Context: an optimization exercise on an open-source flow, tuned for small area, a short achievable clock period and few clock cycles per item. The choices shown serve that exercise and are no tape-out recipe. Where RTL was checked, it was by simulation tests only, not by an equivalence proof against the original. Not every run is shown, and edits may drop behaviour that the tests do not exercise. For run 9, only the layout was checked, not whether the RTL still works. Power is estimated from default activity; no workload was simulated.

===== design.v =====
module mp_cache_data_array #(
    parameter NUM_WMASKS = 32,
    parameter DATA_WIDTH = 256,
    parameter ADDR_WIDTH = 4
) (
    input  logic                  clk0,
    input  logic                  csb0,     
    input  logic                  web0,     
    input  logic [NUM_WMASKS-1:0] wmask0,
    input  logic [ADDR_WIDTH-1:0] addr0,
    input  logic [DATA_WIDTH-1:0] din0,
    output logic [DATA_WIDTH-1:0] dout0
);
  localparam RAM_DEPTH = 1 << ADDR_WIDTH;
  logic [DATA_WIDTH-1:0] mem[RAM_DEPTH];
  logic                  web0_reg;
  logic [NUM_WMASKS-1:0] wmask0_reg;
  logic [ADDR_WIDTH-1:0] addr0_reg;
  logic [DATA_WIDTH-1:0] din0_reg;
  always_ff @(posedge clk0) begin
    if (!csb0) begin
      web0_reg   <= web0;
      wmask0_reg <= wmask0;
      addr0_reg  <= addr0;
      din0_reg   <= din0;
    end
  end
  logic [DATA_WIDTH-1:0] bitmask;
  always_comb begin
    for (integer i = 0; i < NUM_WMASKS; i++) bitmask[i*8+:8] = {8{wmask0_reg[i]}};
  end
  always_ff @(posedge clk0) begin
    if (!web0_reg) mem[addr0_reg] <= (mem[addr0_reg] & ~bitmask) | (din0_reg & bitmask);
  end
  assign dout0 = mem[addr0_reg];
endmodule
module mp_cache_tag_array #(
    parameter DATA_WIDTH = 23,
    parameter ADDR_WIDTH = 4
) (
    input  logic                  clk0,
    input  logic                  csb0,     
    input  logic                  web0,     
    input  logic [ADDR_WIDTH-1:0] addr0,
    input  logic [DATA_WIDTH-1:0] din0,
    output logic [DATA_WIDTH-1:0] dout0
);
  localparam RAM_DEPTH = 1 << ADDR_WIDTH;
  logic [DATA_WIDTH-1:0] mem[RAM_DEPTH];
  logic                  web0_reg;
  logic [ADDR_WIDTH-1:0] addr0_reg;
  logic [DATA_WIDTH-1:0] din0_reg;
  always_ff @(posedge clk0) begin
    if (!csb0) begin
      web0_reg  <= web0;
      addr0_reg <= addr0;
      din0_reg  <= din0;
    end
  end
  always_ff @(posedge clk0) begin
    if (!web0_reg) mem[addr0_reg] <= din0_reg;
  end
  assign dout0 = mem[addr0_reg];
endmodule
module sp_ff_array #(
            parameter               S_INDEX     = 4,
            parameter               WIDTH       = 1
)(
    input   logic                   clk0,
    input   logic                   rst0,
    input   logic                   csb0,
    input   logic                   web0,
    input   logic   [S_INDEX-1:0]   addr0,
    input   logic   [WIDTH-1:0]     din0,
    output  logic   [WIDTH-1:0]     dout0
);
            localparam              NUM_SETS    = 2**S_INDEX;
            logic                   web0_reg;
            logic   [S_INDEX-1:0]   addr0_reg;
            logic   [WIDTH-1:0]     din0_reg;
            logic   [WIDTH-1:0]     internal_array [NUM_SETS];
    always_ff @(posedge clk0) begin
        if (rst0) begin
            web0_reg  <= 1'b1;
            addr0_reg <= 'x;
            din0_reg  <= 'x;
        end else begin
            if (!csb0) begin
                web0_reg  <= web0;
                addr0_reg <= addr0;
                din0_reg  <= din0;
            end
        end
    end
    always_ff @(posedge clk0) begin
        if (rst0) begin
            for (integer i = 0; i < NUM_SETS; i++) begin
                internal_array[i] <= '0;
            end
        end else begin
            if (!web0_reg) begin
                internal_array[addr0_reg] <= din0_reg;
            end
        end
    end
    always_comb begin
        dout0 = internal_array[addr0_reg];
    end
endmodule : sp_ff_array
module cache (
    input logic clk,
    input logic rst,
    input  logic [ 31:0] ufp_addr,
    input  logic [  3:0] ufp_rmask,
    input  logic [  3:0] ufp_wmask,
    output logic [255:0] ufp_rdata,
    input  logic [ 31:0] ufp_wdata,
    output logic         ufp_resp,
    output logic [ 31:0] dfp_addr,
    output logic         dfp_read,
    output logic         dfp_write,
    input  logic [255:0] dfp_rdata,
    output logic [255:0] dfp_wdata,
    input  logic         dfp_resp,
    input  logic [ 31:0] dfp_raddr
);
  localparam int L = 16;   
  logic [255:0] data_q [L];
  logic [ 24:0] tag_q  [L];
  logic [L-1:0] valid_q;
  logic [L-1:0] dirty_q;
  logic [  2:0] plru_q [4];
  logic         idle_q;   
  logic         resp_q;   
  logic         wr_q;   
  logic         wb_q;   
  logic         rd_q;   
  logic [L-1:0] sel_q;   
  logic [L-1:0] vline_q;   
  logic [  1:0] vway_q;   
  logic [ 26:0] maddr_q;   
  logic        req;
  logic        start;
  logic        is_wr;
  logic [24:0] tag;
  logic [ 1:0] set;
  logic [ 2:0] word;
  assign req   = (ufp_rmask != 4'b0) || (ufp_wmask != 4'b0);
  assign start = idle_q && req;
  assign is_wr = (ufp_wmask != 4'b0);
  assign tag   = ufp_addr[31:7];
  assign set   = ufp_addr[6:5];
  assign word  = ufp_addr[4:2];
  logic [L-1:0] set_dec;
  logic [L-1:0] line_hit;
  logic         hit;
  logic [ 1:0] hit_way;
  always_comb begin
    for (int l = 0; l < L; l++) begin
      set_dec[l]  = (set == l[3:2]);
      line_hit[l] = set_dec[l] && valid_q[l] && (tag_q[l] == tag);
    end
    hit = |line_hit;
    hit_way = 2'd0;
    for (int l = 0; l < L; l++) if (line_hit[l]) hit_way = l[1:0];
  end
  logic [2:0] plru;
  logic [1:0] victim;
  logic [L-1:0] victim_line;
  logic [24:0] victim_tag;
  logic victim_dirty;   
  always_comb begin
    plru = plru_q[set];
    casez (plru)
      3'b0?0:  victim = 2'd3;
      3'b1?0:  victim = 2'd2;
      3'b?01:  victim = 2'd1;
      default: victim = 2'd0;
    endcase
    for (int l = 0; l < L; l++) victim_line[l] = set_dec[l] && (victim == l[1:0]);
    victim_tag   = tag_q[{set, victim}];
    victim_dirty = valid_q[{set, victim}] && dirty_q[{set, victim}];
  end
  logic fill;   
  logic wb_done;   
  assign fill    = rd_q && dfp_resp;
  assign wb_done = wb_q && dfp_resp;
  always_ff @(posedge clk) begin
    if (rst) begin
      idle_q <= 1'b1;
      resp_q <= 1'b0;
      wr_q   <= 1'b0;
      wb_q   <= 1'b0;
      rd_q   <= 1'b0;
    end else if (start) begin
      idle_q <= 1'b0;
      resp_q <= hit;
      wr_q   <= hit && is_wr;
      wb_q   <= !hit && victim_dirty;
      rd_q   <= !hit && !victim_dirty;
    end else begin
      if (resp_q || fill) idle_q <= 1'b1;
      resp_q <= 1'b0;
      wr_q   <= 1'b0;
      if (wb_q && dfp_resp) begin
        wb_q <= 1'b0;
        rd_q <= 1'b1;
      end
      if (fill) rd_q <= 1'b0;
    end
  end
  always_ff @(posedge clk) begin
    if (start) begin
      vline_q <= victim_line;
      vway_q  <= victim;
      maddr_q <= (!hit && victim_dirty) ? {victim_tag, set} : ufp_addr[31:5];
    end else if (wb_done) begin
      maddr_q <= ufp_addr[31:5];
    end
  end
  always_ff @(posedge clk) begin
    if (start || wb_done) sel_q <= sel_d;
  end
  assign dfp_read  = rd_q;
  assign dfp_write = wb_q;
  assign dfp_addr  = {maddr_q, 5'b0};
  assign ufp_resp  = resp_q || fill;
  logic [L-1:0] sel_d;
  logic         rd_d;
  assign sel_d = start ? (hit ? line_hit : (victim_dirty ? victim_line : '0))
                       : (wb_done ? '0 : sel_q);
  assign rd_d  = start ? (!hit && !victim_dirty) : wb_done || (rd_q && !dfp_resp);
  for (genvar k = 0; k < 8; k++) begin : slices
    out_slice #(
        .W(32)
    ) slice (
        .clk     (clk),
        .rst     (rst),
        .sel_d   (sel_d),
        .rd_d    (rd_d),
        .din     ({data_q[15][k*32+:32], data_q[14][k*32+:32], data_q[13][k*32+:32],
                   data_q[12][k*32+:32], data_q[11][k*32+:32], data_q[10][k*32+:32],
                   data_q[9][k*32+:32], data_q[8][k*32+:32], data_q[7][k*32+:32],
                   data_q[6][k*32+:32], data_q[5][k*32+:32], data_q[4][k*32+:32],
                   data_q[3][k*32+:32], data_q[2][k*32+:32], data_q[1][k*32+:32],
                   data_q[0][k*32+:32]}),
        .mem_data(dfp_rdata[k*32+:32]),
        .dout_u  (ufp_rdata[k*32+:32]),
        .dout_d  (dfp_wdata[k*32+:32])
    );
  end
  logic [ 31:0] byte_wr;   
  logic [255:0] new_line;
  logic         hit_now;   
  assign hit_now = start && hit;
  always_comb begin
    for (int b = 0; b < 32; b++) begin
      byte_wr[b] = is_wr && (word == b[4:2]) && ufp_wmask[b%4];
      new_line[b*8+:8] = byte_wr[b] ? ufp_wdata[(b%4)*8+:8] : dfp_rdata[b*8+:8];
    end
  end
  for (genvar l = 0; l < L; l++) begin : lines
    logic line_fill;
    logic line_wr;
    assign line_fill = rd_q && vline_q[l];
    assign line_wr   = wr_q && sel_q[l];
    for (genvar b = 0; b < 32; b++) begin : bytes
      always_ff @(posedge clk) begin
        if (line_fill || (line_wr && byte_wr[b])) data_q[l][b*8+:8] <= new_line[b*8+:8];
      end
    end
    always_ff @(posedge clk) begin
      if (line_fill) tag_q[l] <= tag;
    end
    always_ff @(posedge clk) begin
      if (rst) begin
        valid_q[l] <= 1'b0;
        dirty_q[l] <= 1'b0;
      end else begin
        if (line_fill) valid_q[l] <= 1'b1;
        if (line_fill || line_wr) dirty_q[l] <= is_wr;
      end
    end
  end
  logic       plru_upd;
  logic [1:0] use_way;
  assign plru_upd = start;
  assign use_way  = hit ? hit_way : victim;
  for (genvar s = 0; s < 4; s++) begin : sets
    always_ff @(posedge clk) begin
      if (rst) plru_q[s] <= 3'b000;
      else if (plru_upd && set == s) begin
        case (use_way)
          2'd0: plru_q[s] <= {plru_q[s][2], 2'b00};
          2'd1: plru_q[s] <= {plru_q[s][2], 2'b10};
          2'd2: plru_q[s] <= {1'b0, plru_q[s][1], 1'b1};
          default: plru_q[s] <= {1'b1, plru_q[s][1], 1'b1};
        endcase
      end
    end
  end
endmodule
module line_mux #(
    parameter int N = 2,
    parameter int W = 1
) (
    input  logic [  N-1:0] sel,
    input  logic [N*W-1:0] din,
    output logic [  W-1:0] dout
);
  always_comb begin
    dout = '0;
    for (int i = 0; i < N; i++) dout = dout | (din[i*W+:W] & {W{sel[i]}});
  end
endmodule
module out_slice #(
    parameter int W = 32
) (
    input  logic            clk,
    input  logic            rst,
    input  logic [    15:0] sel_d,
    input  logic            rd_d,
    input  logic [16*W-1:0] din,
    input  logic [   W-1:0] mem_data,
    output logic [   W-1:0] dout_u,
    output logic [   W-1:0] dout_d
);
  logic [15:0] sel_q;
  logic        rd_q;
  logic [W-1:0] stored;
  always_ff @(posedge clk) begin
    sel_q <= sel_d;
  end
  always_ff @(posedge clk) begin
    if (rst) rd_q <= 1'b0;
    else rd_q <= rd_d;
  end
  line_mux #(
      .N(16),
      .W(W)
  ) mux (
      .sel (sel_q),
      .din (din),
      .dout(stored)
  );
  or_and #(
      .W(W)
  ) last_u (
      .a   (stored),
      .b   (mem_data),
      .bsel(rd_q),
      .y   (dout_u)
  );
  or_and #(
      .W(W)
  ) last_d (
      .a   (stored),
      .b   (mem_data),
      .bsel(rd_q),
      .y   (dout_d)
  );
endmodule
module or_and #(
    parameter int W = 1
) (
    input  logic [W-1:0] a,
    input  logic [W-1:0] b,
    input  logic         bsel,
    output logic [W-1:0] y
);
  assign y = a | (b & {W{bsel}});
endmodule

===== config.mk =====
export PLATFORM = sky130hd
export DESIGN_NAME = cache
export DESIGN_NICKNAME = cache
export VERILOG_FILES = /design/flow/design.v
export SDC_FILE = /design/flow/constraint.sdc
export NUM_CORES = 4
export LEC_CHECK = 0
export CAP_MARGIN = 25
export CELL_PAD_IN_SITES_DETAIL_PLACEMENT = 1
export CELL_PAD_IN_SITES_GLOBAL_PLACEMENT = 2
export CORE_MARGIN = 2
export CORE_UTILIZATION = 35
export CTS_CLUSTER_DIAMETER = 80
export CTS_CLUSTER_SIZE = 20
export SETUP_SLACK_MARGIN = 5
export SLEW_MARGIN = 25
export SYNTH_HIERARCHICAL = 1
export SYNTH_MEMORY_MAX_BITS = 65536
export TNS_END_PERCENT = 100

===== flow/run.sh =====
#!/bin/bash
set -euo pipefail
cd "$(dirname "$0")/.."
groups=""
for i in $(seq 0 255); do
  groups+="-group_pins {dfp_rdata[$i] ufp_rdata[$i] dfp_wdata[$i]} "
done
bash standard.sh \
  SETUP_SLACK_MARGIN=6.5 \
  "BUFFER_PORTS_ARGS=-buffer_cell sky130_fd_sc_hd__buf_2" \
  "PLACE_PINS_ARGS=$groups" \
  finish > standard.log 2>&1

===== constraint.sdc =====
create_clock -name core_clock -period 12.0 [get_ports {clk}]
set_input_delay 2.4000 -clock core_clock [delete_from_list [all_inputs] [get_ports {clk}]]
set_output_delay 2.4000 -clock core_clock [all_outputs]
set_load 0.01 [all_outputs]

===== standard.sh =====
#!/bin/bash
# synth_recipe.tcl (not shown) runs the flow's synth.tcl, then flattens the netlist and writes it again
# the make line also repeats each setting of config.mk as NAME=value (left out here)
make -C /OpenROAD-flow-scripts/flow DESIGN_CONFIG=/design/flow/config.mk WORK_HOME=/design/flow/orfs CLKGATE_MAP_FILE= SYNTH_SCRIPT=/design/flow/synth_recipe.tcl "${@:-finish}"

==> results.toml, run 1 <==
[power]
ir_worst_vdd_uv = 106
intPower_mw = 24.6
p_leak_nw = 65.5
pg_comb_mw = 4.50
p_sw_mw = 8.96
power_frac_seq_pct = 55.8
seq-power_mw = 18.7
powerDensity_nw_per_um2 = 163
p_clk_mw = 10.4
power.group.top = "registers"
power.total_mw = 33.6
clock_power_share_pct = 30.8

[status]
status = "complete, no violations"

[sta]
finalHoldViolCount = 0
fmax_mhz = 180
rsz0062_at_grt = "yes"
relSlewSlack_pct = 22.9
setup_ws_ps = 6440
finalMaxSlewViolations = 0

[cells_and_area]
inverters = 44
clock_area_share_pct = 4.12
post-route-util_pct = 39.4
syn2layout_area_growth_pct = 12.2
mostFrequentLayoutCells = "edfxtp_1 (4555), a22o_1 (1009), a221oi_1 (936)"
final_nets = 11700
area_dominant_class = "registers"
largest_register_ffs = 4096
regArea_um2 = 141000
regMostFlops = "data_q"
multi_input_area_um2 = 40100
seq_share_pct = 68.1
final_cell_count_no_fill = 18600
clkbuf_count = 371
multi_input_area_share_pct = 19.4
multi_input_cells = 4919

[synthesis]
postSynthAreaPerCell_um2 = 17.6
synth_top_area_cell = "edfxtp_1"
synth_seq_area_share_pct = 76.3
synth_seq_cells = 4740
synth_edf_count = 4555
synthXorXnorAreaFrac_pct = 1.91
yosysTopAreaCellShare_pct = 74.3
synth_compound_area_share_pct = 14.6
muxShareOfSynthArea_pct = 1.85
synth-main-ff-cell = "edfxtp_1"
synth_most_common_cell = "edfxtp_1"
synthCells = 10400

[worst_hold_path]
hold_path.class = "flop to flop"
holdPathStages = 2

[floorplan]
design.die.area_um2 = 532000
num_rows = 266
coreArea_um2 = 524000

[placement]
dp_worst_setup_slack_ps = 4520
hpwlAfterDp_mm = 471
placed_area_um2 = 195000
routabilityCongestion = 0.900

[global_routing]
overflow = 0
antenna_found_initial = 99
met1_usage_pct = 35.3
grt_usage_pct = 26.6
grt_max_degree = 65
top_usage_layer = "met2"
grt_pass1_vias = 112000
grtUsageMet2_pct = 43.2
grt_util_met3_pct = 4.65

[drt]
firstDrtPassIters = 7
drt_iter0_markers = 14300
dr_wl_met2_mm = 348
drc_errors = 0
wl_met3_mm = 62.7

[clock_tree]
cts.sinks = 4740
tritoncts = "built"
cts_buffer_depth = 4
cts_resized = 110
path_clk_slew_ps = 90
post_cts_buffers = 129

[worst_setup_path]
r2r_cells = 7
critPathKind = "input port to flop"
cp_data_required_time_ps = 12720
cp-startpoint = "ufp_addr[25]"
cp_cell_sequence = "buf_2 > buf_4 > xnor2_1 > nand4_1 > nor4_1 > nand4_1 > nand4_1 > nor4_4 > nor3b_4 > buf_8 > a221o_4 > buf_4"
crit_family = "simple AND/OR/NAND/NOR gates"
cp-end-kind = "flop"
critical_path.max_stage_delay_ps = 610
cp_slowest_cell = "nand4_1"
r2r-start = "rd_q"
crit_path_end = "sel_q[13]"
critPathBufInv = 4
Testbench counts for the RTL of run 1, summed over its fixed seeds: cycles 83,163, requests 24,000.
### Wiring by layer, run 1

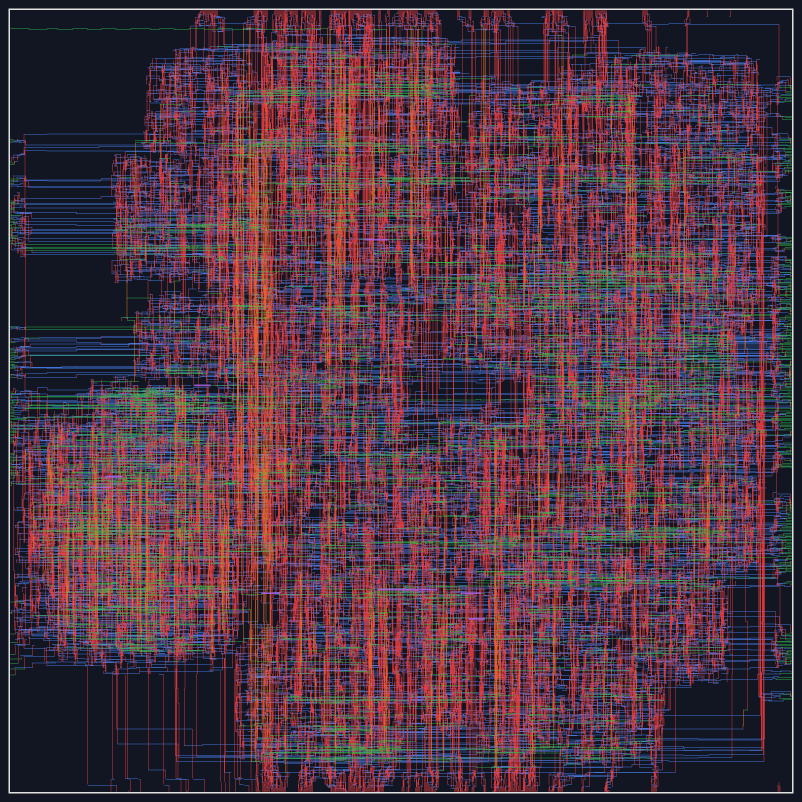
[metal 2] red | wire length: 348 mm
[metal 4] orange | wire length: 28.6 mm
[metal 5] purple | wire length: 167 um
[metal 1] blue | wire length: 288 mm
[metal 3] green | wire length: 62.7 mm

### Wire density map, run 1

Bar = 200 um. 36 x 36 tiles, from dark blue (low) to red (high), scaled to the fullest tile. Values are wire area over tile area, all layers added.
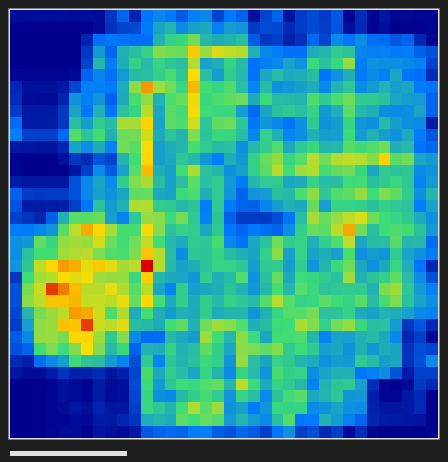
tiles over half the peak: 23%
fullest tile: 0.64
nearly empty tiles: 6.9%
mean over tiles: 0.23
emptiest ninth of the die: upper left

### Clock tree after CTS, run 1

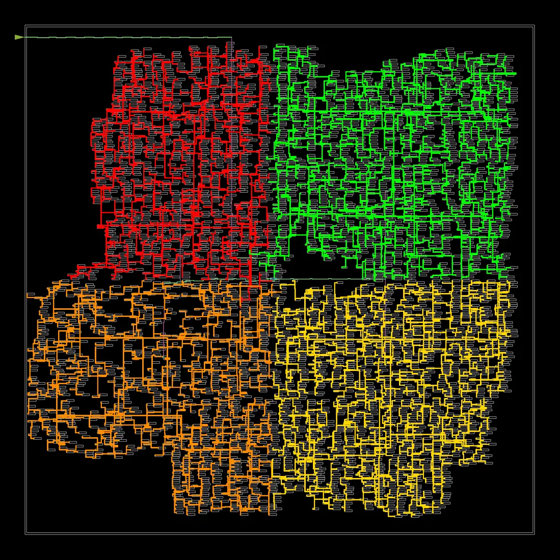
FFs & Latches: 4740
CTS root buf: clkbuf_16
clock buffer count from CTS: 289

## Run 2: what changed since run 1
--- a/config.mk
+++ b/config.mk
@@ -10,8 +10,6 @@
 export CELL_PAD_IN_SITES_GLOBAL_PLACEMENT = 2
 export CORE_MARGIN = 2
 export CORE_UTILIZATION = 35
-export CTS_CLUSTER_DIAMETER = 80
-export CTS_CLUSTER_SIZE = 20
 export SETUP_SLACK_MARGIN = 5
 export SLEW_MARGIN = 25
 export SYNTH_HIERARCHICAL = 1
### Wiring by layer, run 2

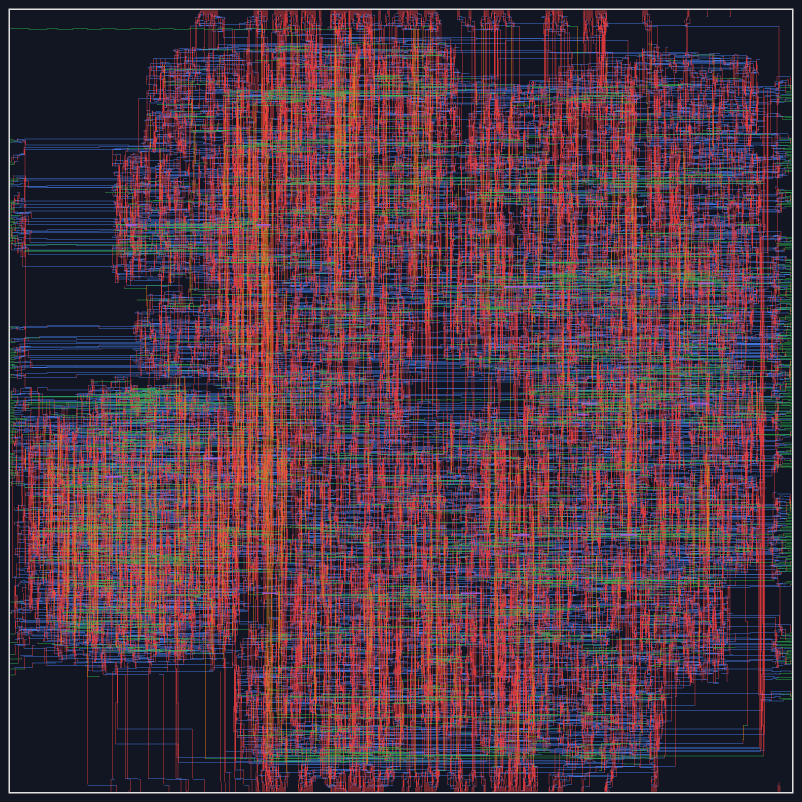
[metal 4] orange | wire length: 32.5 mm
[metal 5] purple | wire length: 193 um
[metal 2] red | wire length: 348 mm
[metal 1] blue | wire length: 290 mm
[metal 3] green | wire length: 63.7 mm

==> run 2 against run 1 <==
Hold slack worse by 6.3 ps. Sequential share of layout area shrank 2.6 points. First-iteration DRC count grew 0.98%. Via count rose by 1.2%. Register-to-register slack improved by 60 ps. Die area is the same. Final cell count up 2.6%. Clock skew shrank 23 ps. Cell area rose by 4.0%. Non-clock buffer count increased by 19. Total power rose by 16%. Largest cell class unchanged.
==> results.toml, run 2 <==
[cells_and_area]
seq_cells = 4740
syn2layout_area_growth_pct = 16.7
seq_share_pct = 65.4
regMostFlops = "data_q"
multi_input_area_share_pct = 18.8
clock_area_share_pct = 7.61
regArea_um2 = 141000
inverters = 44
largest_register_ffs = 4096
final_cell_count_no_fill = 19100
multi_input_cells = 4919
clkbuf_count = 671
diodes = 134
multi_input_area_um2 = 40400

[drt]
firstDrtPassIters = 9
drc_errors = 0
dr_wl_met2_mm = 348
wl_met3_mm = 63.7
drt_iter0_markers = 14400

[synthesis]
muxShareOfSynthArea_pct = 1.85
synth_seq_cells = 4740
postSynthAreaPerCell_um2 = 17.6
yosys.area_share.adder_pct = 0
synth_most_common_cell = "edfxtp_1"
synth-main-ff-cell = "edfxtp_1"
synth_seq_area_share_pct = 76.3
synth_edf_count = 4555
synth_compound_area_share_pct = 14.6
synthXorXnorAreaFrac_pct = 1.91

[power]
seq-power_mw = 18.8
power.group.top = "registers"
clock_power_share_pct = 40.1
p_leak_nw = 69.6
powerDensity_nw_per_um2 = 181
p_clk_mw = 15.6
power.total_mw = 38.9
power_frac_seq_pct = 48.3
pg_comb_mw = 4.54
ir_worst_vdd_uv = 158
p_sw_mw = 10.0

[global_routing]
met1_usage_pct = 35.4
top_usage_layer = "met2"
grt_pass1_vias = 115000
grt_util_met3_pct = 4.87
grt_usage_pct = 26.8
grt_max_degree = 65

[worst_setup_path]
critPathBufInv = 2
r2r_cells = 7
cp-end-kind = "output pin"
cp_data_required_time_ps = 9600
crit_arrival_ps = 3130
critical_path.max_stage_delay_ps = 730
cp-startpoint = "slices[2].slice.sel_q[7]"
crit_path_end = "ufp_rdata[91]"
critPathKind = "flop to output pin"
cp-start-kind = "flop"

[placement]
dp_worst_setup_slack_ps = 4520
hpwlAfterDp_mm = 471
placed_area_um2 = 195000

[clock_tree]
tritoncts = "built"
cts_root_buffer = "clkbuf_16"
path_clk_slew_ps = 60
cts_resized = 153
post_cts_buffers = 149

[floorplan]
num_rows = 266
design.die.area_um2 = 532000

[sta]
finalMaxSlewViolations = 0
finalHoldViolCount = 0
fmax_mhz = 181
setup_ws_ps = 6470

[worst_hold_path]
hold_path.class = "flop to flop"

[status]
status = "complete, no violations"
### Clock tree after CTS, run 2

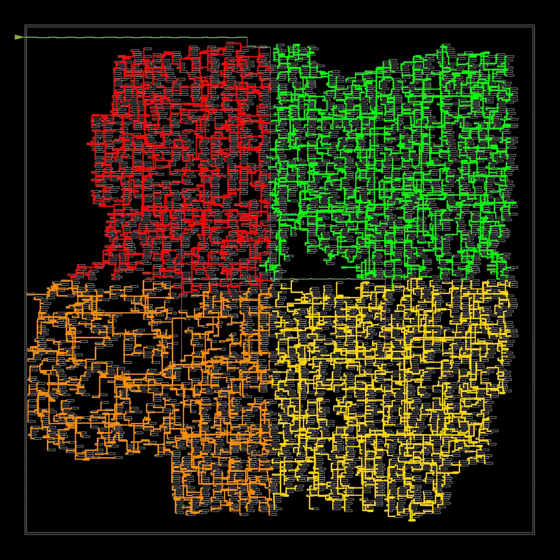
# H-tree levels: 6
clock buffer count from CTS: 519
clock sink count: 4740

## Run 3: what changed since run 2
==> run.sh (new file) <==
#!/bin/bash
# synth_recipe.tcl (not shown) runs the flow's synth.tcl, then flattens the netlist and writes it again
# the make line also repeats each setting of config.mk as NAME=value (left out here)
make -C /OpenROAD-flow-scripts/flow DESIGN_CONFIG=/design/flow/config.mk WORK_HOME=/design/flow/orfs CLKGATE_MAP_FILE= SYNTH_SCRIPT=/design/flow/synth_recipe.tcl finish
--- a/config.mk
+++ b/config.mk
@@ -5,13 +5,13 @@
 export SDC_FILE = /design/flow/constraint.sdc
 export NUM_CORES = 4
 export LEC_CHECK = 0
-export CAP_MARGIN = 25
+export CAP_MARGIN = 40
 export CELL_PAD_IN_SITES_DETAIL_PLACEMENT = 1
 export CELL_PAD_IN_SITES_GLOBAL_PLACEMENT = 2
 export CORE_MARGIN = 2
 export CORE_UTILIZATION = 35
 export SETUP_SLACK_MARGIN = 5
-export SLEW_MARGIN = 25
+export SLEW_MARGIN = 40
 export SYNTH_HIERARCHICAL = 1
 export SYNTH_MEMORY_MAX_BITS = 65536
 export TNS_END_PERCENT = 100
removed: flow/run.sh
removed: standard.sh
### Wiring by layer, run 3

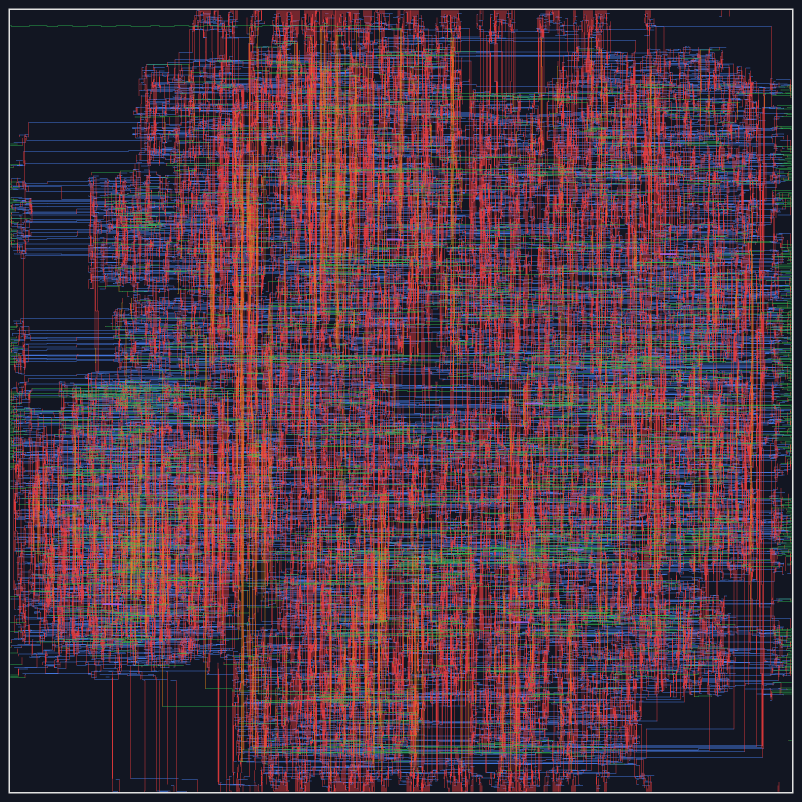
[metal 1] blue | wire length: 293 mm
[metal 3] green | wire length: 59.5 mm
[metal 2] red | wire length: 344 mm
[metal 4] orange | wire length: 32.7 mm
[metal 5] purple | wire length: 144 um

### Clock tree after CTS, run 3

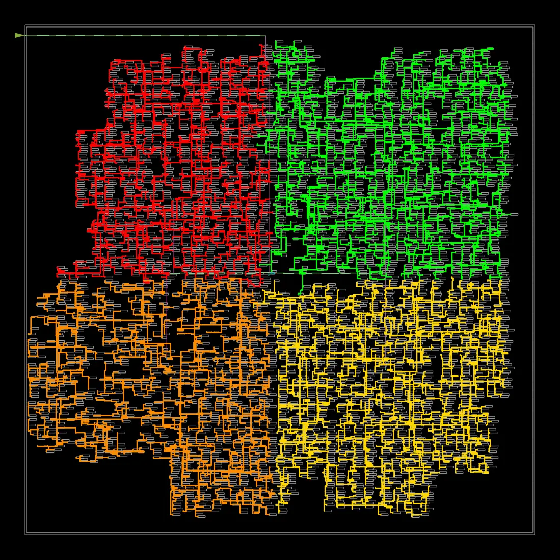
clock buffer count from CTS: 527

==> run 3 against run 2 <==
Synthesized cell count is the same. Clock-buffer cell count grew 25. Register-to-register slack gained 60 ps. Die area is the same. Total power grew 2.1%. Clock power grew 3%. Critical path type is now input port to output pin.
==> results.toml, run 3 <==
[status]
status = "complete, no violations"

[global_routing]
grt_max_degree = 65
grt_pass1_vias = 113000
grt_util_met3_pct = 4.70

[worst_setup_path]
critical_path.max_stage_delay_ps = 910
crit_path_end = "ufp_resp"
cp_data_required_time_ps = 9600
r2r_cells = 8
critPathKind = "input port to output pin"
crit_arrival_ps = 4430

[synthesis]
synth_seq_cells = 4740
synth_most_common_cell = "edfxtp_1"
synth_compound_area_share_pct = 14.6
postSynthAreaPerCell_um2 = 17.6
synth_seq_area_share_pct = 76.3
yosys.area_share.adder_pct = 0
muxShareOfSynthArea_pct = 1.85

[cells_and_area]
multi_input_cells = 4919
multi_input_area_share_pct = 18.7
syn2layout_area_growth_pct = 19.0
multi_input_area_um2 = 41000
regMostFlops = "data_q"
inverters = 44
final_cell_count_no_fill = 18900
regArea_um2 = 141000
largest_register_ffs = 4096
seq_share_pct = 64.2

[sta]
finalMaxSlewViolations = 0
finalHoldViolCount = 0

[power]
ir_worst_vdd_uv = 155
clock_power_share_pct = 40.6
p_sw_mw = 10.1
p_clk_mw = 16.1
pg_comb_mw = 4.85
p_leak_nw = 69.2
seq-power_mw = 18.7

[clock_tree]
cts_resized = 0
cts.sinks = 4740
cts_max_level = 6
post_cts_buffers = 0

[floorplan]
design.die.area_um2 = 532000
num_rows = 266

[drt]
drt_iter0_markers = 13500
drc_errors = 0
dr_wl_met2_mm = 344

[placement]
dp_worst_setup_slack_ps = 4440
hpwlAfterDp_mm = 476

[worst_hold_path]
hold_path.class = "flop to flop"
## Run 4: what changed since run 3
--- a/design.v
+++ b/design.v
@@ -230,23 +230,23 @@
   assign sel_d = start ? (hit ? line_hit : (victim_dirty ? victim_line : '0))
                        : (wb_done ? '0 : sel_q);
   assign rd_d  = start ? (!hit && !victim_dirty) : wb_done || (rd_q && !dfp_resp);
-  for (genvar k = 0; k < 8; k++) begin : slices
+  for (genvar k = 0; k < 16; k++) begin : slices
     out_slice #(
-        .W(32)
+        .W(16)
     ) slice (
         .clk     (clk),
         .rst     (rst),
         .sel_d   (sel_d),
         .rd_d    (rd_d),
-        .din     ({data_q[15][k*32+:32], data_q[14][k*32+:32], data_q[13][k*32+:32],
-                   data_q[12][k*32+:32], data_q[11][k*32+:32], data_q[10][k*32+:32],
-                   data_q[9][k*32+:32], data_q[8][k*32+:32], data_q[7][k*32+:32],
-                   data_q[6][k*32+:32], data_q[5][k*32+:32], data_q[4][k*32+:32],
-                   data_q[3][k*32+:32], data_q[2][k*32+:32], data_q[1][k*32+:32],
-                   data_q[0][k*32+:32]}),
-        .mem_data(dfp_rdata[k*32+:32]),
-        .dout_u  (ufp_rdata[k*32+:32]),
-        .dout_d  (dfp_wdata[k*32+:32])
+        .din     ({data_q[15][k*16+:16], data_q[14][k*16+:16], data_q[13][k*16+:16],
+                   data_q[12][k*16+:16], data_q[11][k*16+:16], data_q[10][k*16+:16],
+                   data_q[9][k*16+:16], data_q[8][k*16+:16], data_q[7][k*16+:16],
+                   data_q[6][k*16+:16], data_q[5][k*16+:16], data_q[4][k*16+:16],
+                   data_q[3][k*16+:16], data_q[2][k*16+:16], data_q[1][k*16+:16],
+                   data_q[0][k*16+:16]}),
+        .mem_data(dfp_rdata[k*16+:16]),
+        .dout_u  (ufp_rdata[k*16+:16]),
+        .dout_d  (dfp_wdata[k*16+:16])
     );
   end
   logic [ 31:0] byte_wr;   
==> flow/run.sh (new file) <==
#!/bin/bash
set -euo pipefail
cd "$(dirname "$0")/.."
groups=""
for i in $(seq 0 255); do
  groups+="-group_pins {dfp_rdata[$i] ufp_rdata[$i] dfp_wdata[$i]} "
done
bash standard.sh \
  SETUP_SLACK_MARGIN=6.6 \
  "BUFFER_PORTS_ARGS=-buffer_cell sky130_fd_sc_hd__buf_2" \
  "PLACE_PINS_ARGS=$groups" \
  finish > standard.log 2>&1
==> standard.sh (new file) <==
#!/bin/bash
# synth_recipe.tcl (not shown) runs the flow's synth.tcl, then flattens the netlist and writes it again
# the make line also repeats each setting of config.mk as NAME=value (left out here)
make -C /OpenROAD-flow-scripts/flow DESIGN_CONFIG=/design/flow/config.mk WORK_HOME=/design/flow/orfs CLKGATE_MAP_FILE= SYNTH_SCRIPT=/design/flow/synth_recipe.tcl "${@:-finish}"
==> config.mk (replaced) <==
export PLATFORM = sky130hd
export DESIGN_NAME = cache
export DESIGN_NICKNAME = cache
export VERILOG_FILES = /design/flow/design.v
export SDC_FILE = /design/flow/constraint.sdc
export NUM_CORES = 4
export LEC_CHECK = 0
export CAP_MARGIN = 25
export CELL_PAD_IN_SITES_DETAIL_PLACEMENT = 1
export CELL_PAD_IN_SITES_GLOBAL_PLACEMENT = 2
export CORE_MARGIN = 2
export CORE_UTILIZATION = 50
export CTS_CLUSTER_DIAMETER = 80
export CTS_CLUSTER_SIZE = 20
export SETUP_SLACK_MARGIN = 5
export SLEW_MARGIN = 25
export SYNTH_HIERARCHICAL = 1
export SYNTH_MEMORY_MAX_BITS = 65536
export TNS_END_PERCENT = 100
removed: run.sh
==> run 4 against run 3 <==
Now fails the layout checks on antenna violations. Die area decreased by 28%. Register-to-register slack gained 520 ps. Sequential share of layout area rose by 5.2 points. Maximum frequency increased by 23%. Clock skew shrank 51 ps. Synthesized cell count is 2.8% higher. Clock power fell by 35%. Highest routed layer unchanged.
==> results.toml, run 4 <==
[status]
status = "complete, but fails checks"
violations = "antenna violations"

[cells_and_area]
multi_input_area_share_pct = 19.6
final_cell_count_no_fill = 16700
multi_input_cells = 4927
syn2layout_area_growth_pct = 9.67
regArea_um2 = 143000
multi_input_area_um2 = 40500
regMostFlops = "data_q"
seq_share_pct = 69.4
largest_register_ffs = 4096

[worst_setup_path]
crit_arrival_ps = 6160
cp_data_required_time_ps = 12620
critPathKind = "input port to flop"
critical_path.max_stage_delay_ps = 680
r2r_cells = 7
crit_path_end = "sel_q[10]"

[clock_tree]
cts_resized = 145
post_cts_buffers = 121
cts_max_level = 5

[global_routing]
grt_max_degree = 45
grt_util_met3_pct = 6.77
grt_pass1_vias = 111000

[drt]
drc_errors = 0
dr_wl_met2_mm = 321
ant_nets = 2

[power]
p_sw_mw = 8.80
clock_power_share_pct = 30.6
pg_comb_mw = 4.03
p_clk_mw = 10.4
ir_worst_vdd_uv = 111

[sta]
finalMaxSlewViolations = 0

[synthesis]
synth_seq_cells = 4876
synth_compound_area_share_pct = 14.3
yosys.area_share.adder_pct = 0
synth_seq_area_share_pct = 76.1
synth_most_common_cell = "edfxtp_1"

[floorplan]
num_rows = 225
design.die.area_um2 = 381000

[placement]
hpwlAfterDp_mm = 440
dp_worst_setup_slack_ps = 4340

[worst_hold_path]
hold_path.class = "flop to flop"
Testbench counts for the RTL of run 4, summed over its fixed seeds: cycles 83,163, requests 24,000.
### Clock tree after CTS, run 4

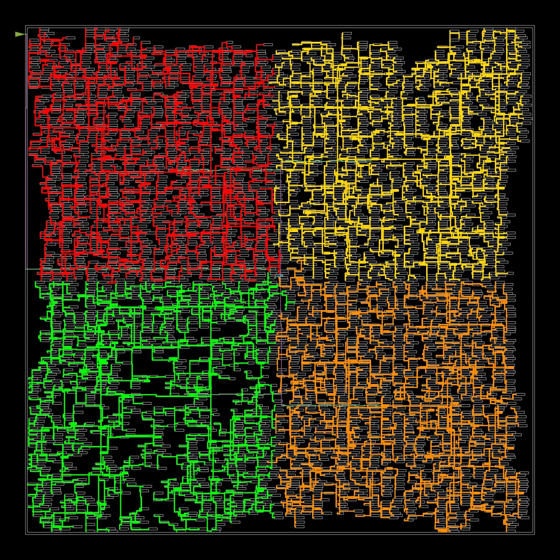
clock sink count: 4876
FFs & Latches: 4876
clock buffer count from CTS: 288

### Routed clock nets over the placement, run 4

Bar = 200 um.
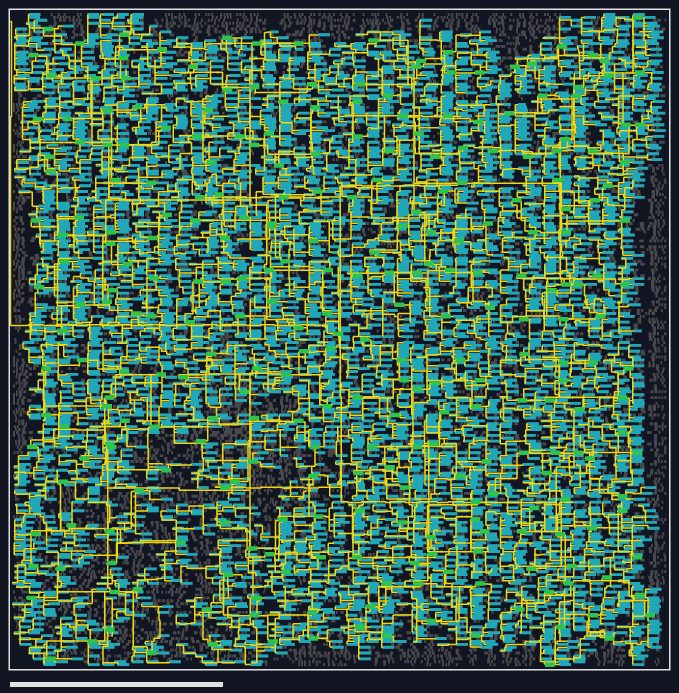
[clock drivers] green | count: 288
[clock wires] yellow | length: 51.8 mm
[flip-flops] cyan | count: 4876
routed clock nets: 289

### Wiring by layer, run 4

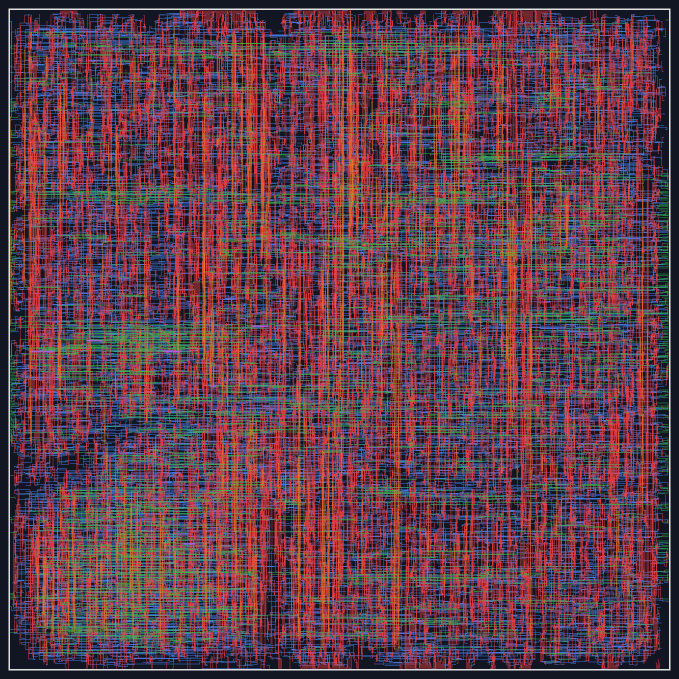

## Run 5: what changed since run 4
--- a/config.mk
+++ b/config.mk
@@ -9,9 +9,9 @@
 export CELL_PAD_IN_SITES_DETAIL_PLACEMENT = 1
 export CELL_PAD_IN_SITES_GLOBAL_PLACEMENT = 2
 export CORE_MARGIN = 2
-export CORE_UTILIZATION = 50
-export CTS_CLUSTER_DIAMETER = 80
-export CTS_CLUSTER_SIZE = 20
+export CORE_UTILIZATION = 55
+export CTS_CLUSTER_DIAMETER = 90
+export CTS_CLUSTER_SIZE = 24
 export SETUP_SLACK_MARGIN = 5
 export SLEW_MARGIN = 25
 export SYNTH_HIERARCHICAL = 1
### Wiring by layer, run 5

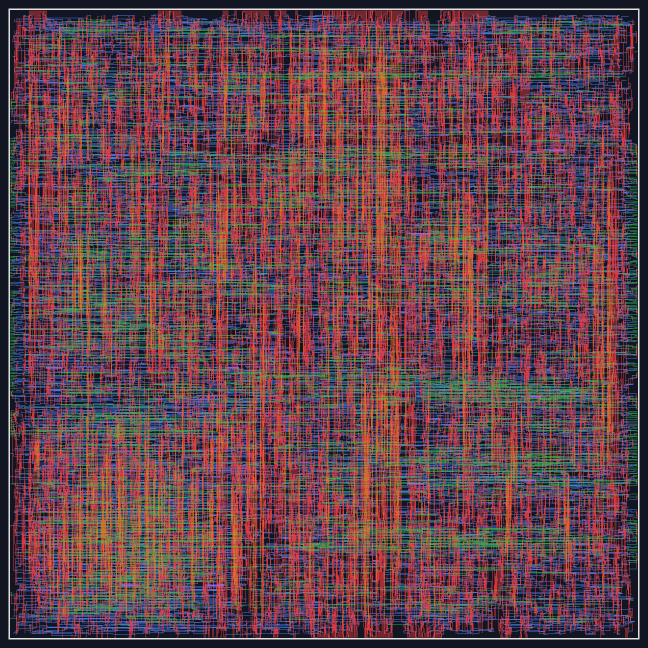
[metal 3] green | wire length: 76.6 mm
[metal 5] purple | wire length: 117 um
[metal 4] orange | wire length: 31.8 mm
[metal 1] blue | wire length: 252 mm
[metal 2] red | wire length: 304 mm

### Clock tree after CTS, run 5

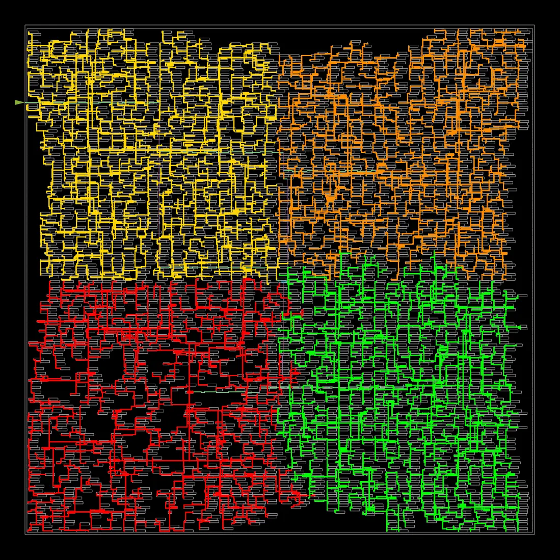
clock buffer count from CTS: 228
# H-tree levels: 4

==> run 5 against run 4 <==
Sequential share of layout area increased by 0.94 points. Largest power group unchanged. Synthesized cell count unchanged. The run now finishes clean. Final cell count decreased by 3.2%. Clock power decreased by 13%. First-iteration DRC count increased by 15%. Critical path type unchanged. Maximum frequency increased by 0.34%. Flip-flop and latch count unchanged.
==> results.toml, run 5 <==
[power]
p_sw_mw = 8.52
seq-power_mw = 19.5
p_leak_nw = 65.0
switching_share_pct = 26.1
p_clk_mw = 9.01
power.total_mw = 32.6
powerDensity_nw_per_um2 = 160
clock_power_share_pct = 27.7
intPower_mw = 24.1
p_comb_share_pct = 12.3
ir_worst_vdd_uv = 158
pg_comb_mw = 4.02

[worst_setup_path]
r2r_cells = 7
r2r-start = "rd_q"
critPathKind = "input port to flop"
crit_path_end = "maddr_q[8]"
critical_path.max_stage_delay_ps = 940
cp_slowest_cell = "a222oi_1"
cp-end-kind = "flop"
cp-start-kind = "input port"
worst-path-stages = 9
cp_cell_sequence = "buf_4 > mux4_2 > nand2b_2 > nor2_2 > buf_4 > a222oi_1 > nand3_1 > o22ai_1 > mux2i_1"
crit_family = "compound AO/OA/AOI/OAI gates"
crit_arrival_ps = 6240
cp_data_required_time_ps = 12720

[synthesis]
synth_most_common_cell = "edfxtp_1"
synth_seq_cells = 4876
synth_seq_area_share_pct = 76.1
synth_top_area_cell = "edfxtp_1"
yosys.area_share.adder_pct = 0
synth_compound_area_share_pct = 14.3
yosysTopAreaCellShare_pct = 72.7
synth_edf_count = 4555
synth-main-ff-cell = "edfxtp_1"
synth_common_cells = "edfxtp_1 (4555), a221oi_1 (1033), a22o_1 (1025)"
yosysWarningCount = 12
synth_top_family_by_area = "compound AO/OA/AOI/OAI gates"
synth_cell_types = 64
netlist_top_cells_area = "edfxtp_1 (73%), a221oi_1 (4.8%), a22o_1 (4.8%), dfxtp_1 (3.4%), buf_6 (1.7%)"

[cells_and_area]
diodes = 179
regMostFlops = "data_q"
seq_cells = 4876
clkbuf_count = 399
largest_register_ffs = 4096
mostFrequentLayoutCells = "edfxtp_1 (4555), a22o_1 (1025), a221oi_1 (911)"
fillers = 29900
regArea_um2 = 143000
multi_input_cells = 4927
final_common_cell = "edfxtp_1"
syn2layout_area_growth_pct = 8.23
multi_input_area_share_pct = 19.8
seq_share_pct = 70.4
multi_input_area_um2 = 40400
final_cell_count_no_fill = 16200
buf_share_pct = 3.47

[sta]
setup_viol = 0
fin_tns_setup_ps = 0
relSlewSlack_pct = 19.0
finalMaxSlewViolations = 0
setup_ws_ps = 6480
fmax_mhz = 181

[worst_hold_path]
hp-start = "dirty_q[12]"
hold_end = "dirty_q[12]"
holdPathStages = 2
hold_path.class = "flop to flop"

[floorplan]
coreArea_um2 = 340000
num_rows = 214
initial_utilization_pct = 55.3
tap_cells = 4536
design.die.area_um2 = 347000

[placement]
placed_area_um2 = 194000
hpwlAfterDp_mm = 434
dp_worst_setup_slack_ps = 4110
routabilityCongestion = 0.955

[global_routing]
grt_util_met3_pct = 7.80
grt_pass1_wl_mm = 905
grtUsageMet2_pct = 57.2
antenna_found_initial = 84
grt_pass1_vias = 112000
grt_max_degree = 51
overflow = 0

[clock_tree]
cts.sinks = 4876
hold_buffers = 0
tritoncts = "built"
path_clk_slew_ps = 100
cts_root_buffer = "clkbuf_16"
post_cts_buffers = 112
cts_buffer_depth = 4
cts_resized = 158
insertion_delay_ps = 1020

[status]
status = "complete, no violations"

[drt]
vias = 115000
drc_errors = 0
drt_iter0_markers = 17400
ant_nets = 0
dr_wl_met2_mm = 304
viasPerCell = 7.13
dr.max_layer_used = "met5"
wl_met3_mm = 76.6
wirelength_mm = 664
### Wire density map, run 5

Bar = 200 um. 29 x 29 tiles, from dark blue (low) to red (high), scaled to the fullest tile. Values are wire area over tile area, all layers added.
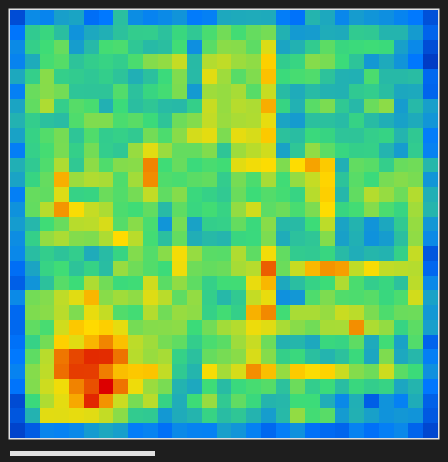

## Run 6: what changed since run 5
--- a/design.v
+++ b/design.v
@@ -345,20 +345,13 @@
   );
   or_and #(
       .W(W)
-  ) last_u (
+  ) last (
       .a   (stored),
       .b   (mem_data),
       .bsel(rd_q),
       .y   (dout_u)
   );
-  or_and #(
-      .W(W)
-  ) last_d (
-      .a   (stored),
-      .b   (mem_data),
-      .bsel(rd_q),
-      .y   (dout_d)
-  );
+  assign dout_d = dout_u;
 endmodule
 module or_and #(
     parameter int W = 1
### Wire density map, run 6

Bar = 200 um. 29 x 29 tiles, from dark blue (low) to red (high), scaled to the fullest tile. Values are wire area over tile area, all layers added.
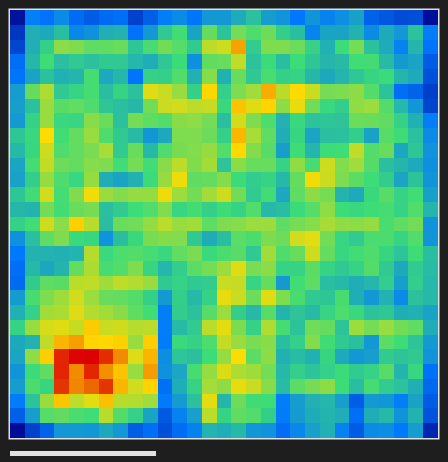
densest ninth of the die: lower left
tiles over half the peak: 48%
fullest tile: 0.66
mean over tiles: 0.33

### Wiring by layer, run 6

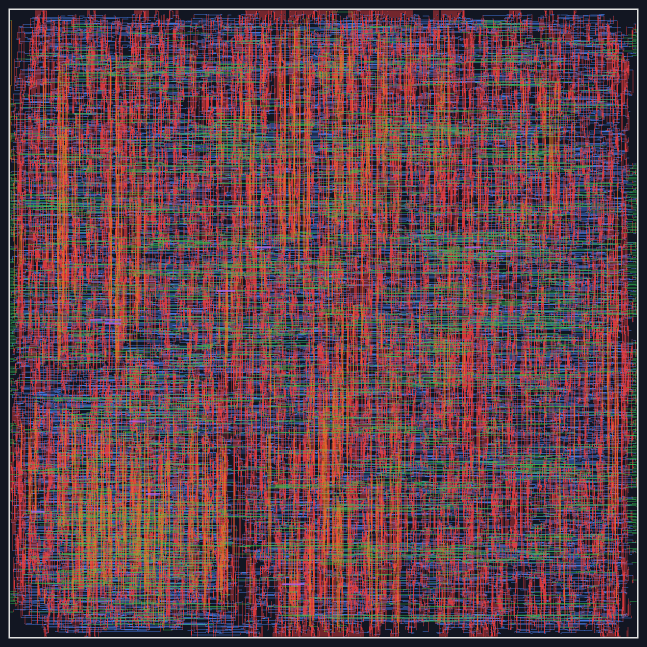
[metal 3] green | wire length: 74.3 mm
[metal 2] red | wire length: 308 mm
[metal 5] purple | wire length: 151 um
[metal 4] orange | wire length: 32.3 mm
[metal 1] blue | wire length: 245 mm

==> run 6 against run 5 <==
Register-to-register slack better by 120 ps. Total power is 0.76% lower. Routed wire length is 0.81% lower. Cell area is 1.3% lower. Global-route usage is 0.29 points lower. Die area is 0.25% lower. Synthesized area is 0.26% lower. Still clean. Maximum frequency is 1.9% higher. Largest power group unchanged.
==> results.toml, run 6 <==
[status]
status = "complete, no violations"

[worst_setup_path]
cp-end-kind = "output pin"
cp_slowest_cell = "a21o_2"
r2r-start = "rd_q"
cp_data_required_time_ps = 9600
critical_path.max_stage_delay_ps = 290
crit_family = "buffers and inverters"
r2r_cells = 6
worst-path-stages = 3
critPathKind = "input port to output pin"

[global_routing]
antenna_found_initial = 95
overflow = 0
grt_max_degree = 40
grt_pass1_vias = 109000
grt_util_met3_pct = 7.98
grt_pass1_wl_mm = 892
grtUsageMet2_pct = 57.3

[sta]
setup_viol = 0
setup_ws_ps = 6590
finalMaxSlewViolations = 0
fin_tns_setup_ps = 0
relSlewSlack_pct = 21.8

[power]
p_leak_nw = 63.2
pg_comb_mw = 3.70
power.total_mw = 32.3
p_comb_share_pct = 11.5
p_sw_mw = 8.40

[synthesis]
yosysTopAreaCellShare_pct = 72.9
synth-main-ff-cell = "edfxtp_1"
synth_most_common_cell = "edfxtp_1"
synth_top_family_by_area = "compound AO/OA/AOI/OAI gates"
synth_edf_count = 4555
synth_seq_cells = 4876
yosys.area_share.adder_pct = 0
netlist_top_cells_area = "edfxtp_1 (73%), a221oi_1 (4.8%), a22o_1 (4.8%), dfxtp_1 (3.4%), mux2_2 (1.6%)"

[cells_and_area]
seq_cells = 4876
fillers = 29700
regArea_um2 = 143000
syn2layout_area_growth_pct = 7.09
final_cell_count_no_fill = 15800
largest_register_ffs = 4096

[clock_tree]
path_clk_slew_ps = 100
cts_root_buffer = "clkbuf_16"
cts_max_level = 4
tritoncts = "built"
cts_made_buffers = 229
cts.sinks = 4876
post_cts_buffers = 26
cts_resized = 258
insertion_delay_ps = 1010

[drt]
dr_wl_met2_mm = 308
ant_nets = 0
drc_errors = 0
viasPerCell = 7.10
wl_met3_mm = 74.3
dr.max_layer_used = "met5"

[placement]
dp_worst_setup_slack_ps = 4310
routabilityCongestion = 0.944
hpwlAfterDp_mm = 427

[worst_hold_path]
holdPathStages = 2
hp-start = "dirty_q[11]"

[floorplan]
design.die.area_um2 = 346000
num_rows = 214
Testbench counts for the RTL of run 6, summed over its fixed seeds: cycles 83,163, requests 24,000.
### Routed clock nets over the placement, run 6

Bar = 200 um.
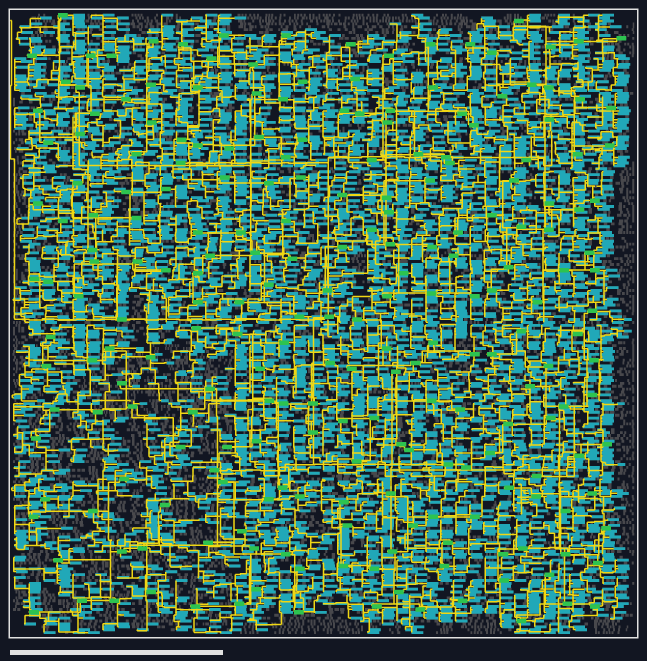

## Run 7: what changed since run 6
--- a/config.mk
+++ b/config.mk
@@ -9,9 +9,9 @@
 export CELL_PAD_IN_SITES_DETAIL_PLACEMENT = 1
 export CELL_PAD_IN_SITES_GLOBAL_PLACEMENT = 2
 export CORE_MARGIN = 2
-export CORE_UTILIZATION = 55
-export CTS_CLUSTER_DIAMETER = 90
-export CTS_CLUSTER_SIZE = 24
+export CORE_UTILIZATION = 35
+export CTS_CLUSTER_DIAMETER = 80
+export CTS_CLUSTER_SIZE = 20
 export SETUP_SLACK_MARGIN = 5
 export SLEW_MARGIN = 25
 export SYNTH_HIERARCHICAL = 1
### Routed clock nets over the placement, run 7

Bar = 200 um.
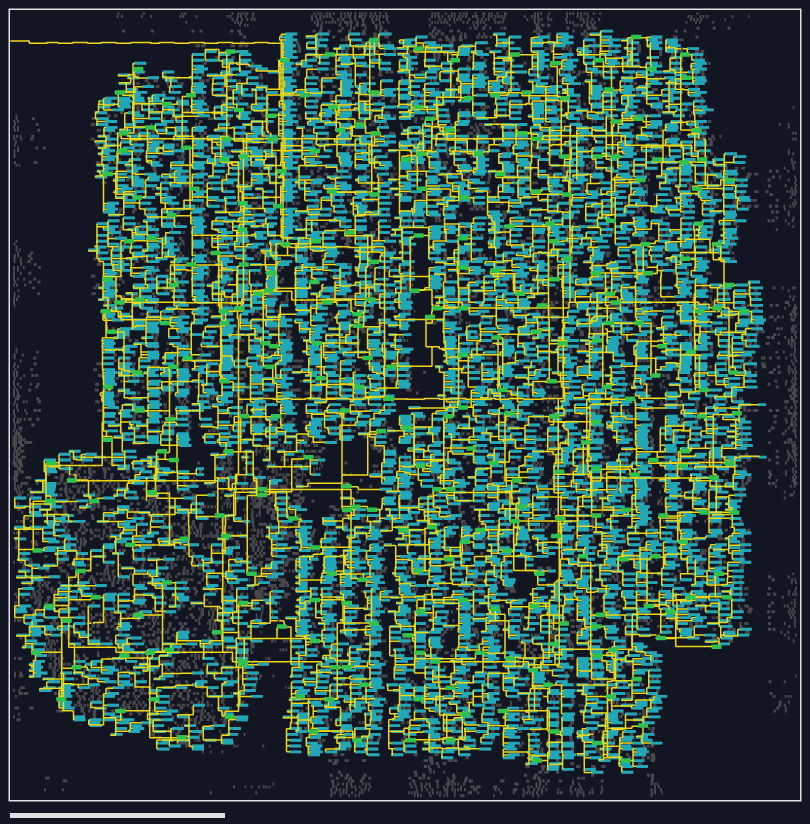
[flip-flops] cyan | count: 4876
[clock drivers] green | count: 304
[clock wires] yellow | length: 55.0 mm
routed clock nets: 305
flops lie: all over the die

==> run 7 against run 6 <==
Clock-buffer cell count rose by 46. Synthesized area unchanged. Combinational power is 6.8% higher. Sequential share of layout area fell by 2.6 points. Critical endpoint is now sel_q[10]. Flip-flop and latch count stayed put. Synthesized cell count unchanged. Clock skew up 31 ps. First-iteration DRC count fell by 19%. Critical path depth grew 8.
==> results.toml, run 7 <==
[synthesis]
synth_top_family_by_area = "compound AO/OA/AOI/OAI gates"
synth_compound_area_share_pct = 13.3
synth-main-ff-cell = "edfxtp_1"
synth_edf_count = 4555
netlist_top_cells_area = "edfxtp_1 (73%), a221oi_1 (4.8%), a22o_1 (4.8%), dfxtp_1 (3.4%), mux2_2 (1.6%)"
synthXorXnorAreaFrac_pct = 1.87
yosysTopAreaCellShare_pct = 72.9
synth_most_common_cell = "edfxtp_1"
yosys.area_share.adder_pct = 0
synth_cell_types = 64
synth_seq_cells = 4876

[worst_setup_path]
cp_data_required_time_ps = 12700
critical_path.max_stage_delay_ps = 670
worst-path-stages = 11
crit_family = "simple AND/OR/NAND/NOR gates"
cp-end-kind = "flop"
r2r-start = "rd_q"
cp_slowest_cell = "and4_1"
critPathBufInv = 3
critPathKind = "input port to flop"
crit_arrival_ps = 6130
path_max_fanout = 39

[power]
p_sw_mw = 9.15
power.total_mw = 34.7
power.group.top = "registers"
p_leak_nw = 65.2
pg_comb_mw = 3.95
p_comb_share_pct = 11.4

[clock_tree]
post_cts_buffers = 23
cts_buffer_depth = 4
insertion_delay_ps = 1010
cts_resized = 582
tritoncts = "built"
path_clk_slew_ps = 90
cts_root_buffer = "clkbuf_16"

[job]
drv_cap = 0

[drt]
dr.max_layer_used = "met5"
drc_errors = 0
ant_nets = 0
wl_met3_mm = 56.3
wl_met1_mm = 295
vias = 111000
viasPerCell = 5.98
dr_wl_met2_mm = 337

[placement]
routabilityCongestion = 0.918
dp_worst_setup_slack_ps = 4140
hpwlAfterDp_mm = 477
io_buffers = 870

[global_routing]
grtUsageMet2_pct = 40.9
met1_usage_pct = 34.8
grt_util_met3_pct = 3.98
overflow = 0
grt_pass1_vias = 109000
grt_max_degree = 48
antenna_found_initial = 92
grt_pass1_wl_mm = 959

[cells_and_area]
regArea_um2 = 143000
largest_register_ffs = 4096
post-route-util_pct = 39.0
final_cell_count_no_fill = 18500
top_regs = "data_q (4096), tag_q (400), slices.slice.sel_q (256)"
syn2layout_area_growth_pct = 11.3
clkbuf_count = 453
seq_cells = 4876
fillers = 52000

[sta]
finalMaxSlewViolations = 0
setup_viol = 0
finalHoldViolCount = 0
setup_ws_ps = 6570
relSlewSlack_pct = 22.6
fin_tns_setup_ps = 0

[worst_hold_path]
hp-start = "dirty_q[8]"
holdPathStages = 2

[floorplan]
num_rows = 269
design.die.area_um2 = 542000

[status]
status = "complete, no violations"
### Clock tree after CTS, run 7

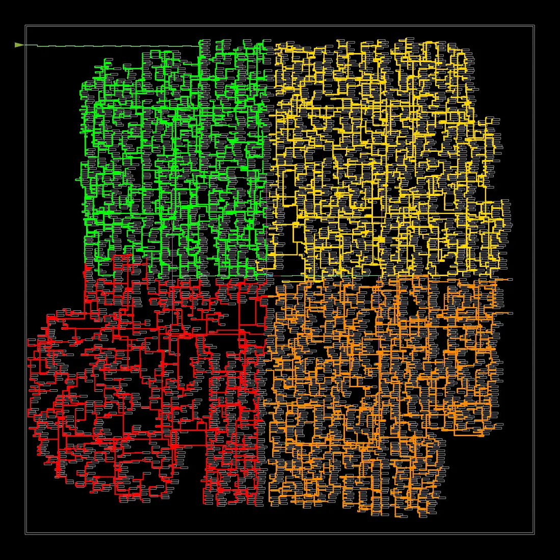
clock buffer count from CTS: 304
# H-tree levels: 5

## Run 8: what changed since run 7
--- a/config.mk
+++ b/config.mk
@@ -5,7 +5,7 @@
 export SDC_FILE = /design/flow/constraint.sdc
 export NUM_CORES = 4
 export LEC_CHECK = 0
-export CAP_MARGIN = 25
+export CAP_MARGIN = 15
 export CELL_PAD_IN_SITES_DETAIL_PLACEMENT = 1
 export CELL_PAD_IN_SITES_GLOBAL_PLACEMENT = 2
 export CORE_MARGIN = 2
@@ -13,7 +13,7 @@
 export CTS_CLUSTER_DIAMETER = 80
 export CTS_CLUSTER_SIZE = 20
 export SETUP_SLACK_MARGIN = 5
-export SLEW_MARGIN = 25
+export SLEW_MARGIN = 15
 export SYNTH_HIERARCHICAL = 1
 export SYNTH_MEMORY_MAX_BITS = 65536
 export TNS_END_PERCENT = 100
### Wire density map, run 8

Bar = 200 um. 37 x 37 tiles, from dark blue (low) to red (high), scaled to the fullest tile. Values are wire area over tile area, all layers added.
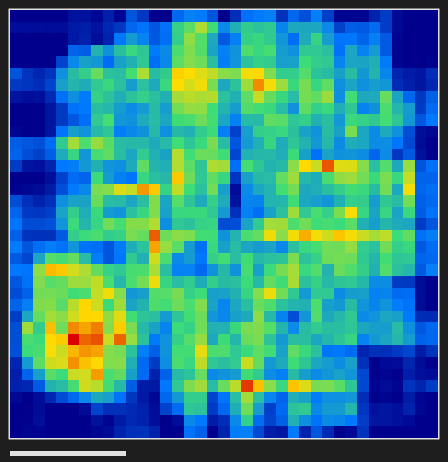
tiles over half the peak: 24%
mean over tiles: 0.22
fullest tile: 0.62
nearly empty tiles: 8.5%

### Routed clock nets over the placement, run 8

Bar = 200 um.
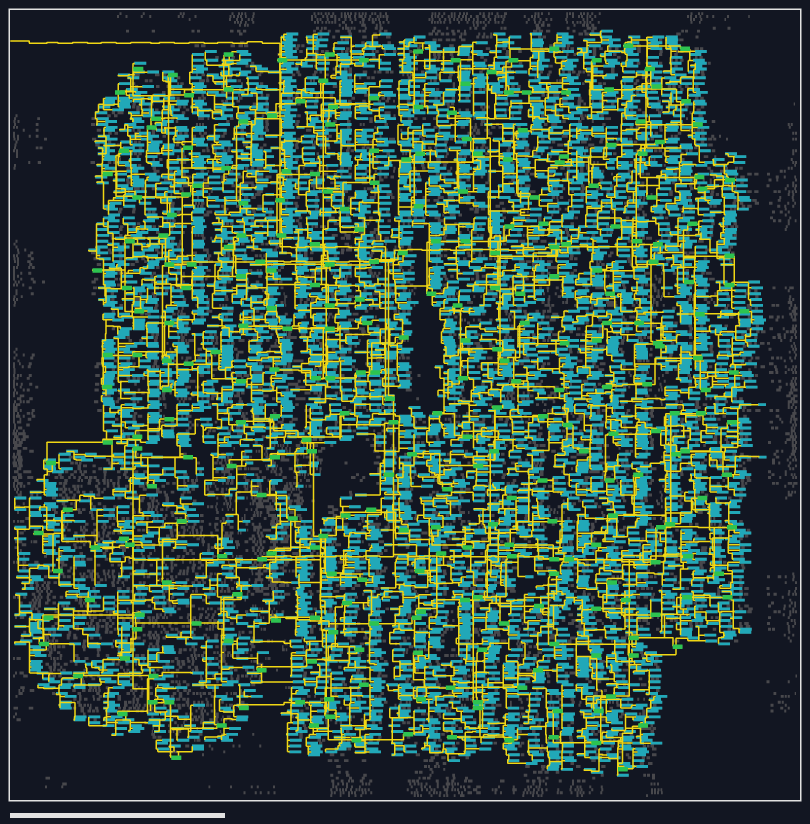
[clock wires] yellow | length: 55.3 mm
[clock drivers] green | count: 302
[flip-flops] cyan | count: 4876
routed clock nets: 303

==> run 8 against run 7 <==
Clock power about the same. Clock skew decreased by 27 ps. Highest routed layer unchanged. Largest cell class unchanged. Final cell count about the same. Hold slack got worse by 4.1 ps.
==> results.toml, run 8 <==
[floorplan]
coreArea_um2 = 535000
num_rows = 269
tap_cells = 7181
design.die.area_um2 = 542000

[cells_and_area]
fillers = 52100
top_regs = "data_q (4096), tag_q (400), slices.slice.sel_q (256)"
final_cell_count_no_fill = 18500
regMostFlops = "data_q"
area_dominant_class = "registers"
multi_input_cells = 4671
seq_cells = 4876
diodes = 120
syn2layout_area_growth_pct = 11.1
largest_register_ffs = 4096
post-route-util_pct = 39.0
final_nets = 11400
regArea_um2 = 143000
clkbuf_count = 436

[clock_tree]
cts_made_buffers = 302
cts_buffer_depth = 4
cts_root_buffer = "clkbuf_16"
path_clk_slew_ps = 70
post_cts_buffers = 22
tritoncts = "built"
cts_resized = 612
insertion_delay_ps = 1000
cts_max_level = 5

[drt]
viasPerCell = 5.97
vias = 111000
ant_nets = 0
drc_errors = 0
wl_met3_mm = 60.6
dr_wl_met2_mm = 338
wl_met1_mm = 291
dr.max_layer_used = "met5"
firstDrtPassIters = 6
wirelength_mm = 721

[global_routing]
overflow = 0
met1_usage_pct = 34.7
grt_pass1_vias = 109000
grtUsageMet2_pct = 40.8
antenna_found_initial = 94
top_usage_layer = "met2"
grt_util_met3_pct = 4.47
grt_pass1_wl_mm = 957
grt_max_degree = 48

[power]
switching_share_pct = 26.5
pg_comb_mw = 3.96
p_clk_mw = 10.9
powerDensity_nw_per_um2 = 165
p_comb_share_pct = 11.5
p_leak_nw = 65.2
power.group.top = "registers"
power_frac_seq_pct = 56.8
p_sw_mw = 9.14
power.total_mw = 34.5

[worst_setup_path]
cp_slowest_cell = "and4_1"
r2r-start = "rd_q"
worst-path-stages = 11
path_max_fanout = 39
critical_path.max_stage_delay_ps = 680
cp_data_required_time_ps = 12670
cp-end-kind = "flop"
crit_arrival_ps = 6210
cp-startpoint = "ufp_addr[6]"
critPathBufInv = 3
crit_family = "simple AND/OR/NAND/NOR gates"
critPathKind = "input port to flop"
cp-start-kind = "input port"

[status]
status = "complete, no violations"

[synthesis]
synth_most_common_cell = "edfxtp_1"
yosys.area_share.adder_pct = 0
synth_top_family_by_area = "compound AO/OA/AOI/OAI gates"
synth_top_area_cell = "edfxtp_1"
synthXorXnorAreaFrac_pct = 1.87
netlist_top_cells_area = "edfxtp_1 (73%), a221oi_1 (4.8%), a22o_1 (4.8%), dfxtp_1 (3.4%), mux2_2 (1.6%)"
synth-main-ff-cell = "edfxtp_1"
synth_compound_area_share_pct = 13.3
synth_edf_count = 4555
synth_cell_types = 64
synth_seq_cells = 4876
yosysWarningCount = 12
yosysTopAreaCellShare_pct = 72.9
synth_seq_area_share_pct = 76.3
synth_common_cells = "edfxtp_1 (4555), a221oi_1 (1033), a22o_1 (1025)"

[placement]
dp_worst_setup_slack_ps = 4100
hpwlAfterDp_mm = 477
io_buffers = 870
routabilityCongestion = 0.918
dpl.cell_count = 17800

[sta]
finalCriticalPeriod_ps = 5540
finalHoldViolCount = 0
finalCritPeriodShare_pct = 46.2
relSlewSlack_pct = 13.6
fin_tns_setup_ps = 0
setup_viol = 0
setup_ws_ps = 6460
finalMaxSlewViolations = 0

[job]
drv_cap = 0

[worst_hold_path]
hp-start = "dirty_q[4]"
holdPathStages = 2
==> run 9: a larger rewrite; changed files in full <==
removed: flow/run.sh
removed: standard.sh
==> design.v <==
module mp_cache_data_array #(
    parameter NUM_WMASKS = 32,
    parameter DATA_WIDTH = 256,
    parameter ADDR_WIDTH = 4
) (
    input  logic                  clk0,
    input  logic                  csb0,     
    input  logic                  web0,     
    input  logic [NUM_WMASKS-1:0] wmask0,
    input  logic [ADDR_WIDTH-1:0] addr0,
    input  logic [DATA_WIDTH-1:0] din0,
    output logic [DATA_WIDTH-1:0] dout0
);
  localparam RAM_DEPTH = 1 << ADDR_WIDTH;
  logic [DATA_WIDTH-1:0] mem[RAM_DEPTH];
  logic                  web0_reg;
  logic [NUM_WMASKS-1:0] wmask0_reg;
  logic [ADDR_WIDTH-1:0] addr0_reg;
  logic [DATA_WIDTH-1:0] din0_reg;
  always_ff @(posedge clk0) begin
    if (!csb0) begin
      web0_reg   <= web0;
      wmask0_reg <= wmask0;
      addr0_reg  <= addr0;
      din0_reg   <= din0;
    end
  end
  logic [DATA_WIDTH-1:0] bitmask;
  always_comb begin
    for (integer i = 0; i < NUM_WMASKS; i++) bitmask[i*8+:8] = {8{wmask0_reg[i]}};
  end
  always_ff @(posedge clk0) begin
    if (!web0_reg) mem[addr0_reg] <= (mem[addr0_reg] & ~bitmask) | (din0_reg & bitmask);
  end
  assign dout0 = mem[addr0_reg];
endmodule
module mp_cache_tag_array #(
    parameter DATA_WIDTH = 23,
    parameter ADDR_WIDTH = 4
) (
    input  logic                  clk0,
    input  logic                  csb0,     
    input  logic                  web0,     
    input  logic [ADDR_WIDTH-1:0] addr0,
    input  logic [DATA_WIDTH-1:0] din0,
    output logic [DATA_WIDTH-1:0] dout0
);
  localparam RAM_DEPTH = 1 << ADDR_WIDTH;
  logic [DATA_WIDTH-1:0] mem[RAM_DEPTH];
  logic                  web0_reg;
  logic [ADDR_WIDTH-1:0] addr0_reg;
  logic [DATA_WIDTH-1:0] din0_reg;
  always_ff @(posedge clk0) begin
    if (!csb0) begin
      web0_reg  <= web0;
      addr0_reg <= addr0;
      din0_reg  <= din0;
    end
  end
  always_ff @(posedge clk0) begin
    if (!web0_reg) mem[addr0_reg] <= din0_reg;
  end
  assign dout0 = mem[addr0_reg];
endmodule
module sp_ff_array #(
            parameter               S_INDEX     = 4,
            parameter               WIDTH       = 1
)(
    input   logic                   clk0,
    input   logic                   rst0,
    input   logic                   csb0,
    input   logic                   web0,
    input   logic   [S_INDEX-1:0]   addr0,
    input   logic   [WIDTH-1:0]     din0,
    output  logic   [WIDTH-1:0]     dout0
);
            localparam              NUM_SETS    = 2**S_INDEX;
            logic                   web0_reg;
            logic   [S_INDEX-1:0]   addr0_reg;
            logic   [WIDTH-1:0]     din0_reg;
            logic   [WIDTH-1:0]     internal_array [NUM_SETS];
    always_ff @(posedge clk0) begin
        if (rst0) begin
            web0_reg  <= 1'b1;
            addr0_reg <= 'x;
            din0_reg  <= 'x;
        end else begin
            if (!csb0) begin
                web0_reg  <= web0;
                addr0_reg <= addr0;
                din0_reg  <= din0;
            end
        end
    end
    always_ff @(posedge clk0) begin
        if (rst0) begin
            for (integer i = 0; i < NUM_SETS; i++) begin
                internal_array[i] <= '0;
            end
        end else begin
            if (!web0_reg) begin
                internal_array[addr0_reg] <= din0_reg;
            end
        end
    end
    always_comb begin
        dout0 = internal_array[addr0_reg];
    end
endmodule : sp_ff_array
module cache (
    input logic clk,
    input logic rst,
    input  logic [ 31:0] ufp_addr,
    input  logic [  3:0] ufp_rmask,
    input  logic [  3:0] ufp_wmask,
    output logic [255:0] ufp_rdata,
    input  logic [ 31:0] ufp_wdata,
    output logic         ufp_resp,
    output logic [ 31:0] dfp_addr,
    output logic         dfp_read,
    output logic         dfp_write,
    input  logic [255:0] dfp_rdata,
    output logic [255:0] dfp_wdata,
    input  logic         dfp_resp,
    input  logic [ 31:0] dfp_raddr
);
  localparam int L = 16;   
  logic [255:0] data_q [L];
  logic [ 24:0] tag_q  [L];
  logic [L-1:0] valid_q;
  logic [L-1:0] dirty_q;
  logic [  2:0] plru_q [4];
  logic        req;
  logic        is_wr;
  logic [24:0] tag;
  logic [ 1:0] set;
  logic [ 2:0] word;
  assign req   = (ufp_rmask != 4'b0) || (ufp_wmask != 4'b0);
  assign is_wr = (ufp_wmask != 4'b0);
  assign tag   = ufp_addr[31:7];
  assign set   = ufp_addr[6:5];
  assign word  = ufp_addr[4:2];
  logic [L-1:0] set_dec;
  logic [L-1:0] line_hit;
  logic         hit;
  logic [ 1:0] hit_way;
  always_comb begin
    for (int l = 0; l < L; l++) begin
      set_dec[l]  = (set == l[3:2]);
      line_hit[l] = set_dec[l] && valid_q[l] && (tag_q[l] == tag);
    end
    hit = |line_hit;
    hit_way = 2'd0;
    for (int l = 0; l < L; l++) if (line_hit[l]) hit_way = l[1:0];
  end
  logic [2:0] plru;
  logic [1:0] victim;
  logic [L-1:0] victim_line;
  logic [24:0] victim_tag;
  logic victim_dirty;   
  always_comb begin
    plru = plru_q[set];
    casez (plru)
      3'b0?0:  victim = 2'd3;
      3'b1?0:  victim = 2'd2;
      3'b?01:  victim = 2'd1;
      default: victim = 2'd0;
    endcase
    for (int l = 0; l < L; l++) victim_line[l] = set_dec[l] && (victim == l[1:0]);
    victim_tag   = tag_q[{set, victim}];
    victim_dirty = valid_q[{set, victim}] && dirty_q[{set, victim}];
  end
  logic fill;   
  logic wb_done;   
  assign dfp_read  = req && !hit && !victim_dirty;
  assign dfp_write = req && !hit && victim_dirty;
  assign dfp_addr  = victim_dirty ? {victim_tag, set, 5'b0} : {ufp_addr[31:5], 5'b0};
  assign fill      = dfp_read && dfp_resp;
  assign wb_done   = dfp_write && dfp_resp;
  logic [L-1:0] line_sel;
  logic         mem_sel;
  logic [255:0] line_out;
  always_comb begin
    for (int l = 0; l < L; l++)
      line_sel[l] = line_hit[l] || (victim_line[l] && victim_dirty && !hit);
    mem_sel = dfp_resp && !victim_dirty;
  end
  line_mux #(
      .N(L + 1),
      .W(256)
  ) out_mux (
      .sel ({mem_sel, line_sel}),
      .din ({dfp_rdata, data_q[15], data_q[14], data_q[13], data_q[12], data_q[11], data_q[10],
             data_q[9], data_q[8], data_q[7], data_q[6], data_q[5], data_q[4], data_q[3],
             data_q[2], data_q[1], data_q[0]}),
      .dout(line_out)
  );
  assign dfp_wdata = line_out;
  assign ufp_rdata = line_out;
  assign ufp_resp  = req && (hit || dfp_resp && !victim_dirty);
  logic [ 31:0] byte_wr;   
  logic [255:0] new_line;
  logic [  1:0] use_way;
  always_comb begin
    for (int b = 0; b < 32; b++) begin
      byte_wr[b] = is_wr && (word == b[4:2]) && ufp_wmask[b%4];
      new_line[b*8+:8] = byte_wr[b] ? ufp_wdata[(b%4)*8+:8] : dfp_rdata[b*8+:8];
    end
    use_way = hit ? hit_way : victim;
  end
  for (genvar l = 0; l < L; l++) begin : lines
    logic line_fill;
    assign line_fill = fill && victim_line[l];
    for (genvar b = 0; b < 32; b++) begin : bytes
      always_ff @(posedge clk) begin
        if (line_fill || (line_hit[l] && byte_wr[b])) data_q[l][b*8+:8] <= new_line[b*8+:8];
      end
    end
    always_ff @(posedge clk) begin
      if (line_fill) tag_q[l] <= tag;
    end
    always_ff @(posedge clk) begin
      if (rst) begin
        valid_q[l] <= 1'b0;
        dirty_q[l] <= 1'b0;
      end else begin
        if (line_fill) valid_q[l] <= 1'b1;
        if (line_fill || (line_hit[l] && is_wr)) dirty_q[l] <= is_wr;
        else if (wb_done && victim_line[l]) dirty_q[l] <= 1'b0;
      end
    end
  end
  for (genvar s = 0; s < 4; s++) begin : sets
    always_ff @(posedge clk) begin
      if (rst) plru_q[s] <= 3'b000;
      else if (ufp_resp && set == s) begin
        case (use_way)
          2'd0: plru_q[s] <= {plru_q[s][2], 2'b00};
          2'd1: plru_q[s] <= {plru_q[s][2], 2'b10};
          2'd2: plru_q[s] <= {1'b0, plru_q[s][1], 1'b1};
          default: plru_q[s] <= {1'b1, plru_q[s][1], 1'b1};
        endcase
      end
    end
  end
endmodule
module line_mux #(
    parameter int N = 2,
    parameter int W = 1
) (
    input  logic [  N-1:0] sel,
    input  logic [N*W-1:0] din,
    output logic [  W-1:0] dout
);
  always_comb begin
    dout = '0;
    for (int i = 0; i < N; i++) dout = dout | (din[i*W+:W] & {W{sel[i]}});
  end
endmodule
==> run.sh <==
#!/bin/bash
# synth_recipe.tcl (not shown) runs the flow's synth.tcl, then flattens the netlist and writes it again
# the make line also repeats each setting of config.mk as NAME=value (left out here)
make -C /OpenROAD-flow-scripts/flow DESIGN_CONFIG=/design/flow/config.mk WORK_HOME=/design/flow/orfs CLKGATE_MAP_FILE= SYNTH_SCRIPT=/design/flow/synth_recipe.tcl finish
==> config.mk <==
export PLATFORM = sky130hd
export DESIGN_NAME = cache
export DESIGN_NICKNAME = cache
export VERILOG_FILES = /design/flow/design.v
export SDC_FILE = /design/flow/constraint.sdc
export NUM_CORES = 4
export LEC_CHECK = 0
export CAP_MARGIN = 40
export CORE_MARGIN = 2
export CORE_UTILIZATION = 35
export SLEW_MARGIN = 40
export SYNTH_HIERARCHICAL = 1
export SYNTH_MEMORY_MAX_BITS = 65536
==> run 9 against run 8 <==
Die area is 5.8% lower. Routed wire length shrank 9.0%. Via count increased by 0.99%. Register-to-register slack got worse by 990 ps. Critical path depth is 6 higher. Global-route usage down 0.95 points. Cell area increased by 0.35%. Flip-flop and latch count down 336. Clock skew up 47 ps.
==> results.toml, run 9 <==
[cells_and_area]
seq_cells = 4540
fillers = 44800
final_nets = 11700
regArea_um2 = 136000
syn2layout_area_growth_pct = 18.5
regMostFlops = "data_q"
top_regs = "data_q (4096), tag_q (400)"
diodes = 133
buffers = 1481
final_cell_count_no_fill = 18500
area_dominant_class = "registers"
post-route-util_pct = 41.7
clkbuf_count = 557
largest_register_ffs = 4096

[power]
p_clk_mw = 14.0
p_sw_mw = 8.23
powerDensity_nw_per_um2 = 166
pg_comb_mw = 3.00
power_frac_seq_pct = 51.1
p_comb_share_pct = 8.6
switching_share_pct = 23.7
power.group.top = "registers"
p_leak_nw = 66.0
power.total_mw = 34.8

[sta]
relSlewSlack_pct = 30.8
setup_ws_ps = 786
fin_tns_setup_ps = 0
finalCriticalPeriod_ps = 11210
setup_viol = 0
finalCritPeriodShare_pct = 93.5
finalMaxSlewViolations = 0

[worst_setup_path]
cp-startpoint = "ufp_addr[5]"
cp-start-kind = "input port"
path_max_fanout = 83
worst-path-stages = 17
crit_family = "simple AND/OR/NAND/NOR gates"
cp-end-kind = "output pin"
critPathKind = "input port to output pin"
r2r-start = "plru_q[3][0]"
critPathBufInv = 4

[status]
status = "complete, no violations"

[synthesis]
synthXorXnorAreaFrac_pct = 1.98
yosysTopAreaCellShare_pct = 76.4
synth_compound_area_share_pct = 12.6
synth_edf_count = 4496
synth-main-ff-cell = "edfxtp_1"
syn-cell-area_um2 = 177000
netlist_top_cells_area = "edfxtp_1 (76%), a22oi_1 (4.6%), a221oi_1 (2.5%), mux2_2 (1.8%), a222oi_1 (1.7%)"
yosys.area_share.adder_pct = 0
synth_seq_area_share_pct = 76.9
synth_top_area_cell = "edfxtp_1"
synth_cell_types = 66
synth_seq_cells = 4540
synth_top_family_by_area = "compound AO/OA/AOI/OAI gates"

[floorplan]
coreArea_um2 = 502000
die_x_um = 715
design.die.area_um2 = 511000
tap_cells = 6681

[drt]
vias = 112000
dr_wl_met2_mm = 302
viasPerCell = 6.03
wirelength_mm = 657
ant_nets = 0
wl_met3_mm = 77.8
wl_met1_mm = 247
drc_errors = 0
dr.max_layer_used = "met5"
firstDrtPassIters = 10

[clock_tree]
cts_resized = 0
cts_buffer_depth = 4
tritoncts = "built"
post_cts_buffers = 0
insertion_delay_ps = 1090
path_clk_slew_ps = 60
cts_root_buffer = "clkbuf_16"

[global_routing]
grt_pass1_wl_mm = 878
overflow = 0
grt_pass1_vias = 104000
antenna_found_initial = 124
grtUsageMet2_pct = 37.8
grt_usage_pct = 24.7
grt_max_degree = 107
met1_usage_pct = 32.9
top_usage_layer = "met2"

[job]
drv_cap = 0

[placement]
routabilityCongestion = 0.873
dp_worst_setup_slack_ps = 961
hpwlAfterDp_mm = 403

[worst_hold_path]
holdPathStages = 2
### Wiring by layer, run 9

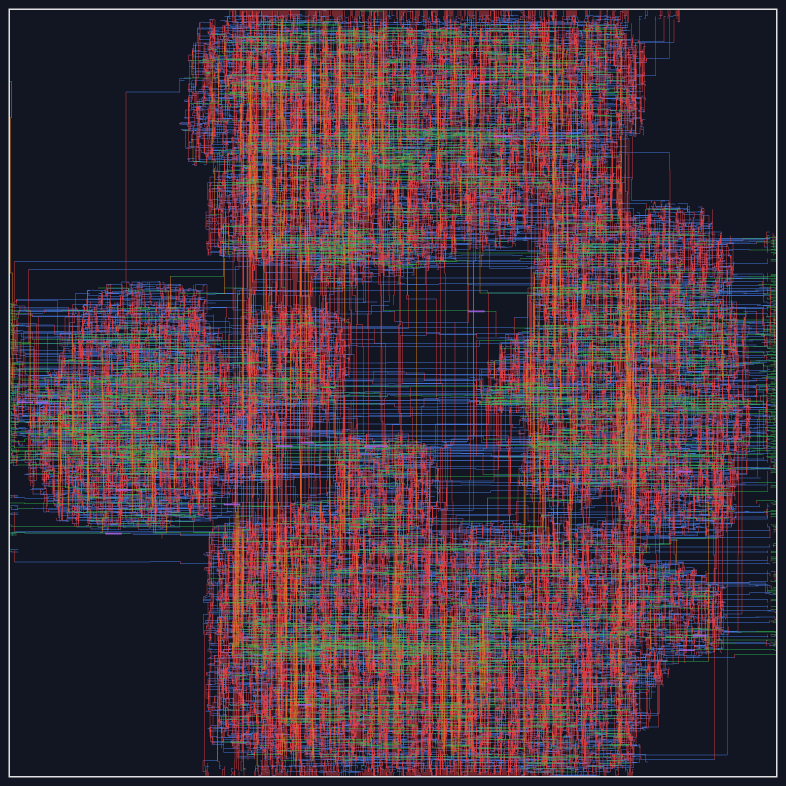
[metal 1] blue | wire length: 247 mm
[metal 5] purple | wire length: 258 um
[metal 3] green | wire length: 77.8 mm
[metal 2] red | wire length: 302 mm
[metal 4] orange | wire length: 30.0 mm

### Routed clock nets over the placement, run 9

Bar = 200 um.
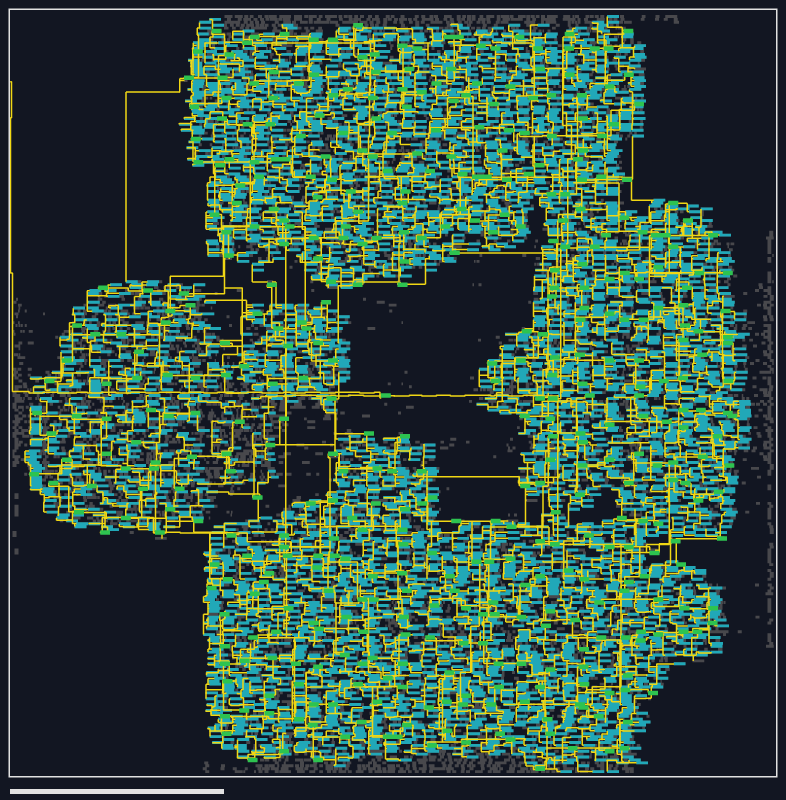
[flip-flops] cyan | count: 4540
[clock drivers] green | count: 458
[clock wires] yellow | length: 52.8 mm
routed clock nets: 459


==> screenshots <==
Clock tree after CTS.
picture 1
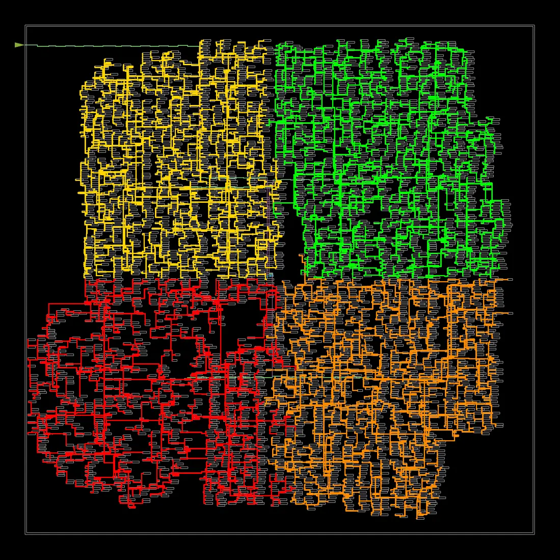
picture 2
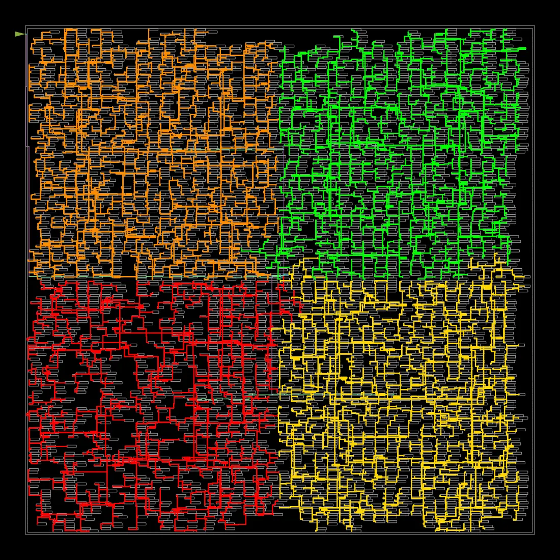
picture 3
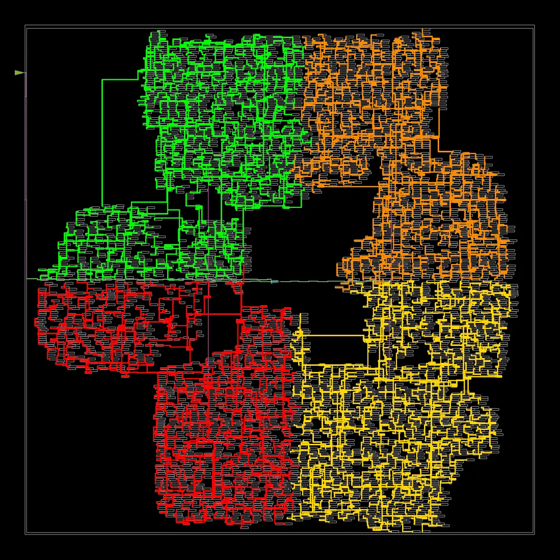
- run 8 = picture 1
- run 6 = picture 2
- run 9 = picture 3


## Gallery

Wire density map.
Plate I
Bar = 200 um. 37 x 37 tiles, from dark blue (low) to red (high), scaled to the fullest tile. Values are wire area over tile area, all layers added.
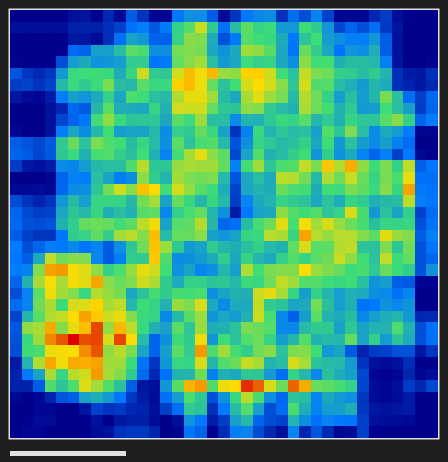
Plate II
Bar = 200 um. 36 x 36 tiles, from dark blue (low) to red (high), scaled to the fullest tile. Values are wire area over tile area, all layers added.
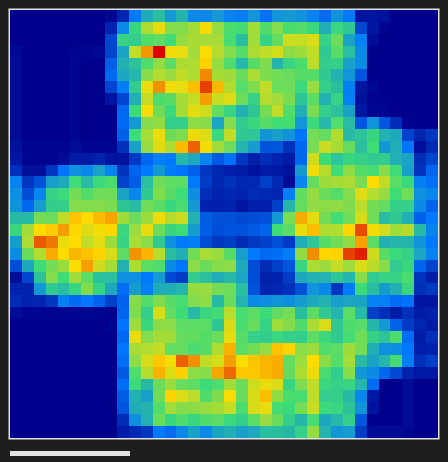
Plate III
Bar = 200 um. 31 x 31 tiles, from dark blue (low) to red (high), scaled to the fullest tile. Values are wire area over tile area, all layers added.
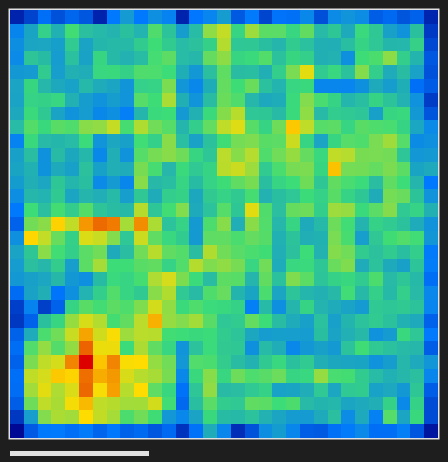
| from | picture |
|---|---|
| run 4 | Plate III |
| run 7 | Plate I |
| run 9 | Plate II |
Of these, smallest die: Plate III

## separate check: timing with driven ports
In the flow no input, the clock included, has a driving cell. The finished layouts below were timed again as built, in two steps. Step 1 sets driving cells, clkbuf_16 on the clock port and buf_2 on the other inputs (assumed; they add their load-dependent delay and slew). Step 2 moves the port delays by t, midway between the first and last clock arrival at a register: inputs arrive t later, outputs are due t later. That takes back most of the time a late clock gives input paths. Slacks: ideal / step 1 / step 2; pairs: ideal / step 1.
run | t (ns) | setup slack, ns | latest minus earliest clock arrival (ns) | slew at the worst register clock pin (ns)
run 1 | 1.081 | 6.444 / 6.367 / 5.468 | 0.104 / 0.104 | 0.09 / 0.09
run 2 | 1.164 | 6.472 / 6.339 / 5.441 | 0.073 / 0.073 | 0.06 / 0.06
run 3 | 1.159 | 5.174 / 5.149 / 4.417 | 0.105 / 0.105 | 0.07 / 0.07
run 4 | 1.052 | 6.465 / 6.536 / 5.501 | 0.051 / 0.051 | 0.09 / 0.09
run 5 | 1.095 | 6.484 / 6.430 / 5.470 | 0.062 / 0.061 | 0.11 / 0.11
run 6 | 1.094 | 6.586 / 6.340 / 5.591 | 0.056 / 0.056 | 0.11 / 0.11
run 7 | 1.112 | 6.568 / 6.455 / 5.569 | 0.097 / 0.096 | 0.10 / 0.10
run 8 | 1.105 | 6.459 / 6.453 / 5.462 | 0.068 / 0.068 | 0.09 / 0.09
run 9 | 1.167 | 0.786 / 0.764 / 0.764 | 0.102 / 0.102 | 0.08 / 0.08
The setup slack of run 2, which loses most, moves by -0.133 ns with the drivers and by -1.031 ns with both steps.
